This is an optimization exercise on Yosys and OpenROAD, whose aim is small area, not a production implementation. Where RTL was checked, it was by simulation tests only, not by an equivalence proof against the original. Some runs may be left out. An edit can pass the tests and still lose a function that they never use. Only the layout flow was run in run 5; the RTL was not checked for function there. In runs 2 to 9 the design's own scripts or RTL, not TritonCTS, make the clock network. The flow treats the clock pin as an ideal source. Dropping or thinning the clock tree relies on that and would not hold on a real chip.

===== flow/flow/run.sh =====
#!/bin/bash
# The standard layout, with three changes:
#  - after the standard synthesis, flow/pol2.py re-picks the polarity of the
#    full adders and gates to drop inverters (registers untouched); Yosys
#    proves the new netlist equivalent to the standard one, and the standard
#    netlist is kept if that proof fails;
#  - the port buffers are the smallest buffer;
#  - the clock tree uses small buffers and no dummy loads.
set -u
export BUFFER_PORTS_ARGS="-buffer_cell sky130_fd_sc_hd__buf_1"
export CTS_ARGS="-sink_clustering_enable -repair_clock_nets -dont_use_dummy_load -buf_list {sky130_fd_sc_hd__clkbuf_8} -sink_clustering_size 30 -sink_clustering_max_diameter 100"
LIB=$FLOW_HOME/platforms/sky130hd/lib/sky130_fd_sc_hd__tt_025C_1v80.lib
R=orfs/results/sky130hd/ame_sobel_filter/base

bash standard.sh synth > synth.log 2>&1 || exit 1

cp $R/1_2_yosys.v std_netlist.v
if python3 flow/pol2.py $LIB std_netlist.v pol_netlist.v > pol.log 2>&1; then
    yosys -p "read_liberty -ignore_miss_func $LIB; read_verilog std_netlist.v; rename $FLOW_TOP gold; read_verilog pol_netlist.v; rename $FLOW_TOP gate; flatten; rename -hide gate/w:_* gate/w:*.*; async2sync; opt_clean; equiv_make gold gate eq; hierarchy -top eq; equiv_simple -undef; equiv_induct -undef; equiv_status -assert" > equiv.log 2>&1
    if [ $? -eq 0 ]; then
        echo "using the re-polarised netlist" >> pol.log
        cp pol_netlist.v $R/1_2_yosys.v
        touch $R/1_2_yosys.v
    else
        echo "equivalence failed: keeping the standard netlist" >> pol.log
    fi
fi

bash standard.sh > standard.log 2>&1

===== flow/flow/pol2.py =====
#!/usr/bin/env python3
"""Re-pick the polarity of cells in a flat, mapped netlist to drop inverters.

A full adder is self-dual: inverting all three inputs inverts both outputs.
A simple gate has a twin in the library with the inverted output (and2/nand2,
a21o/a21oi, xor2/xnor2, ...). Synthesis leaves inverters around fa cells and
between gates that flipping some of them removes. This script drops the
netlist's inverters, then picks for each fa cell whether to flip it and for
each gate which twin to use, so that the area of the gates plus the inverters
still needed is smallest (a local search), and writes the netlist back with
one inverter per net that still needs an inverted copy. xor3/xnor3 cells
become fa cells (smaller) with the carry left open. Registers are not touched.

usage: pol2.py LIB IN.v OUT.v
"""
import re, sys, random, itertools

LIBF, INF, OUTF = sys.argv[1:4]
P = 'sky130_fd_sc_hd__'

# ---- library: area, pins and functions of simple one-output cells
lib = open(LIBF).read()
area, func, inpins, outpin = {}, {}, {}, {}
for cm in re.finditer(r'\n\s*cell\s*\(\s*"?(\w+)"?\s*\)\s*\{', lib):
    name = cm.group(1)
    end = lib.find('\n    cell (', cm.end())
    end = len(lib) if end < 0 else end
    blk = lib[cm.end():end]
    am = re.search(r'\barea\s*:\s*([\d.]+)', blk)
    if am:
        area[name] = float(am.group(1))
    if 'ff (' in blk or 'latch (' in blk or 'statetable' in blk:
        continue
    ins, outs = [], []
    for pm in re.finditer(r'\n\s*pin\s*\(\s*"?(\w+)"?\s*\)\s*\{(.*?)\n\s{8}\}', blk, re.S):
        pb = pm.group(2)
        d = re.search(r'direction\s*:\s*"?(\w+)', pb)
        if not d:
            continue
        if d.group(1) == 'input':
            ins.append(pm.group(1))
        elif d.group(1) == 'output':
            f = re.search(r'function\s*:\s*"([^"]*)"', pb)
            outs.append((pm.group(1), f.group(1) if f else None))
    if len(outs) == 1 and outs[0][1] and 1 <= len(ins) <= 5:
        inpins[name] = sorted(ins)
        outpin[name] = outs[0][0]
        func[name] = outs[0][1]

def to_py(e):
    toks = re.findall(r"[A-Za-z_]\w*|[!&|+^()']|\S", e)
    out = []
    prev = None   # previous token kind: 'v' for a value end, 'o' for an operator
    for t in toks:
        if re.fullmatch(r"[A-Za-z_]\w*", t) or t == '(' or t == '!':
            if prev == 'v':
                out.append(' and ')
            out.append({'!': ' not ', '(': '('}.get(t, t))
            prev = 'o' if t in '!(' else 'v'
        elif t == ')':
            out.append(')'); prev = 'v'
        elif t == "'":
            out.insert(len(out) - 1, ' not ') if False else out.append('')
            raise ValueError('postfix not')
        else:
            out.append({'&': ' and ', '|': ' or ', '+': ' or ', '^': ' != '}[t]); prev = 'o'
    return ''.join(out)

def truth(name):
    e = to_py(func[name])
    ins = inpins[name]
    tt = 0
    for k, vals in enumerate(itertools.product([0, 1], repeat=len(ins))):
        env = dict(zip(ins, [bool(v) for v in vals]))
        if eval(e, {}, env):
            tt |= 1 << k
    return tt

def usable(n):
    return n.startswith(P) and 'lpflow' not in n and 'probe' not in n and re.search(r'_[01]$', n)

twin = {}
sig = {}
for n in func:
    if not usable(n):
        continue
    try:
        sig[n] = (tuple(inpins[n]), truth(n))
    except Exception:
        pass
bysig = {}
for n, s in sig.items():
    bysig.setdefault(s, []).append(n)
for n, (pins, tt) in sig.items():
    full = (1 << (1 << len(pins))) - 1
    cands = bysig.get((pins, tt ^ full), [])
    if cands:
        twin[n] = min(cands, key=lambda c: (area[c], c))

# ---- netlist
src = open(INF).read()
m = re.search(r'^\s*sky130_fd_sc_hd__\w+\s', src, re.M)
head, body_end = src[:m.start()], src.rindex('endmodule')
body = src[m.start():body_end]
cell_re = re.compile(r'\s*(sky130_fd_sc_hd__\w+)\s+(\S+)\s*\((.*?)\);', re.S)
pin_re = re.compile(r'\.(\w+)\(\s*((?:\\\S+\s)|[^()\s]*)\s*\)')
cells = []
pos = 0
for cm in cell_re.finditer(body):
    assert body[pos:cm.start()].strip() == '', body[pos:cm.start()]
    pos = cm.end()
    pins = [(p, n.strip()) for p, n in pin_re.findall(cm.group(3))]
    cells.append([cm.group(1), cm.group(2), pins])
assert body[pos:].strip() == ''
assert 'assign' not in head

OUTS = {'X', 'Y', 'Q', 'Q_N', 'SUM', 'COUT', 'HI', 'LO'}
ports = set()
for pm in re.finditer(r'^\s*output\s+(\[(\d+):(\d+)\]\s+)?(\S+);', head, re.M):
    if pm.group(1):
        hi, lo = int(pm.group(2)), int(pm.group(3))
        for i in range(min(hi, lo), max(hi, lo) + 1):
            ports.add(f'{pm.group(4)}[{i}]')
    else:
        ports.add(pm.group(4))

def short(t):
    return t[len(P):]
isinv = lambda t: re.fullmatch(r'inv_\d+', short(t)) is not None
isfa = lambda t: re.fullmatch(r'fa_\d+', short(t)) is not None

# xor3/xnor3 -> fa with open carry; xnor3 needs its output inverted
base_pol = {}
for i, c in enumerate(cells):
    s = short(c[0])
    if re.fullmatch(r'x(n?)or3_1', s) and not any(n in ports for p, n in c[2]):
        d = dict(c[2])
        neg = s.startswith('xnor')
        c[0] = P + 'fa_1'
        c[2] = [('A', d['A']), ('B', d['B']), ('CIN', d['C']), ('COUT', ''), ('SUM', d['X'])]
        base_pol[i] = 1 if neg else 0

inv_of = {}
for c in cells:
    if isinv(c[0]):
        d = dict(c[2])
        if d['Y'] not in ports:
            inv_of[d['Y']] = d['A']

def resolve(n):
    p = 0
    while n in inv_of:
        n = inv_of[n]; p ^= 1
    return n, p

driver = {}
for i, c in enumerate(cells):
    for p, n in c[2]:
        if p in OUTS and n:
            driver[n] = i

live = [i for i, c in enumerate(cells) if not (isinv(c[0]) and dict(c[2])['Y'] in inv_of)]
def drives_port(c):
    return any(p in OUTS and n in ports for p, n in c[2])
FA = [i for i in live if isfa(cells[i][0]) and not drives_port(cells[i])]
GATE = [i for i in live if cells[i][0] in twin and not drives_port(cells[i]) and not isinv(cells[i][0])]
FAset, GATEset = set(FA), set(GATE)

loads = []  # (cell, pin index, root, pol)
for i in live:
    for k, (p, n) in enumerate(cells[i][2]):
        if p in OUTS:
            continue
        r, pol = resolve(n)
        loads.append((i, k, r, pol))
byroot = {}
for L in loads:
    byroot.setdefault(L[2], []).append(L)

const = lambda r: re.fullmatch(r"1'h[01]", r) is not None
INV_A = area[P + 'inv_1']

def srcflip(f, r):
    s = driver.get(r)
    return f.get(s, 0) ^ base_pol.get(s, 0) if s is not None else 0

def need(f, L):
    i, k, r, pol = L
    return pol ^ srcflip(f, r) ^ (f[i] if i in FAset else 0)

def gate_area(f, i):
    return area[twin[cells[i][0]]] if f[i] else area[cells[i][0]]

def total(f):
    a = 0.0
    needs = set()
    for L in loads:
        if need(f, L) and not const(L[2]):
            needs.add(L[2])
    a += INV_A * len(needs)
    for i in GATE:
        a += gate_area(f, i)
    return a

f = {i: 0 for i in FA + GATE}
start = total(f)
best, bestf = start, dict(f)
rng = random.Random(1)
var = FA + GATE
for restart in range(12):
    if restart:
        f = dict(bestf)
        for i in var:
            if rng.random() < 0.3:
                f[i] ^= 1
    cur = total(f)
    improved = True
    while improved:
        improved = False
        for i in var:
            f[i] ^= 1
            c2 = total(f)
            if c2 < cur - 1e-9:
                cur = c2; improved = True
            else:
                f[i] ^= 1
    if cur < best - 1e-9:
        best, bestf = cur, dict(f)
f = bestf

# ---- rewrite
newinv = {}
def inverted(r):
    if const(r):
        return "1'h1" if r.endswith('0') else "1'h0"
    if r not in newinv:
        newinv[r] = f'_polinv_{len(newinv)}_'
    return newinv[r]

for L in loads:
    i, k, r, pol = L
    p = cells[i][2][k][0]
    cells[i][2][k] = (p, inverted(r) if need(f, L) else r)
for i in GATE:
    if f[i]:
        old, new = cells[i][0], twin[cells[i][0]]
        op, np_ = outpin[old], outpin[new]
        cells[i][0] = new
        cells[i][2] = [(np_ if p == op else p, n) for p, n in cells[i][2]]

ninv_before = sum(1 for c in cells if isinv(c[0]))
sys.stderr.write(f'pol2.py: area of gates and removable inverters {start:.1f} -> {best:.1f}; '
                 f'{len(FA)} fa, {len(GATE)} gates; {len(inv_of)} inverters -> {len(newinv)}\n')

def fmt(n):
    return n + ' ' if n.startswith('\\') else n
out = [head]
for w in newinv.values():
    out.append(f'  wire {w};\n')
for i in live:
    c = cells[i]
    pins = ',\n'.join(f'    .{p}({fmt(n)})' for p, n in c[2])
    out.append(f'  {c[0]} {c[1]} (\n{pins}\n  );\n')
for r, w in newinv.items():
    out.append(f'  {P}inv_1 _polinv_cell_{w[8:-1]}_ (\n    .A({fmt(r)}),\n    .Y({w})\n  );\n')
out.append(src[body_end:])
open(OUTF, 'w').write(''.join(out))

===== flow/standard.sh =====
#!/bin/bash
# synth_recipe.tcl (not shown) runs the flow's synth.tcl, then flattens the netlist and writes it again
# the make line also repeats each setting of config.mk as NAME=value (left out here)
make -C /OpenROAD-flow-scripts/flow DESIGN_CONFIG=/design/flow/config.mk WORK_HOME=/design/flow/orfs CLKGATE_MAP_FILE= SYNTH_SCRIPT=/design/flow/synth_recipe.tcl "${@:-finish}"

===== flow/config.mk =====
export PLATFORM = sky130hd
export DESIGN_NAME = ame_sobel_filter
export DESIGN_NICKNAME = ame_sobel_filter
export VERILOG_FILES = /design/flow/design.v
export SDC_FILE = /design/flow/constraint.sdc
export NUM_CORES = 4
export LEC_CHECK = 0
export CAP_MARGIN = 20
export CORE_MARGIN = 2
export CORE_UTILIZATION = 60
export SLEW_MARGIN = 20

===== flow/constraint.sdc =====
create_clock -name core_clock -period 5.0 [get_ports {clk_i}]
set_input_delay 1.0000 -clock core_clock [delete_from_list [all_inputs] [get_ports {clk_i}]]
set_output_delay 1.0000 -clock core_clock [all_outputs]
set_load 0.01 [all_outputs]

===== flow/design.v =====
`timescale 1 ns / 1 ps
module ame_sobel_filter #(
    parameter LINE_DATA_BITS = 7,
    parameter COMP_DATA_BITS = 8
) (
    input logic clk_i,
    input logic rst_n_i,
    input  logic comp_init_i,
    output logic comp_done_o,
    input logic [5:0] [LINE_DATA_BITS-1:0] line_data_i,
    output logic [3:0] [3:0] [COMP_DATA_BITS-1:0] comp_data_o
);
localparam logic [2:0] IDLE  = 3'b000;
localparam logic [2:0] COL_0 = 3'b001;
localparam logic [2:0] COL_1 = 3'b010;
localparam logic [2:0] COL_2 = 3'b100;
localparam logic [2:0] COL_3 = 3'b101;
localparam logic [2:0] COL_4 = 3'b110;
localparam logic [2:0] COL_5 = 3'b111;
logic [2:0] ctl_sta;
logic       comp_done;
logic sub_2;
logic sub_0;
logic [41:0] line_bits;
logic [3:0] [COMP_DATA_BITS-1:0] comp_new;
logic [3:0] [3:0] [COMP_DATA_BITS-1:0] comp_data;
assign line_bits = line_data_i;
assign sub_2 = ctl_sta[2];
assign sub_0 = ctl_sta[2] & ctl_sta[1];
assign comp_done_o = comp_done;
assign comp_data_o = comp_data;
always_ff @(posedge clk_i or negedge rst_n_i)
begin
    if (!rst_n_i) begin
        ctl_sta   <= IDLE;
        comp_done <= 1'b0;
    end else begin
        case (ctl_sta)
            IDLE:    ctl_sta <= comp_init_i ? COL_0 : IDLE;
            COL_0:   ctl_sta <= COL_1;
            COL_1:   ctl_sta <= COL_2;
            COL_2:   ctl_sta <= COL_3;
            COL_3:   ctl_sta <= COL_4;
            COL_4:   ctl_sta <= COL_5;
            COL_5:   ctl_sta <= comp_init_i ? COL_0 : IDLE;
            default: ctl_sta <= IDLE;
        endcase
        comp_done <= (ctl_sta == COL_5);
    end
end
generate
    if (1) begin: row_0
        logic [7:0] na, nb;
        logic s0, s1, s2, s3, s4, s5, s6, s7, s8, s9, s10, s11, s12, s13, s14, s15, s16, s17, s18, s19, s20, s21, s22, s23, s24, s25, s26, s27, s28;
        logic c0, c1, c2, c3, c4, c5, c6, c7, c8, c9, c10, c11, c12, c13, c14, c15, c16, c17, c18, c19, c20, c21, c22, c23, c24, c25, c26, c27, c28;
        assign na = ~({8{sub_2}} & comp_data[0][2]);
        assign nb = ~({8{sub_0}} & comp_data[0][0]);
        assign s0 = na[0] ^ nb[0] ^ line_bits[0];
        assign c0 = (na[0] & nb[0]) | (na[0] & line_bits[0]) | (nb[0] & line_bits[0]);
        assign s1 = line_bits[14] ^ s0;
        assign c1 = line_bits[14] & s0;
        assign s2 = na[1] ^ nb[1] ^ 1'b1;
        assign c2 = (na[1] & nb[1]) | (na[1] & 1'b1) | (nb[1] & 1'b1);
        assign s3 = line_bits[7] ^ line_bits[1] ^ line_bits[15];
        assign c3 = (line_bits[7] & line_bits[1]) | (line_bits[7] & line_bits[15]) | (line_bits[1] & line_bits[15]);
        assign s4 = s2 ^ c0 ^ s3;
        assign c4 = (s2 & c0) | (s2 & s3) | (c0 & s3);
        assign s5 = c1 ^ s4;
        assign c5 = c1 & s4;
        assign s6 = na[2] ^ nb[2] ^ line_bits[8];
        assign c6 = (na[2] & nb[2]) | (na[2] & line_bits[8]) | (nb[2] & line_bits[8]);
        assign s7 = line_bits[2] ^ line_bits[16] ^ c2;
        assign c7 = (line_bits[2] & line_bits[16]) | (line_bits[2] & c2) | (line_bits[16] & c2);
        assign s8 = c3 ^ s6 ^ s7;
        assign c8 = (c3 & s6) | (c3 & s7) | (s6 & s7);
        assign s9 = c4 ^ s8 ^ c5;
        assign c9 = (c4 & s8) | (c4 & c5) | (s8 & c5);
        assign s10 = na[3] ^ nb[3] ^ line_bits[9];
        assign c10 = (na[3] & nb[3]) | (na[3] & line_bits[9]) | (nb[3] & line_bits[9]);
        assign s11 = line_bits[3] ^ line_bits[17] ^ c6;
        assign c11 = (line_bits[3] & line_bits[17]) | (line_bits[3] & c6) | (line_bits[17] & c6);
        assign s12 = c7 ^ s10 ^ c8;
        assign c12 = (c7 & s10) | (c7 & c8) | (s10 & c8);
        assign s13 = s11 ^ s12 ^ c9;
        assign c13 = (s11 & s12) | (s11 & c9) | (s12 & c9);
        assign s14 = na[4] ^ nb[4] ^ line_bits[10];
        assign c14 = (na[4] & nb[4]) | (na[4] & line_bits[10]) | (nb[4] & line_bits[10]);
        assign s15 = line_bits[4] ^ line_bits[18] ^ c10;
        assign c15 = (line_bits[4] & line_bits[18]) | (line_bits[4] & c10) | (line_bits[18] & c10);
        assign s16 = s14 ^ c11 ^ s15;
        assign c16 = (s14 & c11) | (s14 & s15) | (c11 & s15);
        assign s17 = c12 ^ s16 ^ c13;
        assign c17 = (c12 & s16) | (c12 & c13) | (s16 & c13);
        assign s18 = na[5] ^ nb[5] ^ line_bits[11];
        assign c18 = (na[5] & nb[5]) | (na[5] & line_bits[11]) | (nb[5] & line_bits[11]);
        assign s19 = line_bits[5] ^ line_bits[19] ^ c14;
        assign c19 = (line_bits[5] & line_bits[19]) | (line_bits[5] & c14) | (line_bits[19] & c14);
        assign s20 = s18 ^ c15 ^ s19;
        assign c20 = (s18 & c15) | (s18 & s19) | (c15 & s19);
        assign s21 = c16 ^ s20 ^ c17;
        assign c21 = (c16 & s20) | (c16 & c17) | (s20 & c17);
        assign s22 = na[6] ^ nb[6] ^ line_bits[12];
        assign c22 = (na[6] & nb[6]) | (na[6] & line_bits[12]) | (nb[6] & line_bits[12]);
        assign s23 = line_bits[6] ^ line_bits[20] ^ c18;
        assign c23 = (line_bits[6] & line_bits[20]) | (line_bits[6] & c18) | (line_bits[20] & c18);
        assign s24 = s22 ^ c19 ^ s23;
        assign c24 = (s22 & c19) | (s22 & s23) | (c19 & s23);
        assign s25 = c20 ^ s24 ^ c21;
        assign c25 = (c20 & s24) | (c20 & c21) | (s24 & c21);
        assign s26 = na[7] ^ nb[7] ^ line_bits[13];
        assign s27 = c22 ^ s26 ^ c23;
        assign s28 = c24 ^ s27 ^ c25;
        assign comp_new[0][0] = s1;
        assign comp_new[0][1] = s5;
        assign comp_new[0][2] = s9;
        assign comp_new[0][3] = s13;
        assign comp_new[0][4] = s17;
        assign comp_new[0][5] = s21;
        assign comp_new[0][6] = s25;
        assign comp_new[0][7] = s28;
    end
    if (1) begin: row_1
        logic [7:0] na, nb;
        logic s0, s1, s2, s3, s4, s5, s6, s7, s8, s9, s10, s11, s12, s13, s14, s15, s16, s17, s18, s19, s20, s21, s22, s23, s24, s25, s26, s27, s28;
        logic c0, c1, c2, c3, c4, c5, c6, c7, c8, c9, c10, c11, c12, c13, c14, c15, c16, c17, c18, c19, c20, c21, c22, c23, c24, c25, c26, c27, c28;
        assign na = ~({8{sub_2}} & comp_data[1][2]);
        assign nb = ~({8{sub_0}} & comp_data[1][0]);
        assign s0 = na[0] ^ nb[0] ^ line_bits[7];
        assign c0 = (na[0] & nb[0]) | (na[0] & line_bits[7]) | (nb[0] & line_bits[7]);
        assign s1 = line_bits[21] ^ s0;
        assign c1 = line_bits[21] & s0;
        assign s2 = na[1] ^ nb[1] ^ 1'b1;
        assign c2 = (na[1] & nb[1]) | (na[1] & 1'b1) | (nb[1] & 1'b1);
        assign s3 = line_bits[14] ^ line_bits[8] ^ line_bits[22];
        assign c3 = (line_bits[14] & line_bits[8]) | (line_bits[14] & line_bits[22]) | (line_bits[8] & line_bits[22]);
        assign s4 = s2 ^ c0 ^ s3;
        assign c4 = (s2 & c0) | (s2 & s3) | (c0 & s3);
        assign s5 = c1 ^ s4;
        assign c5 = c1 & s4;
        assign s6 = na[2] ^ nb[2] ^ line_bits[15];
        assign c6 = (na[2] & nb[2]) | (na[2] & line_bits[15]) | (nb[2] & line_bits[15]);
        assign s7 = line_bits[9] ^ line_bits[23] ^ c2;
        assign c7 = (line_bits[9] & line_bits[23]) | (line_bits[9] & c2) | (line_bits[23] & c2);
        assign s8 = c3 ^ s6 ^ s7;
        assign c8 = (c3 & s6) | (c3 & s7) | (s6 & s7);
        assign s9 = c4 ^ s8 ^ c5;
        assign c9 = (c4 & s8) | (c4 & c5) | (s8 & c5);
        assign s10 = na[3] ^ nb[3] ^ line_bits[16];
        assign c10 = (na[3] & nb[3]) | (na[3] & line_bits[16]) | (nb[3] & line_bits[16]);
        assign s11 = line_bits[10] ^ line_bits[24] ^ c6;
        assign c11 = (line_bits[10] & line_bits[24]) | (line_bits[10] & c6) | (line_bits[24] & c6);
        assign s12 = c7 ^ s10 ^ c8;
        assign c12 = (c7 & s10) | (c7 & c8) | (s10 & c8);
        assign s13 = s11 ^ s12 ^ c9;
        assign c13 = (s11 & s12) | (s11 & c9) | (s12 & c9);
        assign s14 = na[4] ^ nb[4] ^ line_bits[17];
        assign c14 = (na[4] & nb[4]) | (na[4] & line_bits[17]) | (nb[4] & line_bits[17]);
        assign s15 = line_bits[11] ^ line_bits[25] ^ c10;
        assign c15 = (line_bits[11] & line_bits[25]) | (line_bits[11] & c10) | (line_bits[25] & c10);
        assign s16 = s14 ^ c11 ^ s15;
        assign c16 = (s14 & c11) | (s14 & s15) | (c11 & s15);
        assign s17 = c12 ^ s16 ^ c13;
        assign c17 = (c12 & s16) | (c12 & c13) | (s16 & c13);
        assign s18 = na[5] ^ nb[5] ^ line_bits[18];
        assign c18 = (na[5] & nb[5]) | (na[5] & line_bits[18]) | (nb[5] & line_bits[18]);
        assign s19 = line_bits[12] ^ line_bits[26] ^ c14;
        assign c19 = (line_bits[12] & line_bits[26]) | (line_bits[12] & c14) | (line_bits[26] & c14);
        assign s20 = s18 ^ c15 ^ s19;
        assign c20 = (s18 & c15) | (s18 & s19) | (c15 & s19);
        assign s21 = c16 ^ s20 ^ c17;
        assign c21 = (c16 & s20) | (c16 & c17) | (s20 & c17);
        assign s22 = na[6] ^ nb[6] ^ line_bits[19];
        assign c22 = (na[6] & nb[6]) | (na[6] & line_bits[19]) | (nb[6] & line_bits[19]);
        assign s23 = line_bits[13] ^ line_bits[27] ^ c18;
        assign c23 = (line_bits[13] & line_bits[27]) | (line_bits[13] & c18) | (line_bits[27] & c18);
        assign s24 = s22 ^ c19 ^ s23;
        assign c24 = (s22 & c19) | (s22 & s23) | (c19 & s23);
        assign s25 = c20 ^ s24 ^ c21;
        assign c25 = (c20 & s24) | (c20 & c21) | (s24 & c21);
        assign s26 = na[7] ^ nb[7] ^ line_bits[20];
        assign s27 = c22 ^ s26 ^ c23;
        assign s28 = c24 ^ s27 ^ c25;
        assign comp_new[1][0] = s1;
        assign comp_new[1][1] = s5;
        assign comp_new[1][2] = s9;
        assign comp_new[1][3] = s13;
        assign comp_new[1][4] = s17;
        assign comp_new[1][5] = s21;
        assign comp_new[1][6] = s25;
        assign comp_new[1][7] = s28;
    end
    if (1) begin: row_2
        logic [7:0] na, nb;
        logic s0, s1, s2, s3, s4, s5, s6, s7, s8, s9, s10, s11, s12, s13, s14, s15, s16, s17, s18, s19, s20, s21, s22, s23, s24, s25, s26, s27, s28;
        logic c0, c1, c2, c3, c4, c5, c6, c7, c8, c9, c10, c11, c12, c13, c14, c15, c16, c17, c18, c19, c20, c21, c22, c23, c24, c25, c26, c27, c28;
        assign na = ~({8{sub_2}} & comp_data[2][2]);
        assign nb = ~({8{sub_0}} & comp_data[2][0]);
        assign s0 = na[0] ^ nb[0] ^ line_bits[14];
        assign c0 = (na[0] & nb[0]) | (na[0] & line_bits[14]) | (nb[0] & line_bits[14]);
        assign s1 = line_bits[28] ^ s0;
        assign c1 = line_bits[28] & s0;
        assign s2 = na[1] ^ nb[1] ^ 1'b1;
        assign c2 = (na[1] & nb[1]) | (na[1] & 1'b1) | (nb[1] & 1'b1);
        assign s3 = line_bits[21] ^ line_bits[15] ^ line_bits[29];
        assign c3 = (line_bits[21] & line_bits[15]) | (line_bits[21] & line_bits[29]) | (line_bits[15] & line_bits[29]);
        assign s4 = s2 ^ c0 ^ s3;
        assign c4 = (s2 & c0) | (s2 & s3) | (c0 & s3);
        assign s5 = c1 ^ s4;
        assign c5 = c1 & s4;
        assign s6 = na[2] ^ nb[2] ^ line_bits[22];
        assign c6 = (na[2] & nb[2]) | (na[2] & line_bits[22]) | (nb[2] & line_bits[22]);
        assign s7 = line_bits[16] ^ line_bits[30] ^ c2;
        assign c7 = (line_bits[16] & line_bits[30]) | (line_bits[16] & c2) | (line_bits[30] & c2);
        assign s8 = c3 ^ s6 ^ s7;
        assign c8 = (c3 & s6) | (c3 & s7) | (s6 & s7);
        assign s9 = c4 ^ s8 ^ c5;
        assign c9 = (c4 & s8) | (c4 & c5) | (s8 & c5);
        assign s10 = na[3] ^ nb[3] ^ line_bits[23];
        assign c10 = (na[3] & nb[3]) | (na[3] & line_bits[23]) | (nb[3] & line_bits[23]);
        assign s11 = line_bits[17] ^ line_bits[31] ^ c6;
        assign c11 = (line_bits[17] & line_bits[31]) | (line_bits[17] & c6) | (line_bits[31] & c6);
        assign s12 = c7 ^ s10 ^ c8;
        assign c12 = (c7 & s10) | (c7 & c8) | (s10 & c8);
        assign s13 = s11 ^ s12 ^ c9;
        assign c13 = (s11 & s12) | (s11 & c9) | (s12 & c9);
        assign s14 = na[4] ^ nb[4] ^ line_bits[24];
        assign c14 = (na[4] & nb[4]) | (na[4] & line_bits[24]) | (nb[4] & line_bits[24]);
        assign s15 = line_bits[18] ^ line_bits[32] ^ c10;
        assign c15 = (line_bits[18] & line_bits[32]) | (line_bits[18] & c10) | (line_bits[32] & c10);
        assign s16 = s14 ^ c11 ^ s15;
        assign c16 = (s14 & c11) | (s14 & s15) | (c11 & s15);
        assign s17 = c12 ^ s16 ^ c13;
        assign c17 = (c12 & s16) | (c12 & c13) | (s16 & c13);
        assign s18 = na[5] ^ nb[5] ^ line_bits[25];
        assign c18 = (na[5] & nb[5]) | (na[5] & line_bits[25]) | (nb[5] & line_bits[25]);
        assign s19 = line_bits[19] ^ line_bits[33] ^ c14;
        assign c19 = (line_bits[19] & line_bits[33]) | (line_bits[19] & c14) | (line_bits[33] & c14);
        assign s20 = s18 ^ c15 ^ s19;
        assign c20 = (s18 & c15) | (s18 & s19) | (c15 & s19);
        assign s21 = c16 ^ s20 ^ c17;
        assign c21 = (c16 & s20) | (c16 & c17) | (s20 & c17);
        assign s22 = na[6] ^ nb[6] ^ line_bits[26];
        assign c22 = (na[6] & nb[6]) | (na[6] & line_bits[26]) | (nb[6] & line_bits[26]);
        assign s23 = line_bits[20] ^ line_bits[34] ^ c18;
        assign c23 = (line_bits[20] & line_bits[34]) | (line_bits[20] & c18) | (line_bits[34] & c18);
        assign s24 = s22 ^ c19 ^ s23;
        assign c24 = (s22 & c19) | (s22 & s23) | (c19 & s23);
        assign s25 = c20 ^ s24 ^ c21;
        assign c25 = (c20 & s24) | (c20 & c21) | (s24 & c21);
        assign s26 = na[7] ^ nb[7] ^ line_bits[27];
        assign s27 = c22 ^ s26 ^ c23;
        assign s28 = c24 ^ s27 ^ c25;
        assign comp_new[2][0] = s1;
        assign comp_new[2][1] = s5;
        assign comp_new[2][2] = s9;
        assign comp_new[2][3] = s13;
        assign comp_new[2][4] = s17;
        assign comp_new[2][5] = s21;
        assign comp_new[2][6] = s25;
        assign comp_new[2][7] = s28;
    end
    if (1) begin: row_3
        logic [7:0] na, nb;
        logic s0, s1, s2, s3, s4, s5, s6, s7, s8, s9, s10, s11, s12, s13, s14, s15, s16, s17, s18, s19, s20, s21, s22, s23, s24, s25, s26, s27, s28;
        logic c0, c1, c2, c3, c4, c5, c6, c7, c8, c9, c10, c11, c12, c13, c14, c15, c16, c17, c18, c19, c20, c21, c22, c23, c24, c25, c26, c27, c28;
        assign na = ~({8{sub_2}} & comp_data[3][2]);
        assign nb = ~({8{sub_0}} & comp_data[3][0]);
        assign s0 = na[0] ^ nb[0] ^ line_bits[21];
        assign c0 = (na[0] & nb[0]) | (na[0] & line_bits[21]) | (nb[0] & line_bits[21]);
        assign s1 = line_bits[35] ^ s0;
        assign c1 = line_bits[35] & s0;
        assign s2 = na[1] ^ nb[1] ^ 1'b1;
        assign c2 = (na[1] & nb[1]) | (na[1] & 1'b1) | (nb[1] & 1'b1);
        assign s3 = line_bits[28] ^ line_bits[22] ^ line_bits[36];
        assign c3 = (line_bits[28] & line_bits[22]) | (line_bits[28] & line_bits[36]) | (line_bits[22] & line_bits[36]);
        assign s4 = s2 ^ c0 ^ s3;
        assign c4 = (s2 & c0) | (s2 & s3) | (c0 & s3);
        assign s5 = c1 ^ s4;
        assign c5 = c1 & s4;
        assign s6 = na[2] ^ nb[2] ^ line_bits[29];
        assign c6 = (na[2] & nb[2]) | (na[2] & line_bits[29]) | (nb[2] & line_bits[29]);
        assign s7 = line_bits[23] ^ line_bits[37] ^ c2;
        assign c7 = (line_bits[23] & line_bits[37]) | (line_bits[23] & c2) | (line_bits[37] & c2);
        assign s8 = c3 ^ s6 ^ s7;
        assign c8 = (c3 & s6) | (c3 & s7) | (s6 & s7);
        assign s9 = c4 ^ s8 ^ c5;
        assign c9 = (c4 & s8) | (c4 & c5) | (s8 & c5);
        assign s10 = na[3] ^ nb[3] ^ line_bits[30];
        assign c10 = (na[3] & nb[3]) | (na[3] & line_bits[30]) | (nb[3] & line_bits[30]);
        assign s11 = line_bits[24] ^ line_bits[38] ^ c6;
        assign c11 = (line_bits[24] & line_bits[38]) | (line_bits[24] & c6) | (line_bits[38] & c6);
        assign s12 = c7 ^ s10 ^ c8;
        assign c12 = (c7 & s10) | (c7 & c8) | (s10 & c8);
        assign s13 = s11 ^ s12 ^ c9;
        assign c13 = (s11 & s12) | (s11 & c9) | (s12 & c9);
        assign s14 = na[4] ^ nb[4] ^ line_bits[31];
        assign c14 = (na[4] & nb[4]) | (na[4] & line_bits[31]) | (nb[4] & line_bits[31]);
        assign s15 = line_bits[25] ^ line_bits[39] ^ c10;
        assign c15 = (line_bits[25] & line_bits[39]) | (line_bits[25] & c10) | (line_bits[39] & c10);
        assign s16 = s14 ^ c11 ^ s15;
        assign c16 = (s14 & c11) | (s14 & s15) | (c11 & s15);
        assign s17 = c12 ^ s16 ^ c13;
        assign c17 = (c12 & s16) | (c12 & c13) | (s16 & c13);
        assign s18 = na[5] ^ nb[5] ^ line_bits[32];
        assign c18 = (na[5] & nb[5]) | (na[5] & line_bits[32]) | (nb[5] & line_bits[32]);
        assign s19 = line_bits[26] ^ line_bits[40] ^ c14;
        assign c19 = (line_bits[26] & line_bits[40]) | (line_bits[26] & c14) | (line_bits[40] & c14);
        assign s20 = s18 ^ c15 ^ s19;
        assign c20 = (s18 & c15) | (s18 & s19) | (c15 & s19);
        assign s21 = c16 ^ s20 ^ c17;
        assign c21 = (c16 & s20) | (c16 & c17) | (s20 & c17);
        assign s22 = na[6] ^ nb[6] ^ line_bits[33];
        assign c22 = (na[6] & nb[6]) | (na[6] & line_bits[33]) | (nb[6] & line_bits[33]);
        assign s23 = line_bits[27] ^ line_bits[41] ^ c18;
        assign c23 = (line_bits[27] & line_bits[41]) | (line_bits[27] & c18) | (line_bits[41] & c18);
        assign s24 = s22 ^ c19 ^ s23;
        assign c24 = (s22 & c19) | (s22 & s23) | (c19 & s23);
        assign s25 = c20 ^ s24 ^ c21;
        assign c25 = (c20 & s24) | (c20 & c21) | (s24 & c21);
        assign s26 = na[7] ^ nb[7] ^ line_bits[34];
        assign s27 = c22 ^ s26 ^ c23;
        assign s28 = c24 ^ s27 ^ c25;
        assign comp_new[3][0] = s1;
        assign comp_new[3][1] = s5;
        assign comp_new[3][2] = s9;
        assign comp_new[3][3] = s13;
        assign comp_new[3][4] = s17;
        assign comp_new[3][5] = s21;
        assign comp_new[3][6] = s25;
        assign comp_new[3][7] = s28;
    end
    for (genvar r = 0; r < 4; r++) begin: shift_block
        always_ff @(posedge clk_i)
        begin
            comp_data[r][3] <= comp_new[r];
            comp_data[r][2] <= comp_data[r][3];
            comp_data[r][1] <= comp_data[r][2];
            comp_data[r][0] <= comp_data[r][1];
        end
    end
endgenerate
endmodule

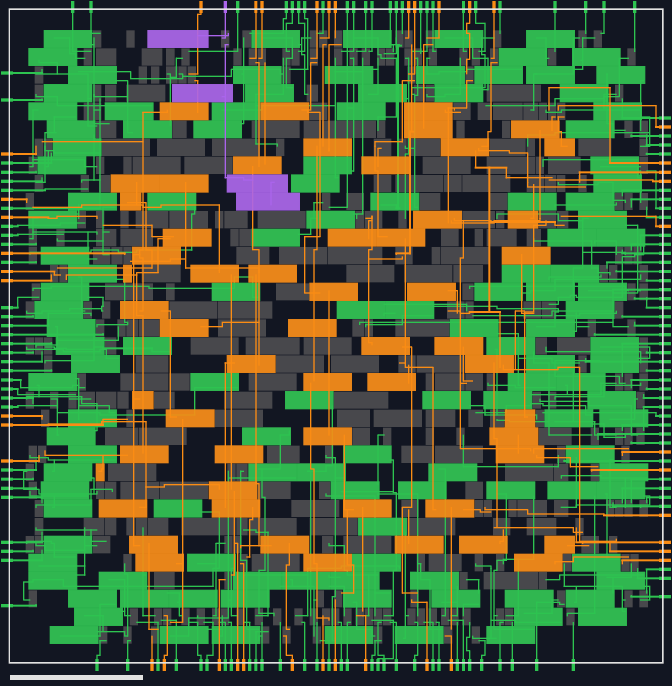
**Above:** run 1 (I/O nets highlighted).
Bar = 20 um.
legend:
  comp_data_o:
    color: green
    bits: 128
    direction: output
    edge: 40 right, 32 bottom, 31 left, 25 top
    end_cells: 128
    wire: 3330 um
  rst_n_i:
    color: purple
    bits: 1
    direction: input
    edge: top
    end_cells: 4
    wire: 38.7 um
  line_data_i:
    color: orange
    bits: 42
    direction: input
    edge: 11 right, 11 bottom, 11 top, 9 left
    end_cells: 56
    wire: 1910 um
port buffer count: 173
num ports: 174

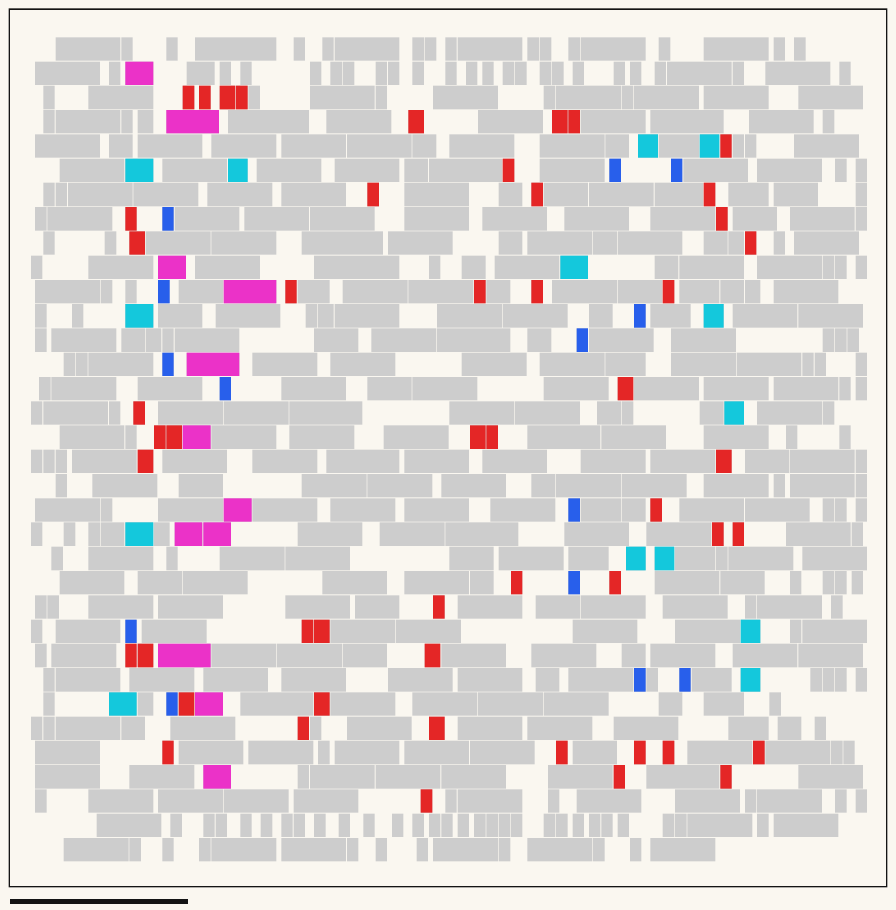
**Above:** run 1 (gate families picked out).
Bar = 20 um.
legend:
  XOR/XNOR gates:
    color: magenta
    cells: 12
  NAND gates:
    color: red
    cells: 51
    where: spread over the die
  inverters:
    color: blue
    cells: 14
  AND and OR gates:
    color: cyan
    cells: 14

==> summary.md, run 1 <==
| Metric | Value |
|---|---|
| Met3 Routed Length | 651 um |
| Multi-input gate area | 2620 um^2 |
| Net Count, Synth | 503 |
| Largest net degree at the start of global routing | 27 |
| Die area | 9650 um^2 |
| Routing usage on met2 | 38.6% |
| H-Tree Level Count | 4 |
| Required time of the critical path | 5.31 ns |
| Max Freq | 208 MHz |
| Hold Path Cell Cnt | 0 |
| Min Clock Period, post-route | 4.81 ns |
| Fin cells | 664 |
| DRC errors left | 0 |
| Post-Synthesis Cells | 354 |
| # clk buffers | 17 |
| Synth warn | 1 |
| First-pass GRT wire length | 17.3 mm |
| Fill cell count | 636 |
| Max-cap viol count | 0 |
| R2r worst-path depth | 14 |
| Hold Startpoint | comp_data[126]$_DFF_P_ |
| Worst setup path endpoint | comp_data[127]$_DFF_P_ |
| Final WS setup | 0.191 ns |
| GR Util met3 | 7.30% |
| Buffers & Inverters on Critical Path | 2 |
| Most frequent cells in the layout | 171 x buf_1, 128 x dfxtp_1, 87 x fa_1 |
| Final #Nets | 707 |
| Outcome | no timing/DRC/antenna violations |
| TritonRoute pass-1 iters | 5 |
| Detail Route Antenna Nets | 0 |
| Final period util | 96.2% |
| Die height | 98.2 um |
| Placer congestion estimate | 0.798 |
| Total GRT Usage | 23.9% |
| Post-cts resize count | 0 |
| Relative slew slack | 76.0% |
| Largest cell class | flip-flops and latches |
| Number of hold buffers added after cts | 0 |
| Met2 wire length | 5.36 mm |
| Hold crit path type | register to register |
| R2R Path Start | ctl_sta[1]$_DFF_PN0_ |
| Worst-Margin Slew | 0.360 ns |
| CP arrival | 5.12 ns |
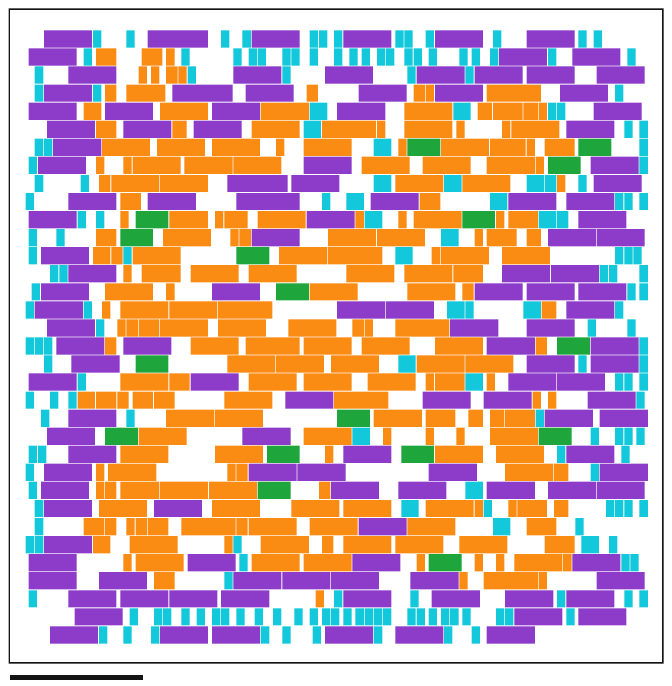
**Above:** run 1 (cells colored by class).
Bar = 20 um.
legend:
  flops:
    color: purple
    cells: 132
    share_of_their_area: 42%
  all other logic:
    color: orange
    cells: 212
    share_of_their_area: 42%
  cells driving clock nets:
    color: green
    cells: 17
    share_of_their_area: 3.7%
  other buffers and delay cells:
    color: cyan
    cells: 195
    share_of_their_area: 13%
Seq/total area: 40.8%
Final Instance Area: 6530 um^2

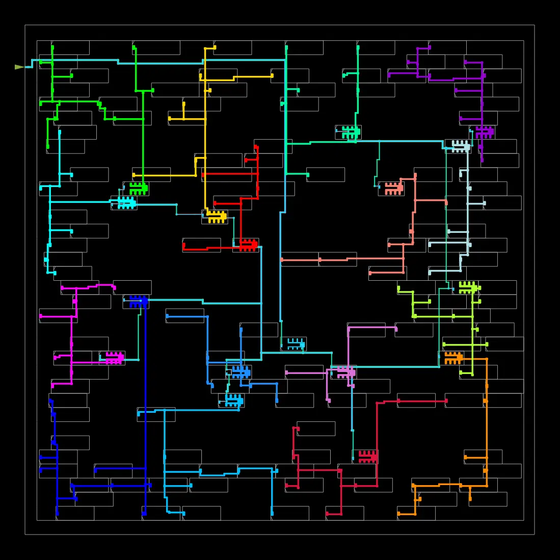
**Above:** run 1 (clock tree after CTS).
Root Driver: clkbuf_8
TritonCTS Buffers: 17

## Run 2: what changed since run 1
--- a/flow/flow/run.sh
+++ b/flow/flow/run.sh
@@ -7,6 +7,7 @@
 #  - the port buffers are the smallest buffer;
-#  - the clock tree uses small buffers and no dummy loads.
+#  - the clock tree is two levels of buffers built by flow/mycts.tcl: a root
+#    buffer on the clock port and one leaf buffer per cluster of registers.
 set -u
 export BUFFER_PORTS_ARGS="-buffer_cell sky130_fd_sc_hd__buf_1"
-export CTS_ARGS="-sink_clustering_enable -repair_clock_nets -dont_use_dummy_load -buf_list {sky130_fd_sc_hd__clkbuf_8} -sink_clustering_size 30 -sink_clustering_max_diameter 100"
+export PRE_CTS_TCL="$(pwd)/flow/mycts.tcl"
 LIB=$FLOW_HOME/platforms/sky130hd/lib/sky130_fd_sc_hd__tt_025C_1v80.lib
==> flow/flow/mycts.tcl (new file) <==
# Replaces clock_tree_synthesis with a two-level clock tree: one root buffer
# on the clock port driving one leaf buffer per cluster of registers, the
# clusters found by k-means on the register positions. Sourced as PRE_CTS_TCL.
rename clock_tree_synthesis orfs_clock_tree_synthesis
proc clock_tree_synthesis { args } {
  set leaf_cell [expr { [info exists ::env(MYCTS_LEAF)] ? $::env(MYCTS_LEAF) : "sky130_fd_sc_hd__clkbuf_8" }]
  set root_cell [expr { [info exists ::env(MYCTS_ROOT)] ? $::env(MYCTS_ROOT) : "sky130_fd_sc_hd__clkbuf_8" }]
  set per_leaf  [expr { [info exists ::env(MYCTS_PER_LEAF)] ? $::env(MYCTS_PER_LEAF) : 15 }]
  set db [ord::get_db]
  set block [ord::get_db_block]
  set clk_name [get_name [lindex [get_property [lindex [all_clocks] 0] sources] 0]]
  set clk_net [$block findNet $clk_name]
  # sinks: every instance pin on the clock net
  set sinks {}
  foreach it [$clk_net getITerms] {
    set bb [[$it getInst] getBBox]
    lappend sinks [list $it [expr { ([$bb xMin] + [$bb xMax]) / 2.0 }] [expr { ([$bb yMin] + [$bb yMax]) / 2.0 }]]
  }
  set n [llength $sinks]
  set k [expr { max(1, int(ceil(double($n) / $per_leaf))) }]
  # k-means, seeded along the sorted x positions
  set sorted [lsort -real -index 1 $sinks]
  set cx {}; set cy {}
  for { set i 0 } { $i < $k } { incr i } {
    set s [lindex $sorted [expr { int(($i + 0.5) * $n / $k) }]]
    lappend cx [lindex $s 1]; lappend cy [lindex $s 2]
  }
  for { set iter 0 } { $iter < 30 } { incr iter } {
    set sx [lrepeat $k 0.0]; set sy [lrepeat $k 0.0]; set sn [lrepeat $k 0]
    # balanced assignment: nearest free cluster, closest pairs first
    set cap [expr { int(ceil(double($n) / $k)) }]
    set pairs {}
    set j 0
    foreach s $sinks {
      for { set i 0 } { $i < $k } { incr i } {
        lappend pairs [list $j $i [expr { abs([lindex $s 1] - [lindex $cx $i]) + abs([lindex $s 2] - [lindex $cy $i]) }]]
      }
      incr j
    }
    set assign [lrepeat $n -1]
    foreach pr [lsort -real -index 2 $pairs] {
      lassign $pr j i d
      if { [lindex $assign $j] >= 0 || [lindex $sn $i] >= $cap } { continue }
      lset assign $j $i
      set s [lindex $sinks $j]
      lset sx $i [expr { [lindex $sx $i] + [lindex $s 1] }]
      lset sy $i [expr { [lindex $sy $i] + [lindex $s 2] }]
      lset sn $i [expr { [lindex $sn $i] + 1 }]
    }
    for { set i 0 } { $i < $k } { incr i } {
      if { [lindex $sn $i] > 0 } {
        lset cx $i [expr { [lindex $sx $i] / [lindex $sn $i] }]
        lset cy $i [expr { [lindex $sy $i] / [lindex $sn $i] }]
      }
    }
  }
  # root buffer at the centre of the leaves
  set rx 0.0; set ry 0.0
  for { set i 0 } { $i < $k } { incr i } { set rx [expr { $rx + [lindex $cx $i] / $k }]; set ry [expr { $ry + [lindex $cy $i] / $k }] }
  set root [odb::dbInst_create $block [$db findMaster $root_cell] clkbuf_root_$clk_name]
  $root setLocation [expr { int($rx) }] [expr { int($ry) }]
  $root setPlacementStatus PLACED
  set root_net [odb::dbNet_create $block clknet_root_$clk_name]
  $root_net setSigType CLOCK
  [$root findITerm A] connect $clk_net
  [$root findITerm X] connect $root_net
  set leaf_nets {}
  for { set i 0 } { $i < $k } { incr i } {
    set leaf [odb::dbInst_create $block [$db findMaster $leaf_cell] clkbuf_leaf_${i}_$clk_name]
    $leaf setLocation [expr { int([lindex $cx $i]) }] [expr { int([lindex $cy $i]) }]
    $leaf setPlacementStatus PLACED
    set net [odb::dbNet_create $block clknet_leaf_${i}_$clk_name]
    $net setSigType CLOCK
    [$leaf findITerm A] connect $root_net
    [$leaf findITerm X] connect $net
    lappend leaf_nets $net
  }
  foreach s $sinks a $assign {
    set it [lindex $s 0]
    $it disconnect
    $it connect [lindex $leaf_nets $a]
  }
  puts "mycts: $n sinks, $k leaf buffers ($leaf_cell), root $root_cell"
  set_propagated_clock [all_clocks]
}
==> run 2 against run 1 <==
Wire length down 0.79%. Fmax decreased by 0.75%. Hold slack better by 0.010 ns. Critical path type unchanged. Still clean. Critical path depth unchanged. Register-to-register slack got worse by 0.02 ns.
==> summary.md, run 2 <==
| Metric | Value |
|---|---|
| Met2 wire length | 5.29 mm (-1.3%) |
| Hold crit path type | register to register |
| Required time of the critical path | 5.28 ns (-0.03 ns) |
| Die area | 9650 um^2 (unchanged) |
| TritonRoute pass-1 iters | 5 (unchanged) |
| Port buffer count | 173 (unchanged) |
| GR Util met3 | 3.15% (-4.2 points) |
| Worst setup path endpoint | comp_data[127]$_DFF_P_ |
| Net Count, Synth | 503 (unchanged) |
| Detail Route Antenna Nets | 0 (unchanged) |
| Final Max Tran Viols | 0 |
| Hold Startpoint | comp_data[79]$_DFF_P_ |
| R2R Path Start | ctl_sta[1]$_DFF_PN0_ |
| Seq/total area | 41.3% (+0.52 points) |
| Routing usage on met2 | 38.5% (-0.11 points) |
| Fill cell count | 639 (+0.47%) |
| Multi-input gate area | 2620 um^2 (unchanged) |
| Worst-path maximum fanout | 1 |
| 1st-iter DRT viols | 56 |
| Max-cap viol count | 0 (unchanged) |
| Outcome | no timing/DRC/antenna violations |
| Placer congestion estimate | 0.798 (unchanged) |
| Final period util | 96.9% (+0.73 points) |
| Min Clock Period, post-route | 4.85 ns (+0.0365 ns) |
| Most frequent cells in the layout | 171 x buf_1, 128 x dfxtp_1, 87 x fa_1 |
| Num ports | 174 (unchanged) |
| Buffers & Inverters on Critical Path | 2 (unchanged) |
| Largest cell class | flip-flops and latches |
| Max Freq | 206 MHz (-0.75%) |
| Number of global-route vias before repair | 3448 |
| Final #Nets | 702 (-0.71%) |
| Synth warn | 1 (unchanged) |
| DRC errors left | 0 (unchanged) |
| Relative slew slack | 76.5% (+0.54 points) |
| Post-Synthesis Cells | 354 (unchanged) |
| CP arrival | 5.13 ns (about the same) |
| Global route hottest layer | met2 |
| Final Instance Area | 6440 um^2 (-1.2%) |
| Final WS setup | 0.154 ns (-0.0365 ns) |
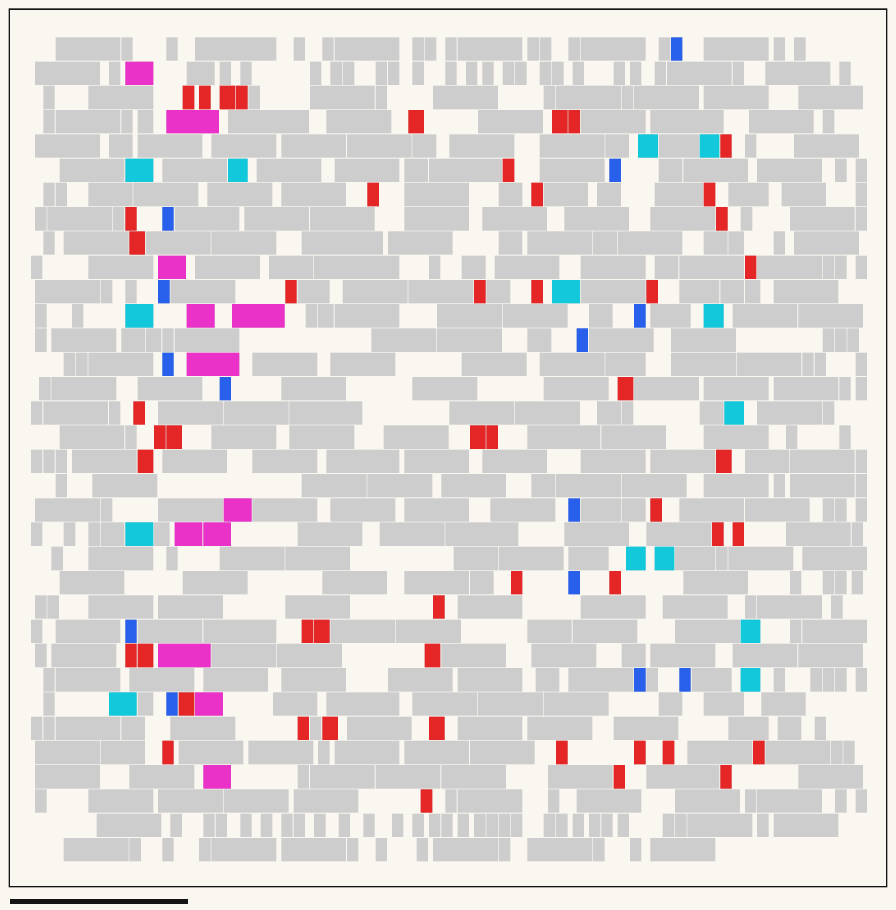
**Above:** run 2 (gate families picked out).
Bar = 20 um.
legend:
  NAND gates:
    color: red
    cells: 51
    where: spread over the die
  inverters:
    color: blue
    cells: 14
  AND and OR gates:
    color: cyan
    cells: 14
  XOR/XNOR gates:
    color: magenta
    cells: 12

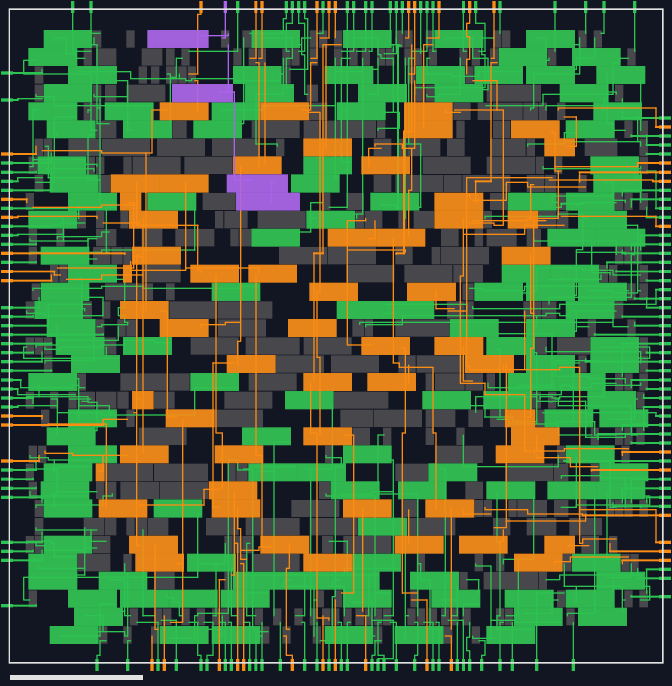
**Above:** run 2 (I/O nets highlighted).
Bar = 20 um.
legend:
  line_data_i:
    color: orange
    bits: 42
    direction: input
    edge: 11 right, 11 bottom, 11 top, 9 left
    end_cells: 56
    wire: 1890 um
  comp_data_o:
    color: green
    bits: 128
    direction: output
    edge: 40 right, 32 bottom, 31 left, 25 top
    end_cells: 128
    wire: 3350 um
  rst_n_i:
    color: purple
    bits: 1
    direction: input
    edge: top
    end_cells: 4
    wire: 39.0 um

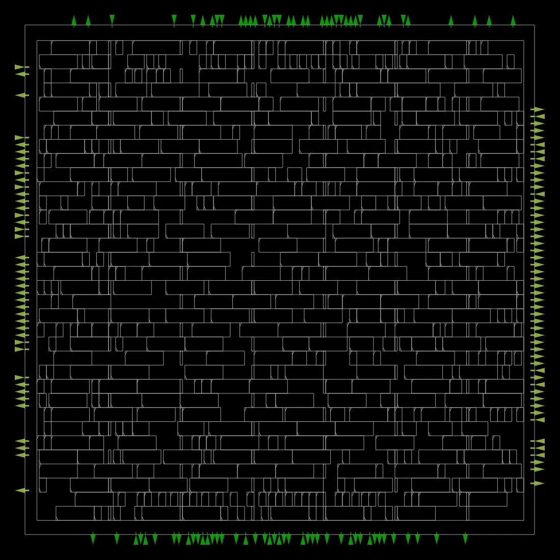
**Above:** run 2 (placement view).
final core utilization: 74.3%
Well Taps: 108
fin cells: 659
row count: 34
num sequential: 132

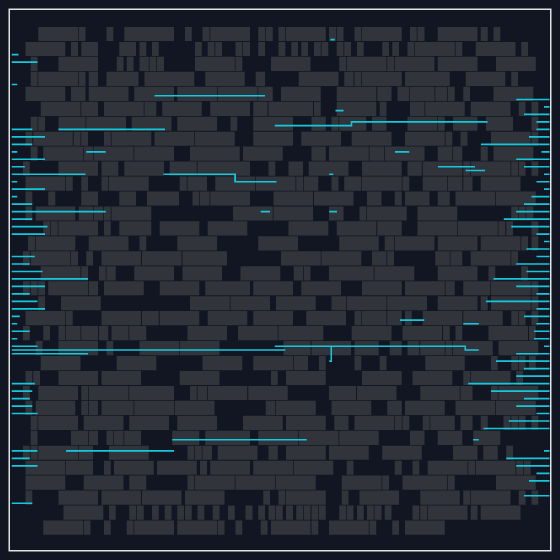
**Above:** run 2 (met3 routing).
nets with wire on the layer: 101
wire length on this layer: 684 um
main direction: horizontal
share of all routed wire: 6.5%
longest straight run: 49.4 um

## Run 3: what changed since run 2
--- a/flow/config.mk
+++ b/flow/config.mk
@@ -9,3 +9,3 @@
 export CORE_MARGIN = 2
-export CORE_UTILIZATION = 60
+export CORE_UTILIZATION = 50
 export SLEW_MARGIN = 20
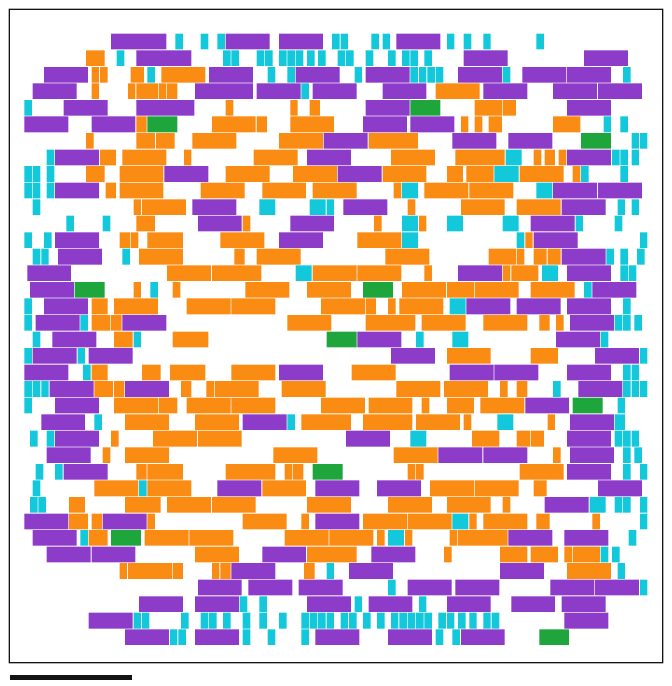
**Above:** run 3 (cells colored by class).
Bar = 20 um.
legend:
  other buffers and delay cells:
    color: cyan
    cells: 192
    share_of_their_area: 13%
  flops:
    color: purple
    cells: 132
    share_of_their_area: 42%
  all other logic:
    color: orange
    cells: 212
    share_of_their_area: 43%
  cells driving clock nets:
    color: green
    cells: 10
    share_of_their_area: 2.2%
core area: 10300 um^2
Final Instance Area: 6450 um^2

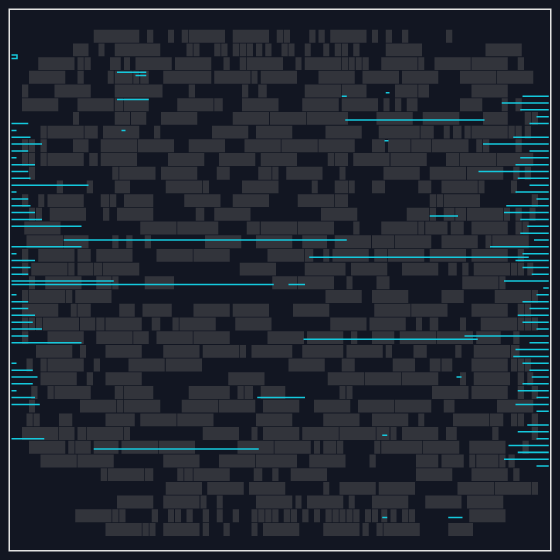
**Above:** run 3 (met3 routing).
nets with wire on the layer: 99
main direction: horizontal
wire length on this layer: 760 um
GR Util met3: 3.04%
Vias: 3206
drt total wl: 10.9 mm

==> run 3 against run 2 <==
Core utilization decreased by 12 points. Critical path depth did not move. Final cell count up 3.5%. Critical path type unchanged. Sequential share of layout area about the same. First-iteration DRC count up 25%. Wire length grew 3.8%. Flip-flop and latch count unchanged. Worst setup slack lost 0.0072 ns.
==> summary.md, run 3 <==
| Metric | Value |
|---|---|
| Outcome | no timing/DRC/antenna violations |
| Max-cap viol count | 0 (unchanged) |
| Routing usage on met2 | 34.4% (-4.1 points) |
| Buffers & Inverters on Critical Path | 2 (unchanged) |
| Synth warn | 1 (unchanged) |
| Worst-path maximum fanout | 3 (+2) |
| Final period util | 97.1% (+0.14 points) |
| Global route hottest layer | met2 |
| Final WS setup | 0.147 ns (-0.00715 ns) |
| Num sequential | 132 (unchanged) |
| Net Count, Synth | 503 (unchanged) |
| DRC errors left | 0 (unchanged) |
| Placer congestion estimate | 0.788 (-1.3%) |
| Most frequent cells in the layout | 172 x buf_1, 128 x dfxtp_1, 87 x fa_1 |
| R2R Path Start | ctl_sta[1]$_DFF_PN0_ |
| Hold Startpoint | comp_data[11]$_DFF_P_ |
| CP arrival | 5.19 ns (+0.06 ns) |
| Hold crit path type | register to register |
| Multi-input gate area | 2630 um^2 (+0.14%) |
| Max Freq | 206 MHz (-0.15%) |
| Required time of the critical path | 5.34 ns (+0.06 ns) |
| Number of global-route vias before repair | 3464 (+0.46%) |
| Worst setup path endpoint | comp_data[127]$_DFF_P_ |
| TritonRoute pass-1 iters | 4 (-1) |
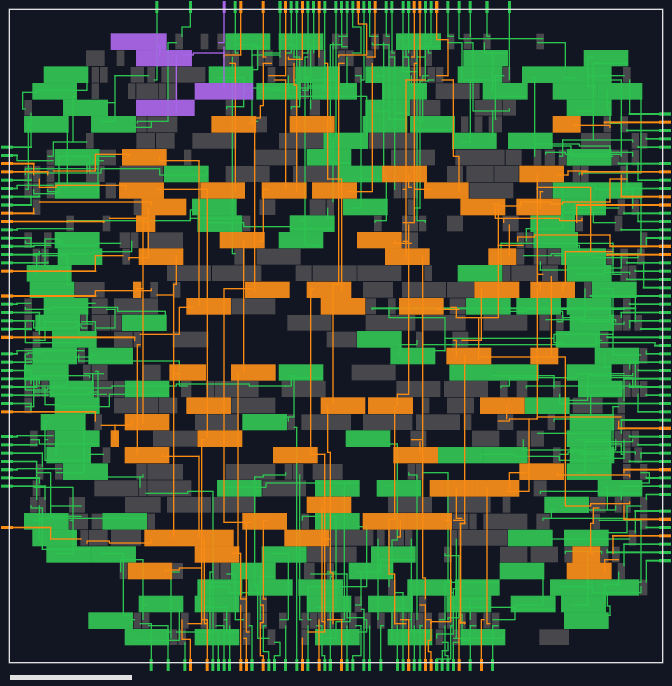
**Above:** run 3 (I/O nets highlighted).
Bar = 20 um.
legend:
  line_data_i:
    color: orange
    bits: 42
    direction: input
    edge: 13 bottom, 10 right, 10 top, 9 left
    end_cells: 56
    wire: 1960 um
  rst_n_i:
    color: purple
    bits: 1
    direction: input
    edge: top
    end_cells: 4
    wire: 31.4 um
  comp_data_o:
    color: green
    bits: 128
    direction: output
    edge: 43 right, 30 bottom, 29 left, 26 top
    end_cells: 128
    wire: 3570 um

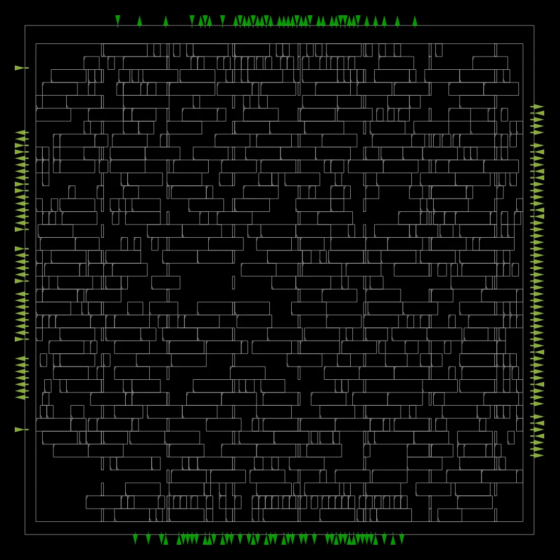
**Above:** run 3 (placement view).
final core utilization: 62.5%
fin cells: 682
Well Taps: 136
fill cell count: 862
Seq/total area: 41.3%

**Run 3: gate families picked out**

Bar = 20 um.
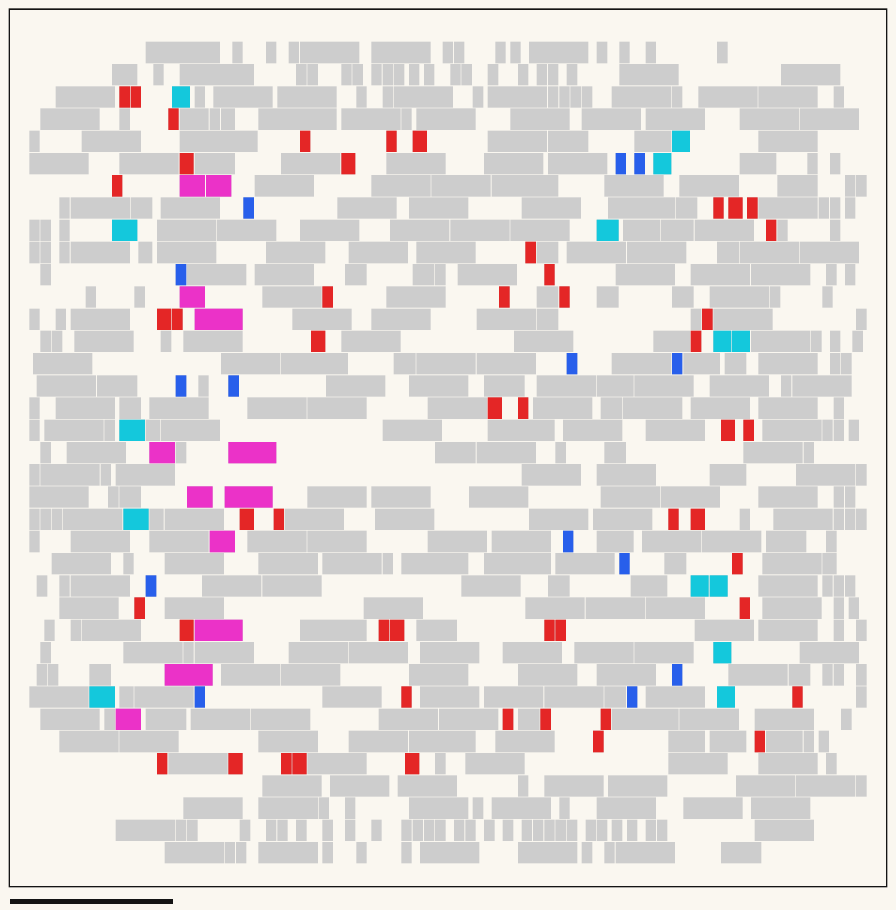

## Run 4: what changed since run 3
--- a/flow/config.mk
+++ b/flow/config.mk
@@ -9,3 +9,3 @@
 export CORE_MARGIN = 2
-export CORE_UTILIZATION = 50
+export CORE_UTILIZATION = 65
 export SLEW_MARGIN = 20
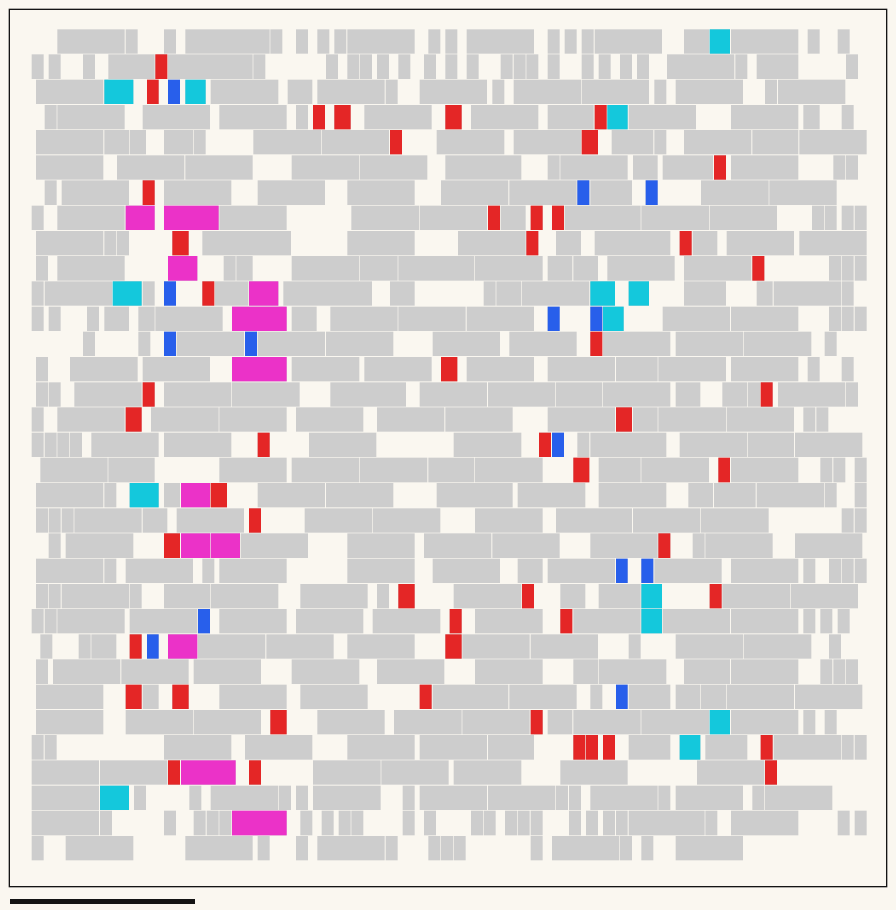
**Above:** run 4 (gate families picked out).
Bar = 20 um.
legend:
  XOR/XNOR gates:
    color: magenta
    cells: 12
  AND and OR gates:
    color: cyan
    cells: 14
    where: spread over the die
  inverters:
    color: blue
    cells: 14
  NAND gates:
    color: red
    cells: 51
    where: spread over the die

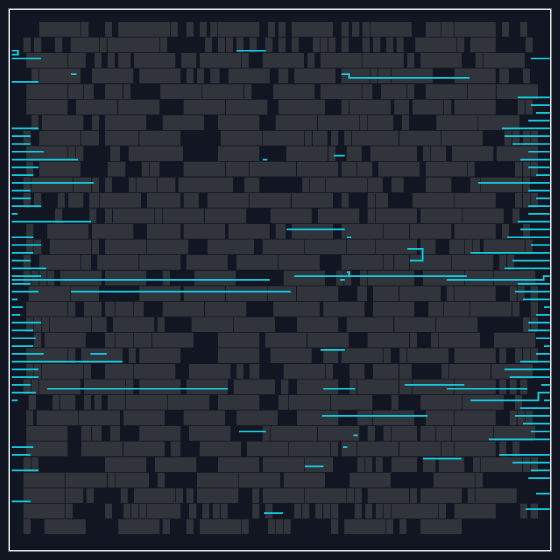
**Above:** run 4 (met3 routing).
share of all routed wire: 6.7%
longest straight run: 44.9 um
wire length on this layer: 719 um

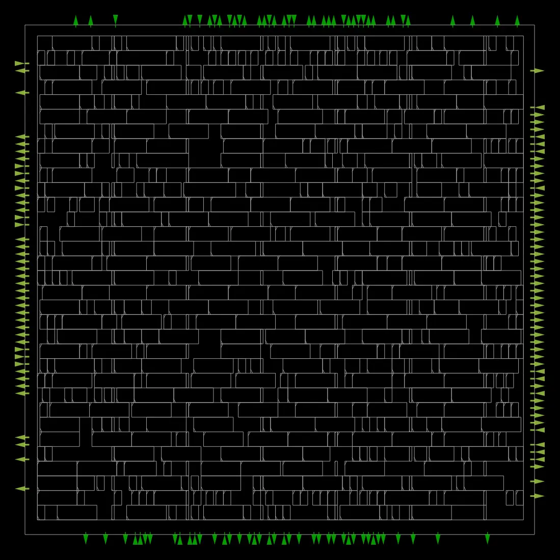
**Above:** run 4 (placement view).
row count: 33
Seq/total area: 41.4%
fill cell count: 529
fin cells: 654

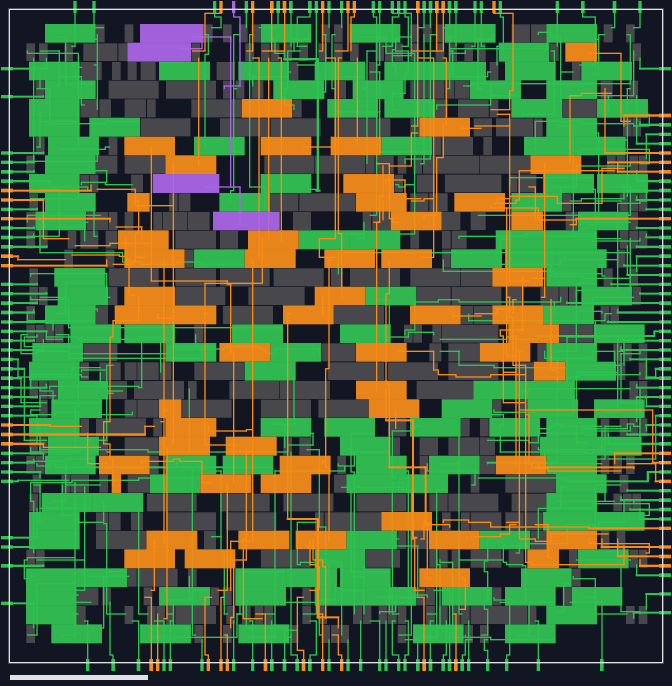
**Above:** run 4 (I/O nets highlighted).
Bar = 20 um.
legend:
  comp_data_o:
    color: green
    bits: 128
    direction: output
    edge: 40 right, 33 left, 29 bottom, 26 top
    end_cells: 128
    wire: 3570 um
  rst_n_i:
    color: purple
    bits: 1
    direction: input
    edge: top
    end_cells: 4
    wire: 57.0 um
  line_data_i:
    color: orange
    bits: 42
    direction: input
    edge: 12 right, 11 bottom, 11 top, 8 left
    end_cells: 56
    wire: 1890 um

==> run 4 against run 3 <==
Synthesized area unchanged. Fmax up 0.36%. Critical path depth unchanged. Final cell count down 4.1%. Worst setup slack better by 0.018 ns. Sequential share of layout area up 0.064 points. Cell area down 0.16%. First-iteration DRC count up 2.9%. Critical path type unchanged. Critical endpoint unchanged. Highest routed layer unchanged.
==> summary.md, run 4 <==
| Metric | Value |
|---|---|
| Max-cap viol count | 0 (unchanged) |
| Required time of the critical path | 5.28 ns (-0.06 ns) |
| Final WS setup | 0.165 ns (+0.0176 ns) |
| Most frequent cells in the layout | 171 x buf_1, 128 x dfxtp_1, 86 x fa_1 |
| Die height | 94.5 um |
| TritonRoute pass-1 iters | 4 (unchanged) |
| Worst-path maximum fanout | 1 (-2) |
| Worst setup path endpoint | comp_data[127]$_DFF_P_ |
| Drt total wl | 10.7 mm (-1.8%) |
| Setup crit start | line_data_i[36] |
| Number of global-route vias before repair | 3401 (-1.8%) |
| Max Freq | 207 MHz (+0.36%) |
| Synth warn | 1 (unchanged) |
| Detail Route Antenna Nets | 0 |
| Worst path cell trace | buf_1 -> fa_1 -> fa_1 -> ha_2 -> fa_2 -> fa_2 -> fa_1 -> fa_1 -> fa_1 -> inv_1 -> fa_1 -> xnor2_2 -> xnor2_1 |
| Hold Startpoint | comp_data[76]$_DFF_P_ |
| Buffers & Inverters on Critical Path | 2 (unchanged) |
| R2R Path Start | ctl_sta[1]$_DFF_PN0_ |
| Routing usage on met2 | 41.9% (+7.5 points) |
| DRC errors left | 0 (unchanged) |
| GR Util met3 | 2.95% (-0.087 points) |
| Vias | 3272 (+2.1%) |
| Placer congestion estimate | 0.829 (+5.3%) |
| Global route hottest layer | met2 |
| CP arrival | 5.11 ns (-0.08 ns) |
| Most used cell, CP | fa_1 |
| Num sequential | 132 (unchanged) |
| Net Count, Synth | 503 (unchanged) |
| Final core utilization | 79.6% (+17 points) |
| Final period util | 96.7% (-0.35 points) |
| Multi-input gate area | 2630 um^2 (+0.19%) |
| Final Instance Area | 6440 um^2 (-0.16%) |
| DP Worst Slack | -0.374 ns |
| Outcome | no timing/DRC/antenna violations |
| CP max stage delay | 0.51 ns |
| Core area | 8090 um^2 (-22%) |
| DP Cell Count | 643 |
| Hold crit path type | register to register |
| Well Taps | 105 (-23%) |
## Run 5: what changed since run 4
--- a/flow/design.v
+++ b/flow/design.v
@@ -22,3 +22,3 @@
 logic sub_2;
-logic sub_0;
+logic sub_0;    
 logic [41:0] line_bits;
@@ -28,3 +28,2 @@
 assign sub_2 = ctl_sta[2];
-assign sub_0 = ctl_sta[2] & ctl_sta[1];
 assign comp_done_o = comp_done;
@@ -50,2 +49,6 @@
 end
+always_ff @(posedge clk_i)
+begin
+    sub_0 <= (ctl_sta == COL_3) || (ctl_sta == COL_4);
+end
 generate
==> flow/flow/run.sh (replaced) <==
#!/bin/bash
# The standard layout, with four changes:
#  - after the standard synthesis, flow/dp.py rewrites the four adder trees
#    that feed the shift registers as explicit full/half adder cells, ordered
#    by arrival time, and flow/pol2.py re-picks the polarity of full adders
#    and gates to drop inverters (registers untouched). Yosys proves the new
#    netlist equivalent to the standard one; if the proof fails the standard
#    netlist is kept;
#  - the port buffers are the smallest buffer;
#  - the clock tree is two levels of buffers built by flow/mycts.tcl: a root
#    buffer on the clock port and one leaf buffer per cluster of registers.
set -u
export BUFFER_PORTS_ARGS="-buffer_cell sky130_fd_sc_hd__buf_1"
export PRE_CTS_TCL="$(pwd)/flow/mycts.tcl"
LIB=$FLOW_HOME/platforms/sky130hd/lib/sky130_fd_sc_hd__tt_025C_1v80.lib
R=orfs/results/sky130hd/ame_sobel_filter/base

bash standard.sh synth > synth.log 2>&1 || exit 1

cp $R/1_2_yosys.v std_netlist.v

equiv() {
    yosys -p "read_liberty -ignore_miss_func $LIB; read_verilog std_netlist.v; rename $FLOW_TOP gold; read_verilog $1; rename $FLOW_TOP gate; flatten; rename -hide gate/w:_* gate/w:*.*; async2sync; opt_clean; equiv_make gold gate eq; hierarchy -top eq; equiv_simple -undef; equiv_induct -undef; equiv_status -assert" > equiv_$1.log 2>&1
}

use=std_netlist.v
if python3 flow/dp.py std_netlist.v dp_netlist.v > dp.log 2>&1 && equiv dp_netlist.v; then
    use=dp_netlist.v
fi
if python3 flow/pol2.py $LIB $use pol_netlist.v > pol.log 2>&1 && equiv pol_netlist.v; then
    use=pol_netlist.v
fi
echo "using $use" >> pol.log
if [ $use != std_netlist.v ]; then
    cp $use $R/1_2_yosys.v
    touch $R/1_2_yosys.v
fi

bash standard.sh > standard.log 2>&1
==> flow/flow/dp.py (new file) <==
#!/usr/bin/env python3
"""Rebuild the adder trees of the Sobel filter in a mapped netlist.

The standard synthesis maps the four adder trees (one per row, feeding the D
pins of the newest stage of each row's shift register, comp_data[32r+24..31])
through ABC, which reorders the full adders without knowing when their inputs
arrive. This script removes the gates that only feed those D pins and writes
the same sums back as explicit sky130 cells: per row

    new = a + 2b + c + ~(sub_2 & q2) + ~(sub_0 & q0) + 2      (mod 256)

with a, b, c the row's three pixels, q2 = comp_data[r][2], q0 = comp_data[r][0],
sub_2 = ctl_sta[2] and sub_0 = ctl_sta[2] & ctl_sta[1] or, if the RTL
registers it, the register sub_0 (see the RTL). The bits
of each column are reduced with full and half adders, the earliest-arriving
first and the latest on the fast carry-in pin; the top column is an xor chain.
Registers, their names and cell types are left as they are. The caller proves
the result equivalent to the input netlist.

usage: dp.py IN.v OUT.v
"""
import re, sys, collections

INF, OUTF = sys.argv[1:3]
P = 'sky130_fd_sc_hd__'
src = open(INF).read()
m = re.search(r'^\s*sky130_fd_sc_hd__\w+\s', src, re.M)
head, body_end = src[:m.start()], src.rindex('endmodule')
body = src[m.start():body_end]
cell_re = re.compile(r'\s*(sky130_fd_sc_hd__\w+)\s+(\\\S+\s|\S+)\s*\((.*?)\);', re.S)
pin_re = re.compile(r'\.(\w+)\(\s*((?:\\\S+\s)|[^()\s]*)\s*\)')
cells = []
pos = 0
for cm in cell_re.finditer(body):
    assert body[pos:cm.start()].strip() == '', body[pos:cm.start()]
    pos = cm.end()
    cells.append([cm.group(1), cm.group(2).strip(), [(p, n.strip()) for p, n in pin_re.findall(cm.group(3))]])
assert body[pos:].strip() == ''
assert 'assign' not in head

OUTS = {'X', 'Y', 'Q', 'Q_N', 'SUM', 'COUT', 'HI', 'LO'}
isff = lambda t: re.match(P + r'(df|sdf|edf)', t) is not None
byname = {c[1]: i for i, c in enumerate(cells)}
driver = {}
loads = collections.defaultdict(list)
for i, c in enumerate(cells):
    for p, n in c[2]:
        if p in OUTS:
            driver[n] = i
        else:
            loads[n].append(i)

def flop(name):
    return cells[byname[name]]
def pin(c, p):
    return dict(c[2])[p]

# state bits by their Q net names
qnet_state = {}
for c in cells:
    if isff(c[0]):
        q = pin(c, 'Q')
        mm = re.fullmatch(r'\\ctl_sta\[(\d)\]', q)
        if mm:
            qnet_state[int(mm.group(1))] = q
assert set(qnet_state) == {0, 1, 2}, qnet_state

def cd(n):
    return flop(f'\\comp_data[{n}]$_DFF_P_')

targets = {}   # flop index -> (row, bit)
for r in range(4):
    for b in range(8):
        targets[byname[f'\\comp_data[{32*r+24+b}]$_DFF_P_']] = (r, b)

# cone of the target D pins, stopping at flops and ports
cone = set()
stack = [pin(cells[i], 'D') for i in targets]
seen = set()
while stack:
    n = stack.pop()
    if n in seen:
        continue
    seen.add(n)
    d = driver.get(n)
    if d is None or isff(cells[d][0]):
        continue
    cone.add(d)
    for p, x in cells[d][2]:
        if p not in OUTS:
            stack.append(x)
# keep cone cells that also feed something outside the cone, with their fan-in
keep = set()
for i in cone:
    for p, n in cells[i][2]:
        if p in OUTS and any(l not in cone and l not in targets for l in loads[n]):
            keep.add(i)
stack = list(keep)
while stack:
    i = stack.pop()
    for p, n in cells[i][2]:
        if p in OUTS:
            continue
        d = driver.get(n)
        if d is not None and d in cone and d not in keep:
            keep.add(d); stack.append(d)
remove = cone - keep

# ---- new cells
new_cells = []
new_wires = []
cnt = [0]
def net():
    cnt[0] += 1
    w = f'_dpn_{cnt[0]}_'
    new_wires.append(w)
    return w
def add(t, pins):
    cnt[0] += 1
    new_cells.append([P + t, f'_dpc_{cnt[0]}_', pins])

FA_S_AB, FA_S_C, FA_C_AB, FA_C_C = 0.48, 0.40, 0.42, 0.36
HA_S, HA_C, XOR2, XNOR_OR = 0.22, 0.18, 0.15, 0.20
TIN, TG = 1.15, 0.9

s2, s1 = qnet_state[2], qnet_state[1]
sub0_reg = [pin(c, 'Q') for c in cells if isff(c[0]) and pin(c, 'Q') in ('sub_0', '\\sub_0')]
if sub0_reg:
    sub0 = sub0_reg[0]
else:
    sub0 = net()
    add('and2_1', [('A', s2), ('B', s1), ('X', sub0)])

for r in range(4):
    cols = [[] for _ in range(8)]
    px = lambda k, i: f'line_data_i[{7*(r+k)+i}]'
    for i in range(7):
        cols[i].append((TIN, px(0, i)))
        cols[i + 1].append((TIN, px(1, i)))
        cols[i].append((TIN, px(2, i)))
    for i in range(8):
        q2 = pin(cd(32*r + 16 + i), 'Q')
        q0 = pin(cd(32*r + i), 'Q')
        na, nb = net(), net()
        add('nand2_1', [('A', s2), ('B', q2), ('Y', na)])
        add('nand2_1', [('A', sub0), ('B', q0), ('Y', nb)])
        cols[i].append((TG, na))
        cols[i].append((TG, nb))
    const_one = [False] * 8
    const_one[1] = True
    out = []
    for i in range(8):
        col = cols[i]
        if const_one[i]:
            # x + y + 1: sum = xnor(x, y), carry = x | y
            col.sort()
            (tx, x), (ty, y) = col[:2]
            del col[:2]
            s, c = net(), net()
            add('xnor2_1', [('A', x), ('B', y), ('Y', s)])
            add('or2_1', [('A', x), ('B', y), ('X', c)])
            t = max(tx, ty) + XNOR_OR
            col.append((t, s)); cols[i + 1].append((t, c))
        while len(col) > 1:
            col.sort()
            if i == 7:
                (tx, x), (ty, y) = col[:2]
                del col[:2]
                s = net()
                add('xor2_1', [('A', x), ('B', y), ('X', s)])
                col.append((max(tx, ty) + XOR2, s))
            elif len(col) >= 3:
                (tx, x), (ty, y), (tz, z) = col[:3]
                del col[:3]
                s, c = net(), net()
                add('fa_1', [('A', x), ('B', y), ('CIN', z), ('COUT', c), ('SUM', s)])
                col.append((max(tx + FA_S_AB, ty + FA_S_AB, tz + FA_S_C), s))
                cols[i + 1].append((max(tx + FA_C_AB, ty + FA_C_AB, tz + FA_C_C), c))
            else:
                (tx, x), (ty, y) = col[:2]
                del col[:2]
                s, c = net(), net()
                add('ha_1', [('A', x), ('B', y), ('COUT', c), ('SUM', s)])
                t = max(tx, ty)
                col.append((t + HA_S, s)); cols[i + 1].append((t + HA_C, c))
        out.append(col[0])
    sys.stderr.write(f'dp.py: row {r} bits ready at ' + ' '.join(f'{t:.2f}' for t, _ in out) + '\n')
    for i in range(8):
        fi = byname[f'\\comp_data[{32*r+24+i}]$_DFF_P_']
        cells[fi][2] = [(p, out[i][1] if p == 'D' else n) for p, n in cells[fi][2]]

def fmt(n):
    return n + ' ' if n.startswith('\\') else n
outl = [head]
for w in new_wires:
    outl.append(f'  wire {w};\n')
for i, c in enumerate(cells):
    if i in remove:
        continue
    pins = ',\n'.join(f'    .{p}({fmt(n)})' for p, n in c[2])
    outl.append(f'  {c[0]} {fmt(c[1])} (\n{pins}\n  );\n')
for c in new_cells:
    pins = ',\n'.join(f'    .{p}({fmt(n)})' for p, n in c[2])
    outl.append(f'  {c[0]} {c[1]} (\n{pins}\n  );\n')
outl.append(src[body_end:])
open(OUTF, 'w').write(''.join(outl))
sys.stderr.write(f'dp.py: removed {len(remove)} cells, kept {len(keep)} shared, added {len(new_cells)}\n')
--- a/flow/config.mk
+++ b/flow/config.mk
@@ -9,3 +9,3 @@
 export CORE_MARGIN = 2
-export CORE_UTILIZATION = 65
+export CORE_UTILIZATION = 60
 export SLEW_MARGIN = 20
==> run 5 against run 4 <==
Still clean on timing, DRC and antenna. Die area increased by 5.8%. Synthesized cell count decreased by 3.1%. Via count decreased by 6.6%. Core utilization decreased by 5.3 points. Critical endpoint is now comp_data[31]$_DFF_P_. Largest cell class unchanged.
==> summary.md, run 5 <==
| Metric | Value |
|---|---|
| HPWL after detailed placement | 8.03 mm |
| Routing usage on met2 | 35.8% (-6.1 points) |
| Outcome | no timing/DRC/antenna violations |
| Worst-path maximum fanout | 11 (+10) |
| Detail Route Antenna Nets | 0 (unchanged) |
| Final WS setup | 0.608 ns (+0.443 ns) |
| Placer congestion estimate | 0.805 (-2.8%) |
| Net Count, Synth | 488 (-3.0%) |
| Grt ovf | 0 |
| Final Instance Area | 6160 um^2 (-4.3%) |
| Die height | 97.2 um (+2.8%) |
| TritonRoute pass-1 iters | 4 (unchanged) |
| R2R Setup Slk | 0.61 ns |
| Multi-input gate area | 2520 um^2 (-4.4%) |
| DRC errors left | 0 (unchanged) |
| R2R Path Start | sub_0$_DFF_P_ |
| Worst path cell trace | nand2_1 -> xnor2_1 -> fa_1 -> fa_1 -> ha_1 -> fa_1 -> fa_1 -> fa_1 -> fa_1 -> fa_1 -> xor2_1 |
| Die area | 9450 um^2 |
| Non-clk invs | 0 |
| Final period util | 87.8% (-8.9 points) |
| Min-Delay Endpoint | comp_data[101]$_DFF_P_ |
| Worst-Margin Slew | 0.516 ns |
| Core area | 8300 um^2 (+2.6%) |
| Total GRT Usage | 21.1% |
| CP arrival | 4.66 ns (-0.45 ns) |
| Setup CP Type | register to register |
| Number of global-route vias before repair | 3184 (-6.4%) |
| Synth warn | 1 (unchanged) |
| GR Util met3 | 2.81% (-0.15 points) |
| Buffers & Inverters on Critical Path | 0 (-2) |
| Max Freq | 228 MHz (+10%) |
| Worst-Skew Late Latency | 0.39 ns |
| Setup crit start | sub_0$_DFF_P_ |
| Hold crit path type | register to register |
| Worst setup path endpoint | comp_data[31]$_DFF_P_ |
| Fin cells | 634 (-3.1%) |
| Global route hottest layer | met2 |
| Row count | 33 (unchanged) |
| Number of setup buffers added after CTS | 0 |
| Hold Startpoint | comp_data[109]$_DFF_P_ |
| Initial core utilization | 62.8% |
| DR top layer | met4 |
| CP max stage delay | 0.65 ns (+0.14 ns) |
| Required time of the critical path | 5.27 ns (about the same) |
| Max-cap viol count | 0 (unchanged) |
| Crit-path slowest cell | dfxtp_1 |
| Register Area | 2680 um^2 |
| Most frequent cells in the layout | 173 x buf_1, 129 x dfxtp_1, 92 x fa_1 |
| 1st-iter DRT viols | 57 |
| DP Cell Count | 624 (-3.0%) |
| Met2 wire length | 4.74 mm |
| DP Worst Slack | 0.354 ns (+0.728 ns) |
| Most used cell, CP | fa_1 |
| Setup TNS | 0 ns |
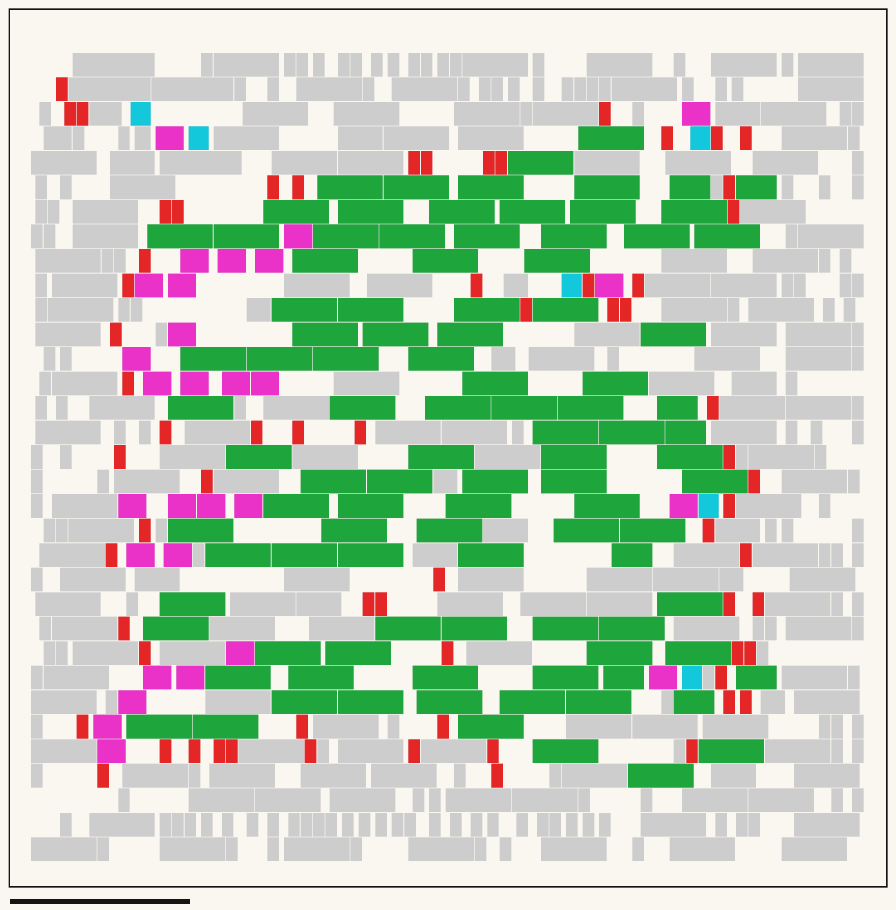
**Above:** run 5 (gate families picked out).
Bar = 20 um.
legend:
  adder and majority cells:
    color: green
    cells: 100
  AND and OR gates:
    color: cyan
    cells: 6
  NAND gates:
    color: red
    cells: 67
    where: spread over the die
  XOR/XNOR gates:
    color: magenta
    cells: 29

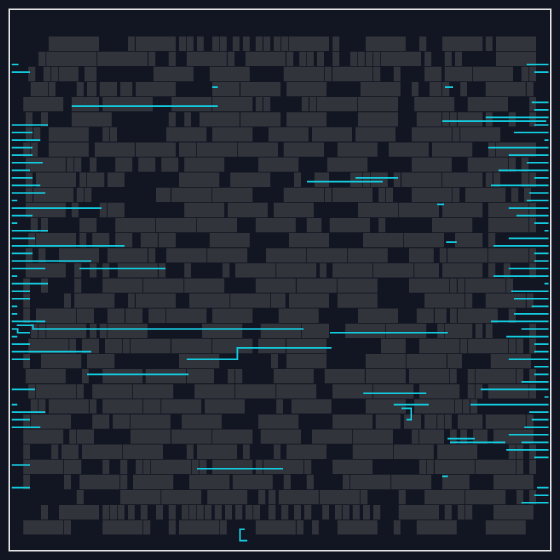
**Above:** run 5 (met3 routing).
wire length on this layer: 711 um
longest straight run: 48.5 um
share of all routed wire: 7.3%
nets with wire on the layer: 105
main direction: horizontal
drt total wl: 9.78 mm
Vias: 3055

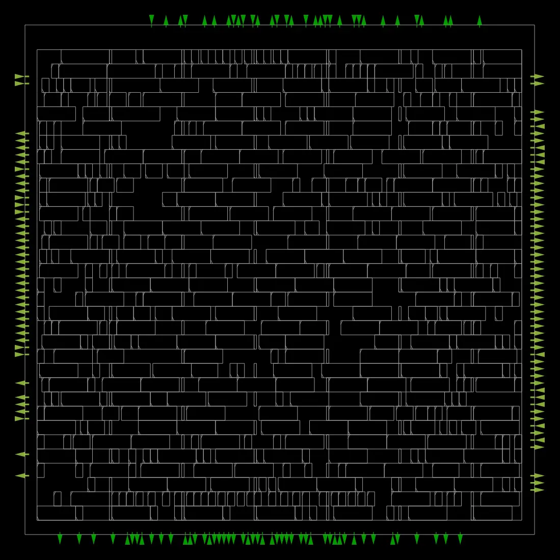
**Above:** run 5 (placement view).
num sequential: 133
final core utilization: 74.3%
Seq/total area: 43.5%
Well Taps: 105
fill cell count: 582

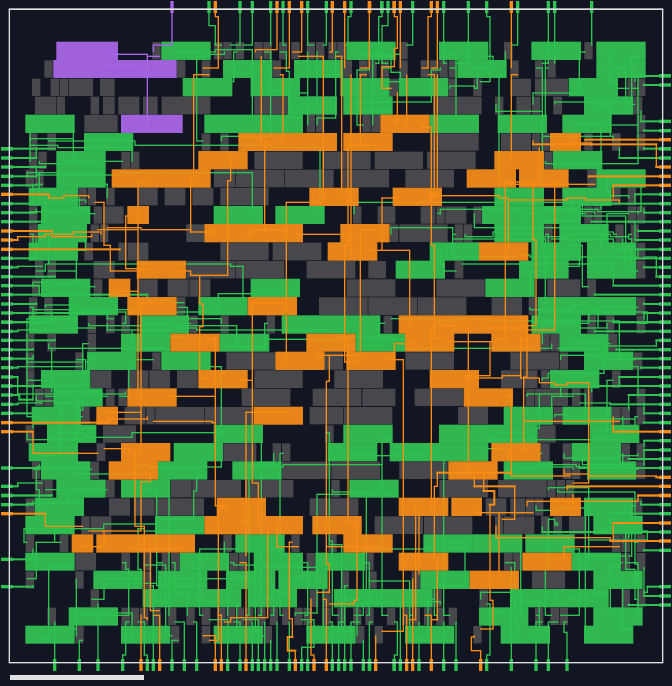
**Above:** run 5 (I/O nets highlighted).
Bar = 20 um.
legend:
  rst_n_i:
    color: purple
    bits: 1
    direction: input
    edge: top
    end_cells: 4
    wire: 32.9 um
  line_data_i:
    color: orange
    bits: 42
    direction: input
    edge: 13 bottom, 12 top, 10 right, 7 left
    end_cells: 56
    wire: 1870 um
  comp_data_o:
    color: green
    bits: 128
    direction: output
    edge: 43 right, 35 bottom, 32 left, 18 top
    end_cells: 128
    wire: 3530 um

## Run 6: what changed since run 5
--- a/flow/design.v
+++ b/flow/design.v
@@ -22,3 +22,3 @@
 logic sub_2;
-logic sub_0;    
+logic sub_0;
 logic [41:0] line_bits;
@@ -28,2 +28,3 @@
 assign sub_2 = ctl_sta[2];
+assign sub_0 = ctl_sta[2] & ctl_sta[1];
 assign comp_done_o = comp_done;
@@ -49,6 +50,2 @@
 end
-always_ff @(posedge clk_i)
-begin
-    sub_0 <= (ctl_sta == COL_3) || (ctl_sta == COL_4);
-end
 generate
--- a/flow/flow/dp.py
+++ b/flow/flow/dp.py
@@ -12,4 +12,3 @@
 with a, b, c the row's three pixels, q2 = comp_data[r][2], q0 = comp_data[r][0],
-sub_2 = ctl_sta[2] and sub_0 = ctl_sta[2] & ctl_sta[1] or, if the RTL
-registers it, the register sub_0 (see the RTL). The bits
+sub_2 = ctl_sta[2] and sub_0 = ctl_sta[2] & ctl_sta[1] (see the RTL). The bits
 of each column are reduced with full and half adders, the earliest-arriving
@@ -126,8 +125,4 @@
 s2, s1 = qnet_state[2], qnet_state[1]
-sub0_reg = [pin(c, 'Q') for c in cells if isff(c[0]) and pin(c, 'Q') in ('sub_0', '\\sub_0')]
-if sub0_reg:
-    sub0 = sub0_reg[0]
-else:
-    sub0 = net()
-    add('and2_1', [('A', s2), ('B', s1), ('X', sub0)])
+sub0 = net()
+add('and2_1', [('A', s2), ('B', s1), ('X', sub0)])
 
==> run 6 against run 5 <==
Fmax down 3.1%. Core utilization down 0.60 points. Die area down 0.32%. Via count up 0.23%. First-iteration DRC count down 46%. Sequential share of layout area about the same. Flip-flop and latch count down 1. Synthesized area down 0.34%. Cell area down 0.81%. Hold slack worse by 0.013 ns. Largest cell class unchanged.
==> summary.md, run 6 <==
| Metric | Value |
|---|---|
| Min-Delay Endpoint | comp_data[32]$_DFF_P_ |
| CP arrival | 4.82 ns (+0.16 ns) |
| Number of global-route vias before repair | 3276 (+2.9%) |
| Final Instance Area | 6110 um^2 (-0.81%) |
| Global route hottest layer | met2 |
| R2R Setup Slk | 0.47 ns (-0.14 ns) |
| Hold crit path type | register to register |
| Vias | 3062 (+0.23%) |
| R2R Path Start | ctl_sta[1]$_DFF_PN0_ |
| Worst-Margin Slew | 0.334 ns (-0.182 ns) |
| Well Taps | 105 (unchanged) |
| Drt total wl | 9.80 mm (+0.26%) |
| Num sequential | 132 (-0.75%) |
| Fill cell count | 623 (+7.0%) |
| CP max stage delay | 0.56 ns (-0.09 ns) |
| Initial core utilization | 62.6% (-0.21 points) |
| 1st-iter DRT viols | 31 (-46%) |
| Required time of the critical path | 5.28 ns (about the same) |
| DP Cell Count | 619 (-0.80%) |
| Worst setup path endpoint | comp_data[31]$_DFF_P_ |
| Final period util | 90.7% (+2.8 points) |
| Seq/total area | 43.6% (about the same) |
| Max Freq | 221 MHz (-3.1%) |
| Most used cell, CP | fa_1 |
| Met2 wire length | 4.76 mm (+0.34%) |
| TritonRoute pass-1 iters | 4 (unchanged) |
| Non-clk invs | 0 (unchanged) |
| Setup CP Type | register to register |
| Final WS setup | 0.466 ns (-0.142 ns) |
| Setup TNS | 0 ns (unchanged) |
| Hold Startpoint | comp_data[40]$_DFF_P_ |
| GR Util met3 | 4.77% (+2.0 points) |
| Fin cells | 629 (-0.79%) |
| Synth warn | 1 (unchanged) |
| Worst-path maximum fanout | 13 (+2) |
| DP Worst Slack | 0.343 ns (-0.0105 ns) |
| Multi-input gate area | 2510 um^2 (-0.30%) |
| Number of setup buffers added after CTS | 0 (unchanged) |
| Worst-Skew Late Latency | 0.40 ns (about the same) |
| DR top layer | met4 |
| Register Area | 2660 um^2 (-0.75%) |
| Die area | 9420 um^2 (-0.32%) |
| Max-cap viol count | 0 (unchanged) |
| Die height | 97.0 um (-0.16%) |
| Most frequent cells in the layout | 173 x buf_1, 128 x dfxtp_1, 92 x fa_1 |
| Outcome | no timing/DRC/antenna violations |
| Crit-path slowest cell | fa_1 |
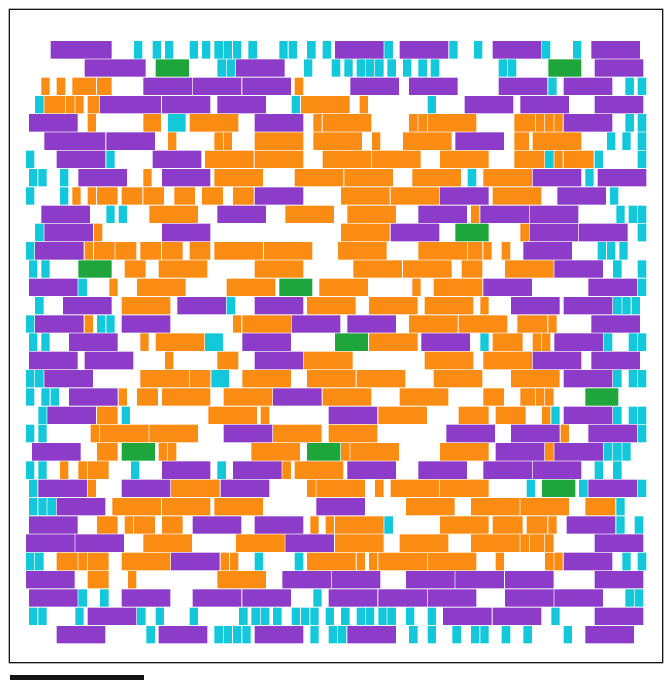
**Above:** run 6 (cells colored by class).
Bar = 20 um.
legend:
  all other logic:
    color: orange
    cells: 206
    share_of_their_area: 42%
  other buffers and delay cells:
    color: cyan
    cells: 176
    share_of_their_area: 11%
  cells driving clock nets:
    color: green
    cells: 10
    share_of_their_area: 2.3%
  flops:
    color: purple
    cells: 132
    share_of_their_area: 45%

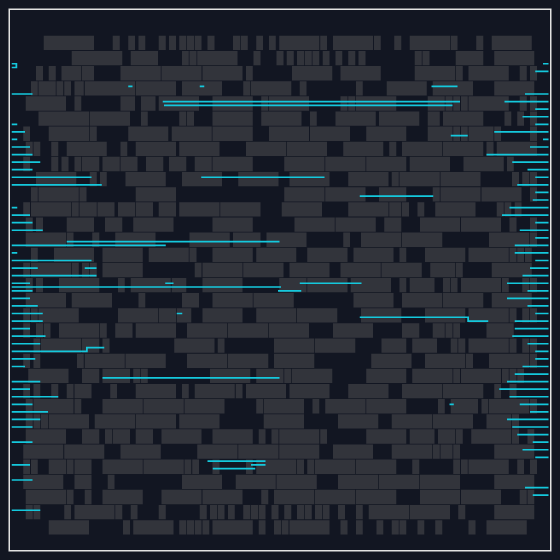
**Above:** run 6 (met3 routing).
longest straight run: 53.1 um
wire length on this layer: 801 um
share of all routed wire: 8.2%
nets with wire on the layer: 104
main direction: horizontal

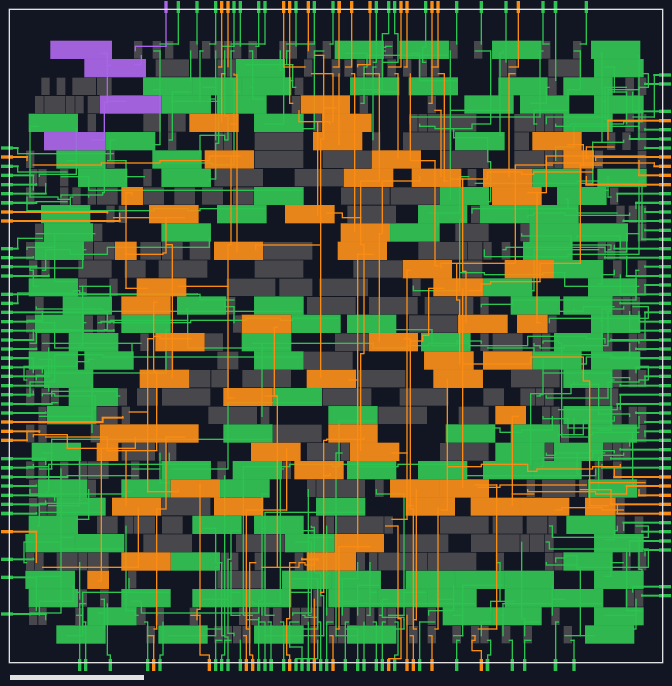
**Above:** run 6 (I/O nets highlighted).
Bar = 20 um.
legend:
  comp_data_o:
    color: green
    bits: 128
    direction: output
    edge: 43 right, 34 left, 31 bottom, 20 top
    end_cells: 128
    wire: 3460 um
  line_data_i:
    color: orange
    bits: 42
    direction: input
    edge: 13 top, 12 bottom, 10 right, 7 left
    end_cells: 56
    wire: 1810 um
  rst_n_i:
    color: purple
    bits: 1
    direction: input
    edge: top
    end_cells: 4
    wire: 32.3 um

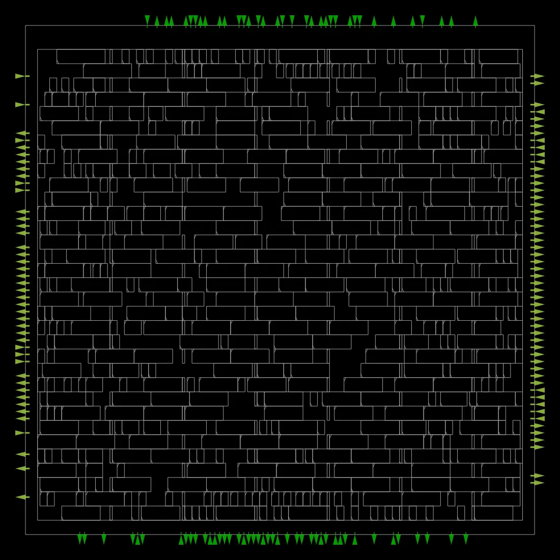
**Above:** run 6 (placement view).
core area: 8300 um^2
final core utilization: 73.6%

## Run 7: what changed since run 6
--- a/flow/flow/mycts.tcl
+++ b/flow/flow/mycts.tcl
@@ -5,4 +5,4 @@
 proc clock_tree_synthesis { args } {
-  set leaf_cell [expr { [info exists ::env(MYCTS_LEAF)] ? $::env(MYCTS_LEAF) : "sky130_fd_sc_hd__clkbuf_8" }]
-  set root_cell [expr { [info exists ::env(MYCTS_ROOT)] ? $::env(MYCTS_ROOT) : "sky130_fd_sc_hd__clkbuf_8" }]
+  set leaf_cell [expr { [info exists ::env(MYCTS_LEAF)] ? $::env(MYCTS_LEAF) : "sky130_fd_sc_hd__buf_6" }]
+  set root_cell [expr { [info exists ::env(MYCTS_ROOT)] ? $::env(MYCTS_ROOT) : "sky130_fd_sc_hd__clkbuf_4" }]
   set per_leaf  [expr { [info exists ::env(MYCTS_PER_LEAF)] ? $::env(MYCTS_PER_LEAF) : 15 }]
--- a/flow/config.mk
+++ b/flow/config.mk
@@ -9,3 +9,3 @@
 export CORE_MARGIN = 2
-export CORE_UTILIZATION = 60
+export CORE_UTILIZATION = 55
 export SLEW_MARGIN = 20
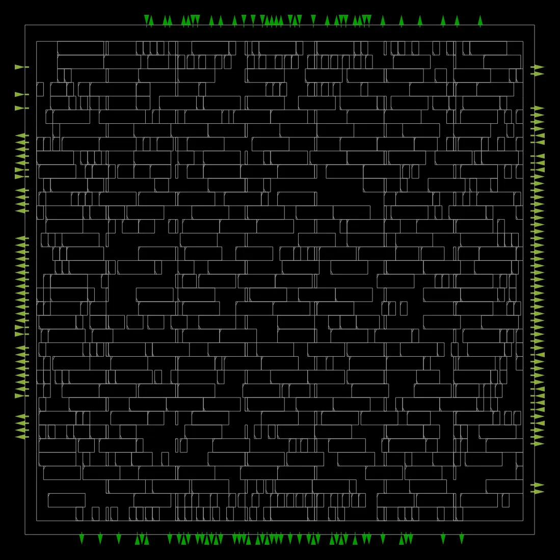
**Above:** run 7 (placement view).
row count: 35
fill cell count: 769

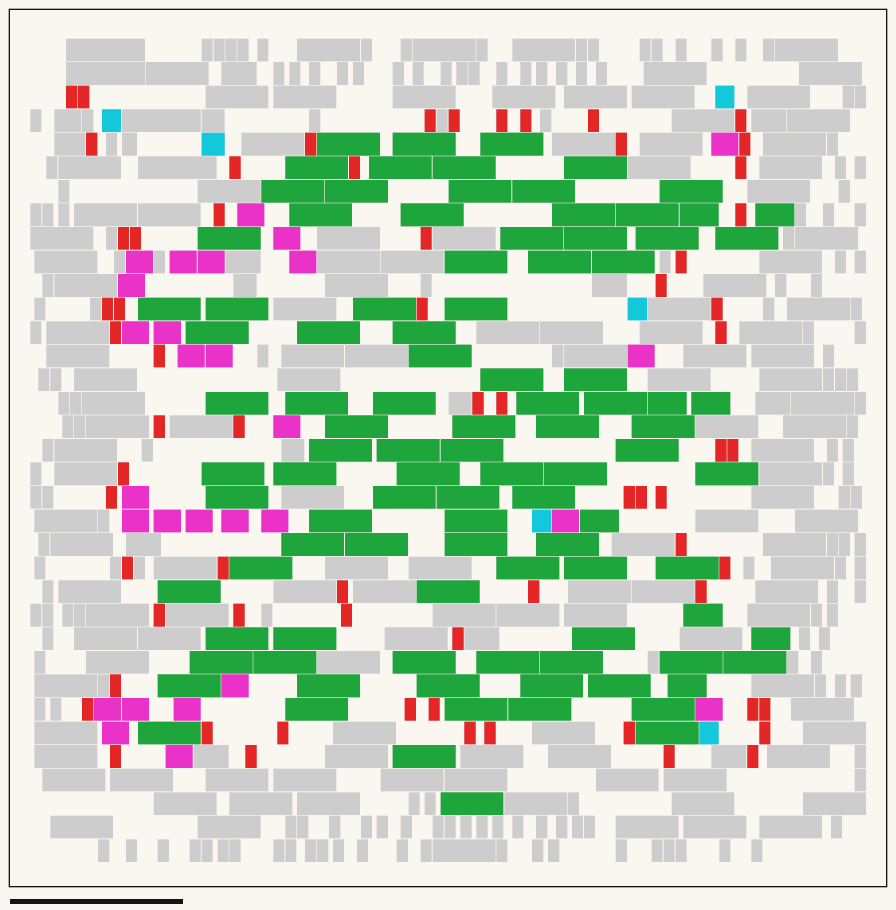
**Above:** run 7 (gate families picked out).
Bar = 20 um.
legend:
  XOR/XNOR gates:
    color: magenta
    cells: 28
  NAND gates:
    color: red
    cells: 67
    where: spread over the die
  adder and majority cells:
    color: green
    cells: 100
  AND and OR gates:
    color: cyan
    cells: 6

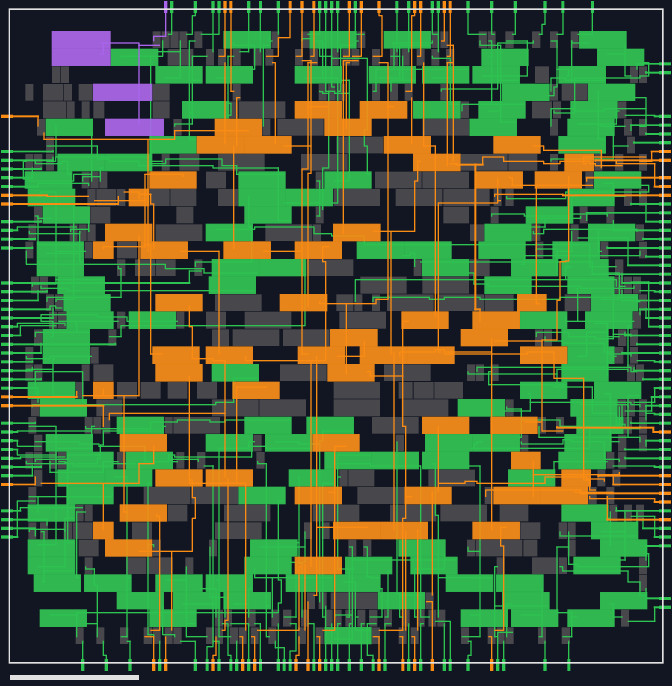
**Above:** run 7 (I/O nets highlighted).
Bar = 20 um.
legend:
  line_data_i:
    color: orange
    bits: 42
    direction: input
    edge: 13 bottom, 12 top, 11 right, 6 left
    end_cells: 56
    wire: 1870 um
  comp_data_o:
    color: green
    bits: 128
    direction: output
    edge: 42 right, 33 left, 31 bottom, 22 top
    end_cells: 128
    wire: 3550 um
  rst_n_i:
    color: purple
    bits: 1
    direction: input
    edge: top
    end_cells: 4
    wire: 30.4 um

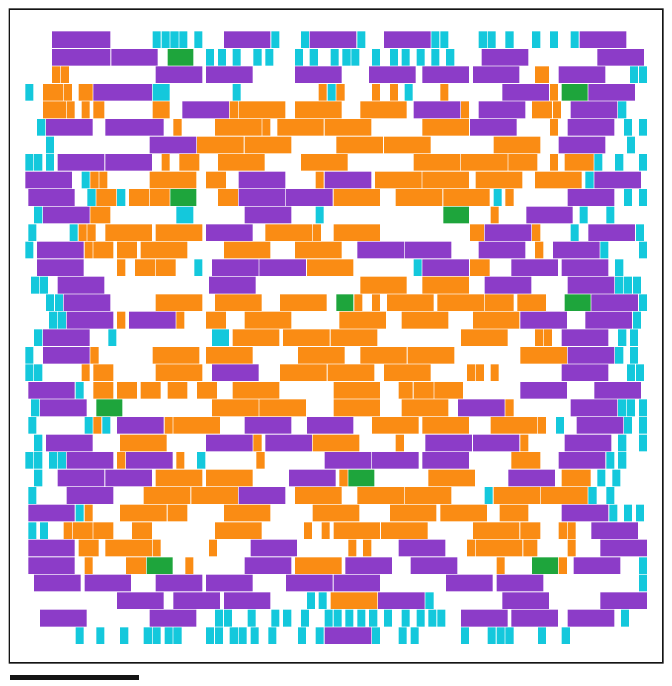
**Above:** run 7 (cells colored by class).
Bar = 20 um.
legend:
  other buffers and delay cells:
    color: cyan
    cells: 176
    share_of_their_area: 11%
  flops:
    color: purple
    cells: 132
    share_of_their_area: 45%
  cells driving clock nets:
    color: green
    cells: 10
    share_of_their_area: 1.8%
  all other logic:
    color: orange
    cells: 206
    share_of_their_area: 42%

==> run 7 against run 6 <==
Still clean. Sequential share of layout area grew 0.15 points. First-iteration DRC count grew 39%. Synthesized area is the same. Global-route usage shrank 1.3 points. Via count shrank 1.1%. Die area grew 8.7%. Final cell count grew 0.95%. Core utilization shrank 7.4 points.
==> summary.md, run 7 <==
| Metric | Value |
|---|---|
| Outcome | no timing/DRC/antenna violations |
| 1st-iter DRT viols | 43 (+39%) |
| Num sequential | 132 (unchanged) |
| Initial core utilization | 56.5% (-6.1 points) |
| Required time of the critical path | 5.37 ns (+0.09 ns) |
| Well Taps | 111 (+5.7%) |
| Final period util | 91.6% (+0.94 points) |
| TritonRoute pass-1 iters | 4 (unchanged) |
| Worst setup path endpoint | comp_data[127]$_DFF_P_ |
| Register Area | 2660 um^2 (unchanged) |
| CP arrival | 4.95 ns (+0.13 ns) |
| Seq/total area | 43.7% (+0.15 points) |
| Drt total wl | 10.0 mm (+2.0%) |
| Die height | 101 um (+4.3%) |
| Multi-input gate area | 2510 um^2 (unchanged) |
| Number of setup buffers added after CTS | 0 (unchanged) |
| GR Util met3 | 2.97% (-1.8 points) |
| Fin cells | 635 (+0.95%) |
| Max-cap viol count | 0 (unchanged) |
| Worst-Skew Late Latency | 0.48 ns (+0.08 ns) |
| Worst-path maximum fanout | 21 (+8) |
| R2R Path Start | ctl_sta[1]$_DFF_PN0_ |
| Crit-path slowest cell | fa_1 |
| Non-clk invs | 0 (unchanged) |
| Number of global-route vias before repair | 3205 (-2.2%) |
| Vias | 3028 (-1.1%) |
| R2R Setup Slk | 0.42 ns (-0.05 ns) |
| Final Instance Area | 6090 um^2 (-0.35%) |
| Most frequent cells in the layout | 173 x buf_1, 128 x dfxtp_1, 92 x fa_1 |
| Hold crit path type | input pin to async pin |
| Worst-Margin Slew | 0.361 ns (+0.0270 ns) |
| DP Cell Count | 625 (+0.97%) |
## Run 8: what changed since run 7
--- a/flow/config.mk
+++ b/flow/config.mk
@@ -9,3 +9,3 @@
 export CORE_MARGIN = 2
-export CORE_UTILIZATION = 55
+export CORE_UTILIZATION = 60
 export SLEW_MARGIN = 20
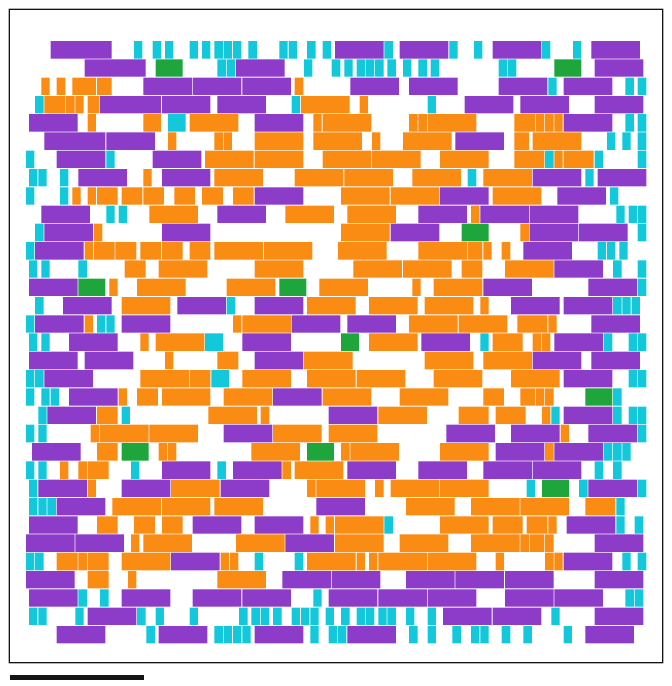
**Above:** run 8 (cells colored by class).
Bar = 20 um.
legend:
  other buffers and delay cells:
    color: cyan
    cells: 176
    share_of_their_area: 11%
  cells driving clock nets:
    color: green
    cells: 10
    share_of_their_area: 1.8%
  flops:
    color: purple
    cells: 132
    share_of_their_area: 45%
  all other logic:
    color: orange
    cells: 206
    share_of_their_area: 42%

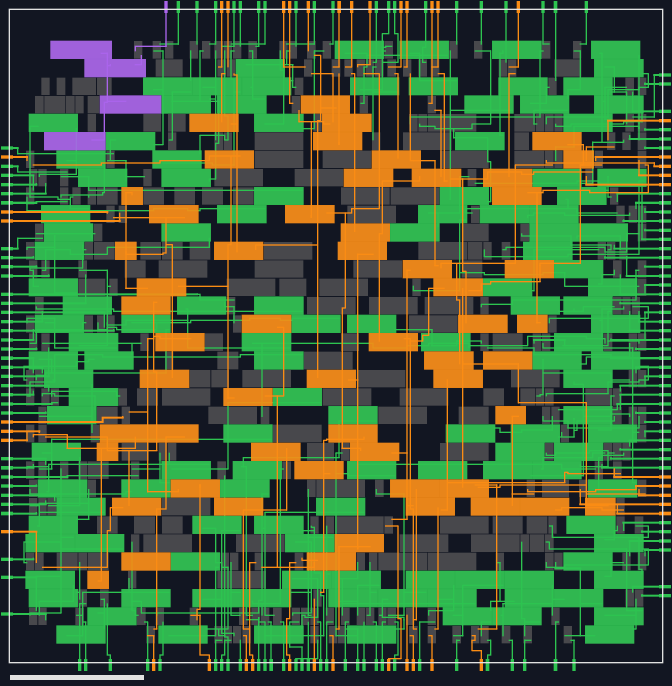
**Above:** run 8 (I/O nets highlighted).
Bar = 20 um.
legend:
  rst_n_i:
    color: purple
    bits: 1
    direction: input
    edge: top
    end_cells: 4
    wire: 32.3 um
  comp_data_o:
    color: green
    bits: 128
    direction: output
    edge: 43 right, 34 left, 31 bottom, 20 top
    end_cells: 128
    wire: 3470 um
  line_data_i:
    color: orange
    bits: 42
    direction: input
    edge: 13 top, 12 bottom, 10 right, 7 left
    end_cells: 56
    wire: 1810 um

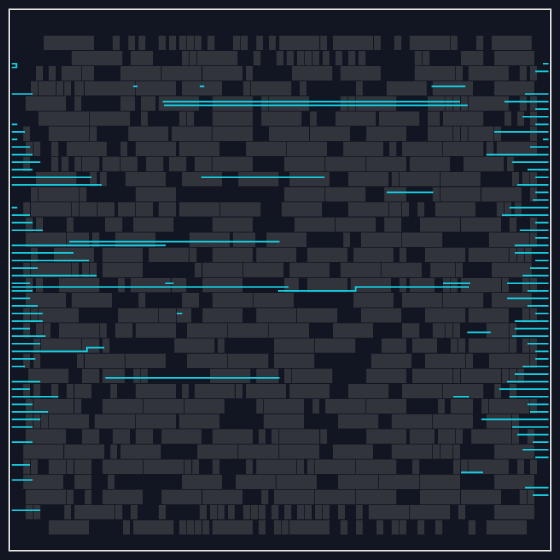
**Above:** run 8 (met3 routing).
longest straight run: 54.3 um
wire length on this layer: 800 um
nets with wire on the layer: 102
main direction: horizontal
share of all routed wire: 8.2%

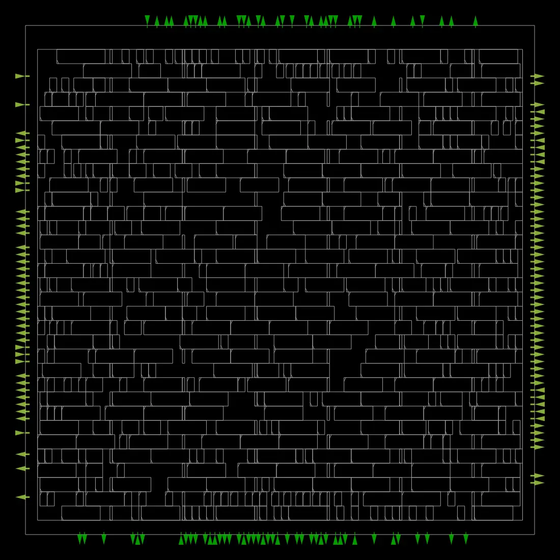
**Above:** run 8 (placement view).
num sequential: 132
row count: 33

==> run 8 against run 7 <==
Final cell count decreased by 0.94%. Critical path depth increased by 1. Register-to-register slack improved by 0.04 ns. Flip-flop and latch count unchanged. Die area decreased by 8.0%. Fmax increased by 0.98%.
==> summary.md, run 8 <==
| Metric | Value |
|---|---|
| Max-cap viol count | 0 (unchanged) |
| Multi-input gate area | 2510 um^2 (unchanged) |
| TritonRoute pass-1 iters | 4 (unchanged) |
| Number of setup buffers added after CTS | 0 (unchanged) |
| R2R Setup Slk | 0.46 ns (+0.04 ns) |
| GR Util met3 | 4.84% (+1.9 points) |
| DP Cell Count | 619 (-0.96%) |
| Worst-Skew Late Latency | 0.48 ns (about the same) |
| Outcome | no timing/DRC/antenna violations |
| Fill cell count | 628 (-18%) |
| CP arrival | 4.90 ns (-0.05 ns) |
| Number of global-route vias before repair | 3276 (+2.2%) |
| Seq/total area | 43.8% (+0.054 points) |
| Initial core utilization | 62.6% (+6.1 points) |
| Well Taps | 105 (-5.4%) |
| 1st-iter DRT viols | 32 (-26%) |
| Worst-Margin Slew | 0.336 ns (-0.0251 ns) |
| R2R Path Start | ctl_sta[1]$_DFF_PN0_ |
| Vias | 3048 (+0.66%) |
| Non-clk invs | 0 (unchanged) |
| Hold crit path type | input pin to async pin |
| Fin cells | 629 (-0.94%) |
| Worst-path maximum fanout | 13 (-38%) |
| Worst setup path endpoint | comp_data[31]$_DFF_P_ |
| Drt total wl | 9.80 mm (-2.0%) |
| Crit-path slowest cell | fa_1 |
| Die height | 97.0 um (-4.1%) |
## Run 9: what changed since run 8
--- a/flow/flow/dp.py
+++ b/flow/flow/dp.py
@@ -125,4 +125,11 @@
 s2, s1 = qnet_state[2], qnet_state[1]
-sub0 = net()
-add('and2_1', [('A', s2), ('B', s1), ('X', sub0)])
+# each half of the rows gets its own copies of the two gating signals, so
+# that no gate drives more than 16 gating nands
+sub0_of, sub2_of = {}, {}
+for half in (0, 1):
+    n0, n2 = net(), net()
+    add('and2_1', [('A', s2), ('B', s1), ('X', n0)])
+    add('buf_2', [('A', s2), ('X', n2)])
+    for r in (2 * half, 2 * half + 1):
+        sub0_of[r], sub2_of[r] = n0, n2
 
@@ -139,4 +146,4 @@
         na, nb = net(), net()
-        add('nand2_1', [('A', s2), ('B', q2), ('Y', na)])
-        add('nand2_1', [('A', sub0), ('B', q0), ('Y', nb)])
+        add('nand2_1', [('A', sub2_of[r]), ('B', q2), ('Y', na)])
+        add('nand2_1', [('A', sub0_of[r]), ('B', q0), ('Y', nb)])
         cols[i].append((TG, na))
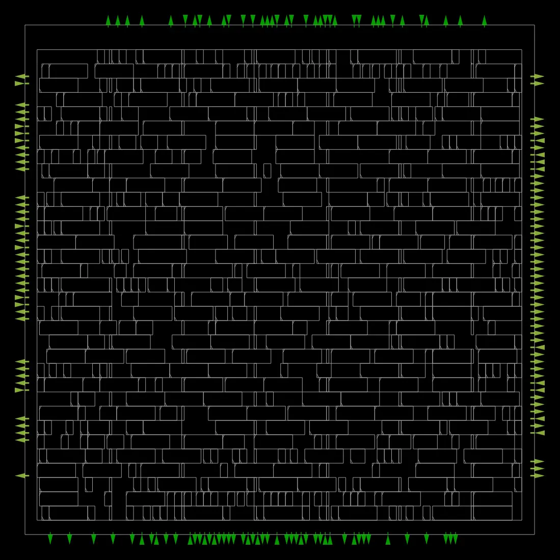
**Above:** run 9 (placement view).
fill cell count: 623
Seq/total area: 43.6%
fin cells: 633
final core utilization: 73.6%

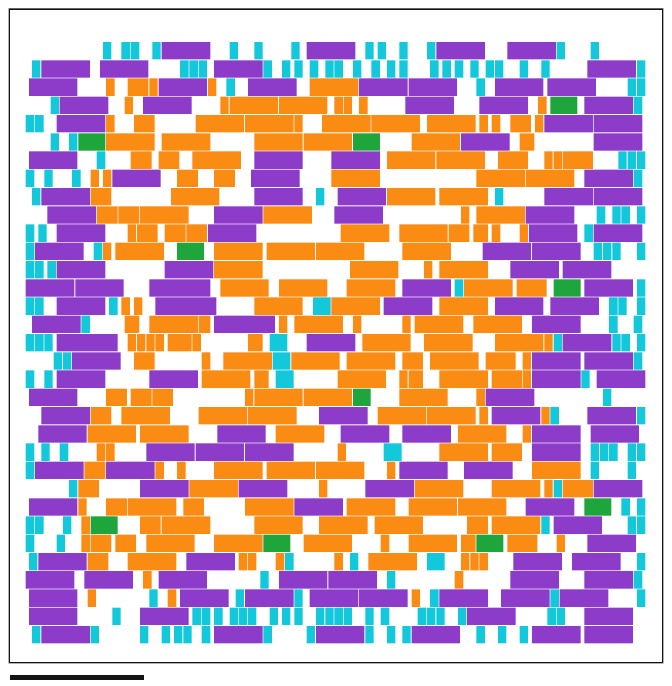
**Above:** run 9 (cells colored by class).
Bar = 20 um.
legend:
  flops:
    color: purple
    cells: 132
    share_of_their_area: 45%
  other buffers and delay cells:
    color: cyan
    cells: 179
    share_of_their_area: 12%
  cells driving clock nets:
    color: green
    cells: 10
    share_of_their_area: 1.8%
  all other logic:
    color: orange
    cells: 207
    share_of_their_area: 42%
Final Instance Area: 6110 um^2

==> run 9 against run 8 <==
Largest cell class unchanged. Worst setup slack worse by 0.044 ns. Final cell count is 0.64% higher.
==> summary.md, run 9 <==
| Metric | Value |
|---|---|
| Worst setup path endpoint | comp_data[31]$_DFF_P_ |
| Row count | 33 (unchanged) |
| Share of layout cells above drive strength 1 | 3.03% |
| Largest cell class | flip-flops and latches |
| Number of setup buffers added after CTS | 0 (unchanged) |
| Worst-Skew Late Latency | 0.47 ns (about the same) |
| Hold crit path type | input pin to async pin |
| 1st-iter DRT viols | 43 (+34%) |
| R2R Setup Slk | 0.42 ns (-0.04 ns) |
| Drt total wl | 10.3 mm (+5.2%) |
| CP arrival | 4.94 ns (+0.04 ns) |
| R2R Path Start | ctl_sta[1]$_DFF_PN0_ |
| Max FFs per register | 128 |
| Syn_area_per_cell | 15.1 um^2 |
| Non-clk invs | 0 (unchanged) |
| Outcome | no timing/DRC/antenna violations |
| Final WS setup | 0.420 ns |
| Worst-path maximum fanout | 9 (-4) |
| Met1 track demand over resource | 31.0% |
| DP Cell Count | 623 (+0.65%) |
| Finish-stage setup viols | 0 |
| Crit-path slowest cell | fa_1 |
| Antenna fix cells | 0 |
| Max Freq | 218 MHz |
| Setup CP Type | register to register |
| Max-cap viol count | 0 (unchanged) |
| Worst-Margin Slew | 0.353 ns (+0.0177 ns) |
| Min Clock Period, post-route | 4.58 ns |
| Initial core utilization | 62.8% (+0.20 points) |
| Number of global-route vias before repair | 3357 (+2.5%) |
| Multi-input gate area | 2510 um^2 (+0.20%) |
| Well Taps | 105 (unchanged) |
| Num sequential | 132 (unchanged) |
| Reg with most FFs | comp_data |
| Grt ovf | 0 |
| Die height | 97.2 um (+0.15%) |
| RSZ-0062 raised after global routing | no |
| WL/cell | 16.3 um |
| Hold slack | 0.348 ns |
| Total GRT Usage | 22.6% |
| Port buffer count | 173 |
| TritonRoute pass-1 iters | 4 (unchanged) |
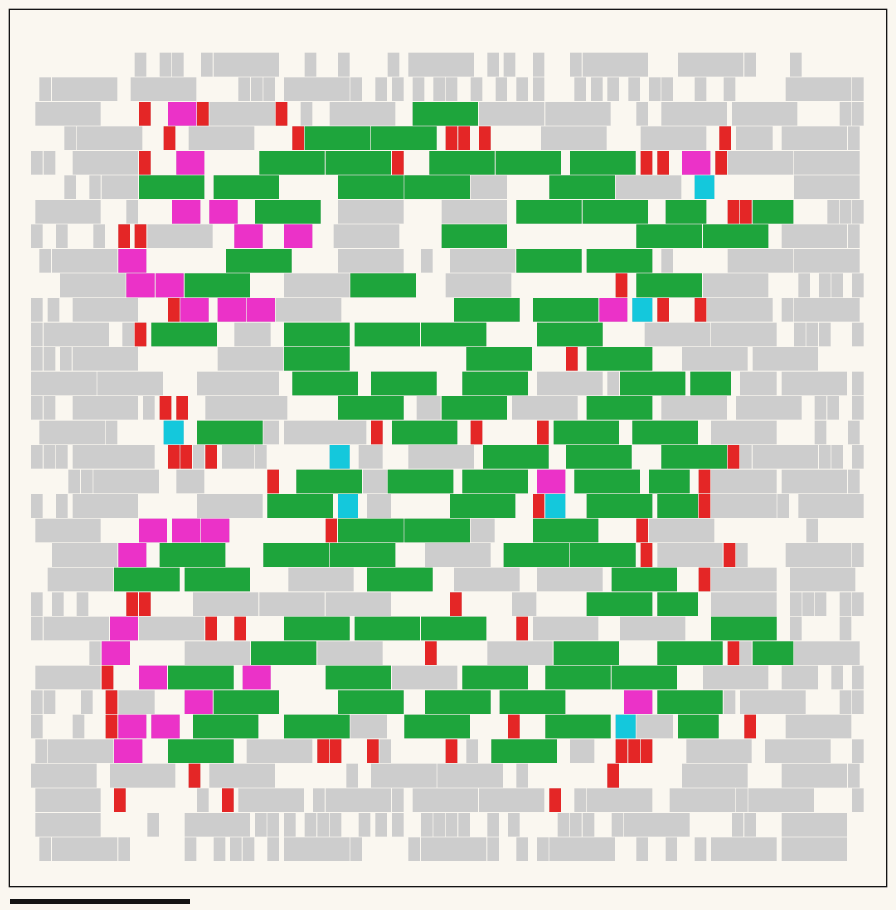
**Above:** run 9 (gate families picked out).
Bar = 20 um.
legend:
  AND and OR gates:
    color: cyan
    cells: 7
  adder and majority cells:
    color: green
    cells: 100
  NAND gates:
    color: red
    cells: 67
    where: spread over the die
  XOR/XNOR gates:
    color: magenta
    cells: 28

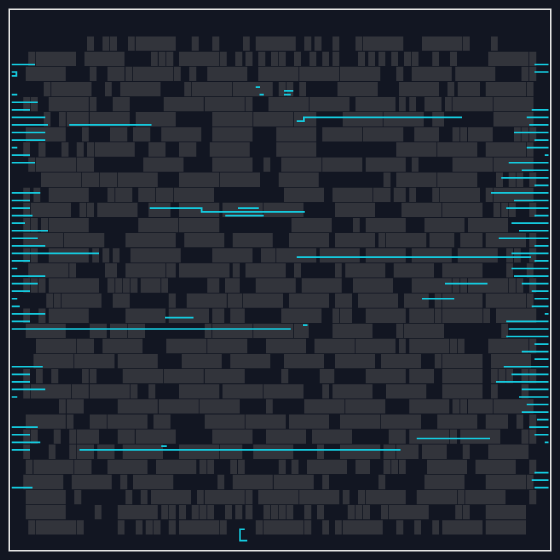
**Above:** run 9 (met3 routing).
share of all routed wire: 6.2%
longest straight run: 57.5 um
main direction: horizontal
nets with wire on the layer: 100
Vias: 3097
GR Util met3: 3.67%

## re-timing with driven ports
In the flow no input, the clock included, has a driving cell. The finished layouts below were timed again as built, in two steps. Step 1, drivers: a clkbuf_16 drives clk_i and a buf_2 each remaining input, both assumed. Step 2, shift: input delay + t, output delay - t, t = (earliest + latest rising clock arrival at the registers) / 2. This alone moves slack from input paths to output paths. Three values: ideal ports, drivers, drivers and shift; two values: the first two.
| run | shift t [ns] | slack for setup (ns) | hold slack, ns | worst setup path at the end | latest minus earliest clock arrival (ns) |
|---|---|---|---|---|---|
| run 1 | 0.444 | 0.191 / 0.193 / -0.247 | 0.341 / 0.341 / 0.341 | input to register | 0.030 / 0.030 |
| run 2 | 0.427 | 0.154 / 0.167 / -0.260 | 0.351 / 0.351 / 0.351 | input to register | 0.015 / 0.014 |
| run 3 | 0.440 | 0.147 / 0.142 / -0.298 | 0.335 / 0.335 / 0.335 | input to register | 0.027 / 0.026 |
| run 4 | 0.419 | 0.165 / 0.175 / -0.244 | 0.349 / 0.349 / 0.349 | input to register | 0.010 / 0.010 |
| run 5 | 0.414 | 0.608 / 0.608 / 0.377 | 0.353 / 0.353 / 0.353 | input to register | 0.016 / 0.016 |
| run 6 | 0.423 | 0.466 / 0.466 / 0.362 | 0.340 / 0.340 / 0.340 | input to register | 0.015 / 0.016 |
| run 7 | 0.507 | 0.419 / 0.419 / 0.345 | 0.325 / 0.315 / 0.349 | input to register | 0.022 / 0.022 |
| run 8 | 0.504 | 0.464 / 0.464 / 0.360 | 0.337 / 0.331 / 0.339 | input to register | 0.016 / 0.016 |
| run 9 | 0.489 | 0.420 / 0.420 / 0.369 | 0.348 / 0.346 / 0.348 | input to register | 0.014 / 0.013 |
With both steps, setup timing fails in run 1, run 2, run 3 and run 4, where it was met with ideal ports. The setup slack of run 3, which loses most, moves by -0.005 ns with the drivers and by -0.445 ns with both steps.
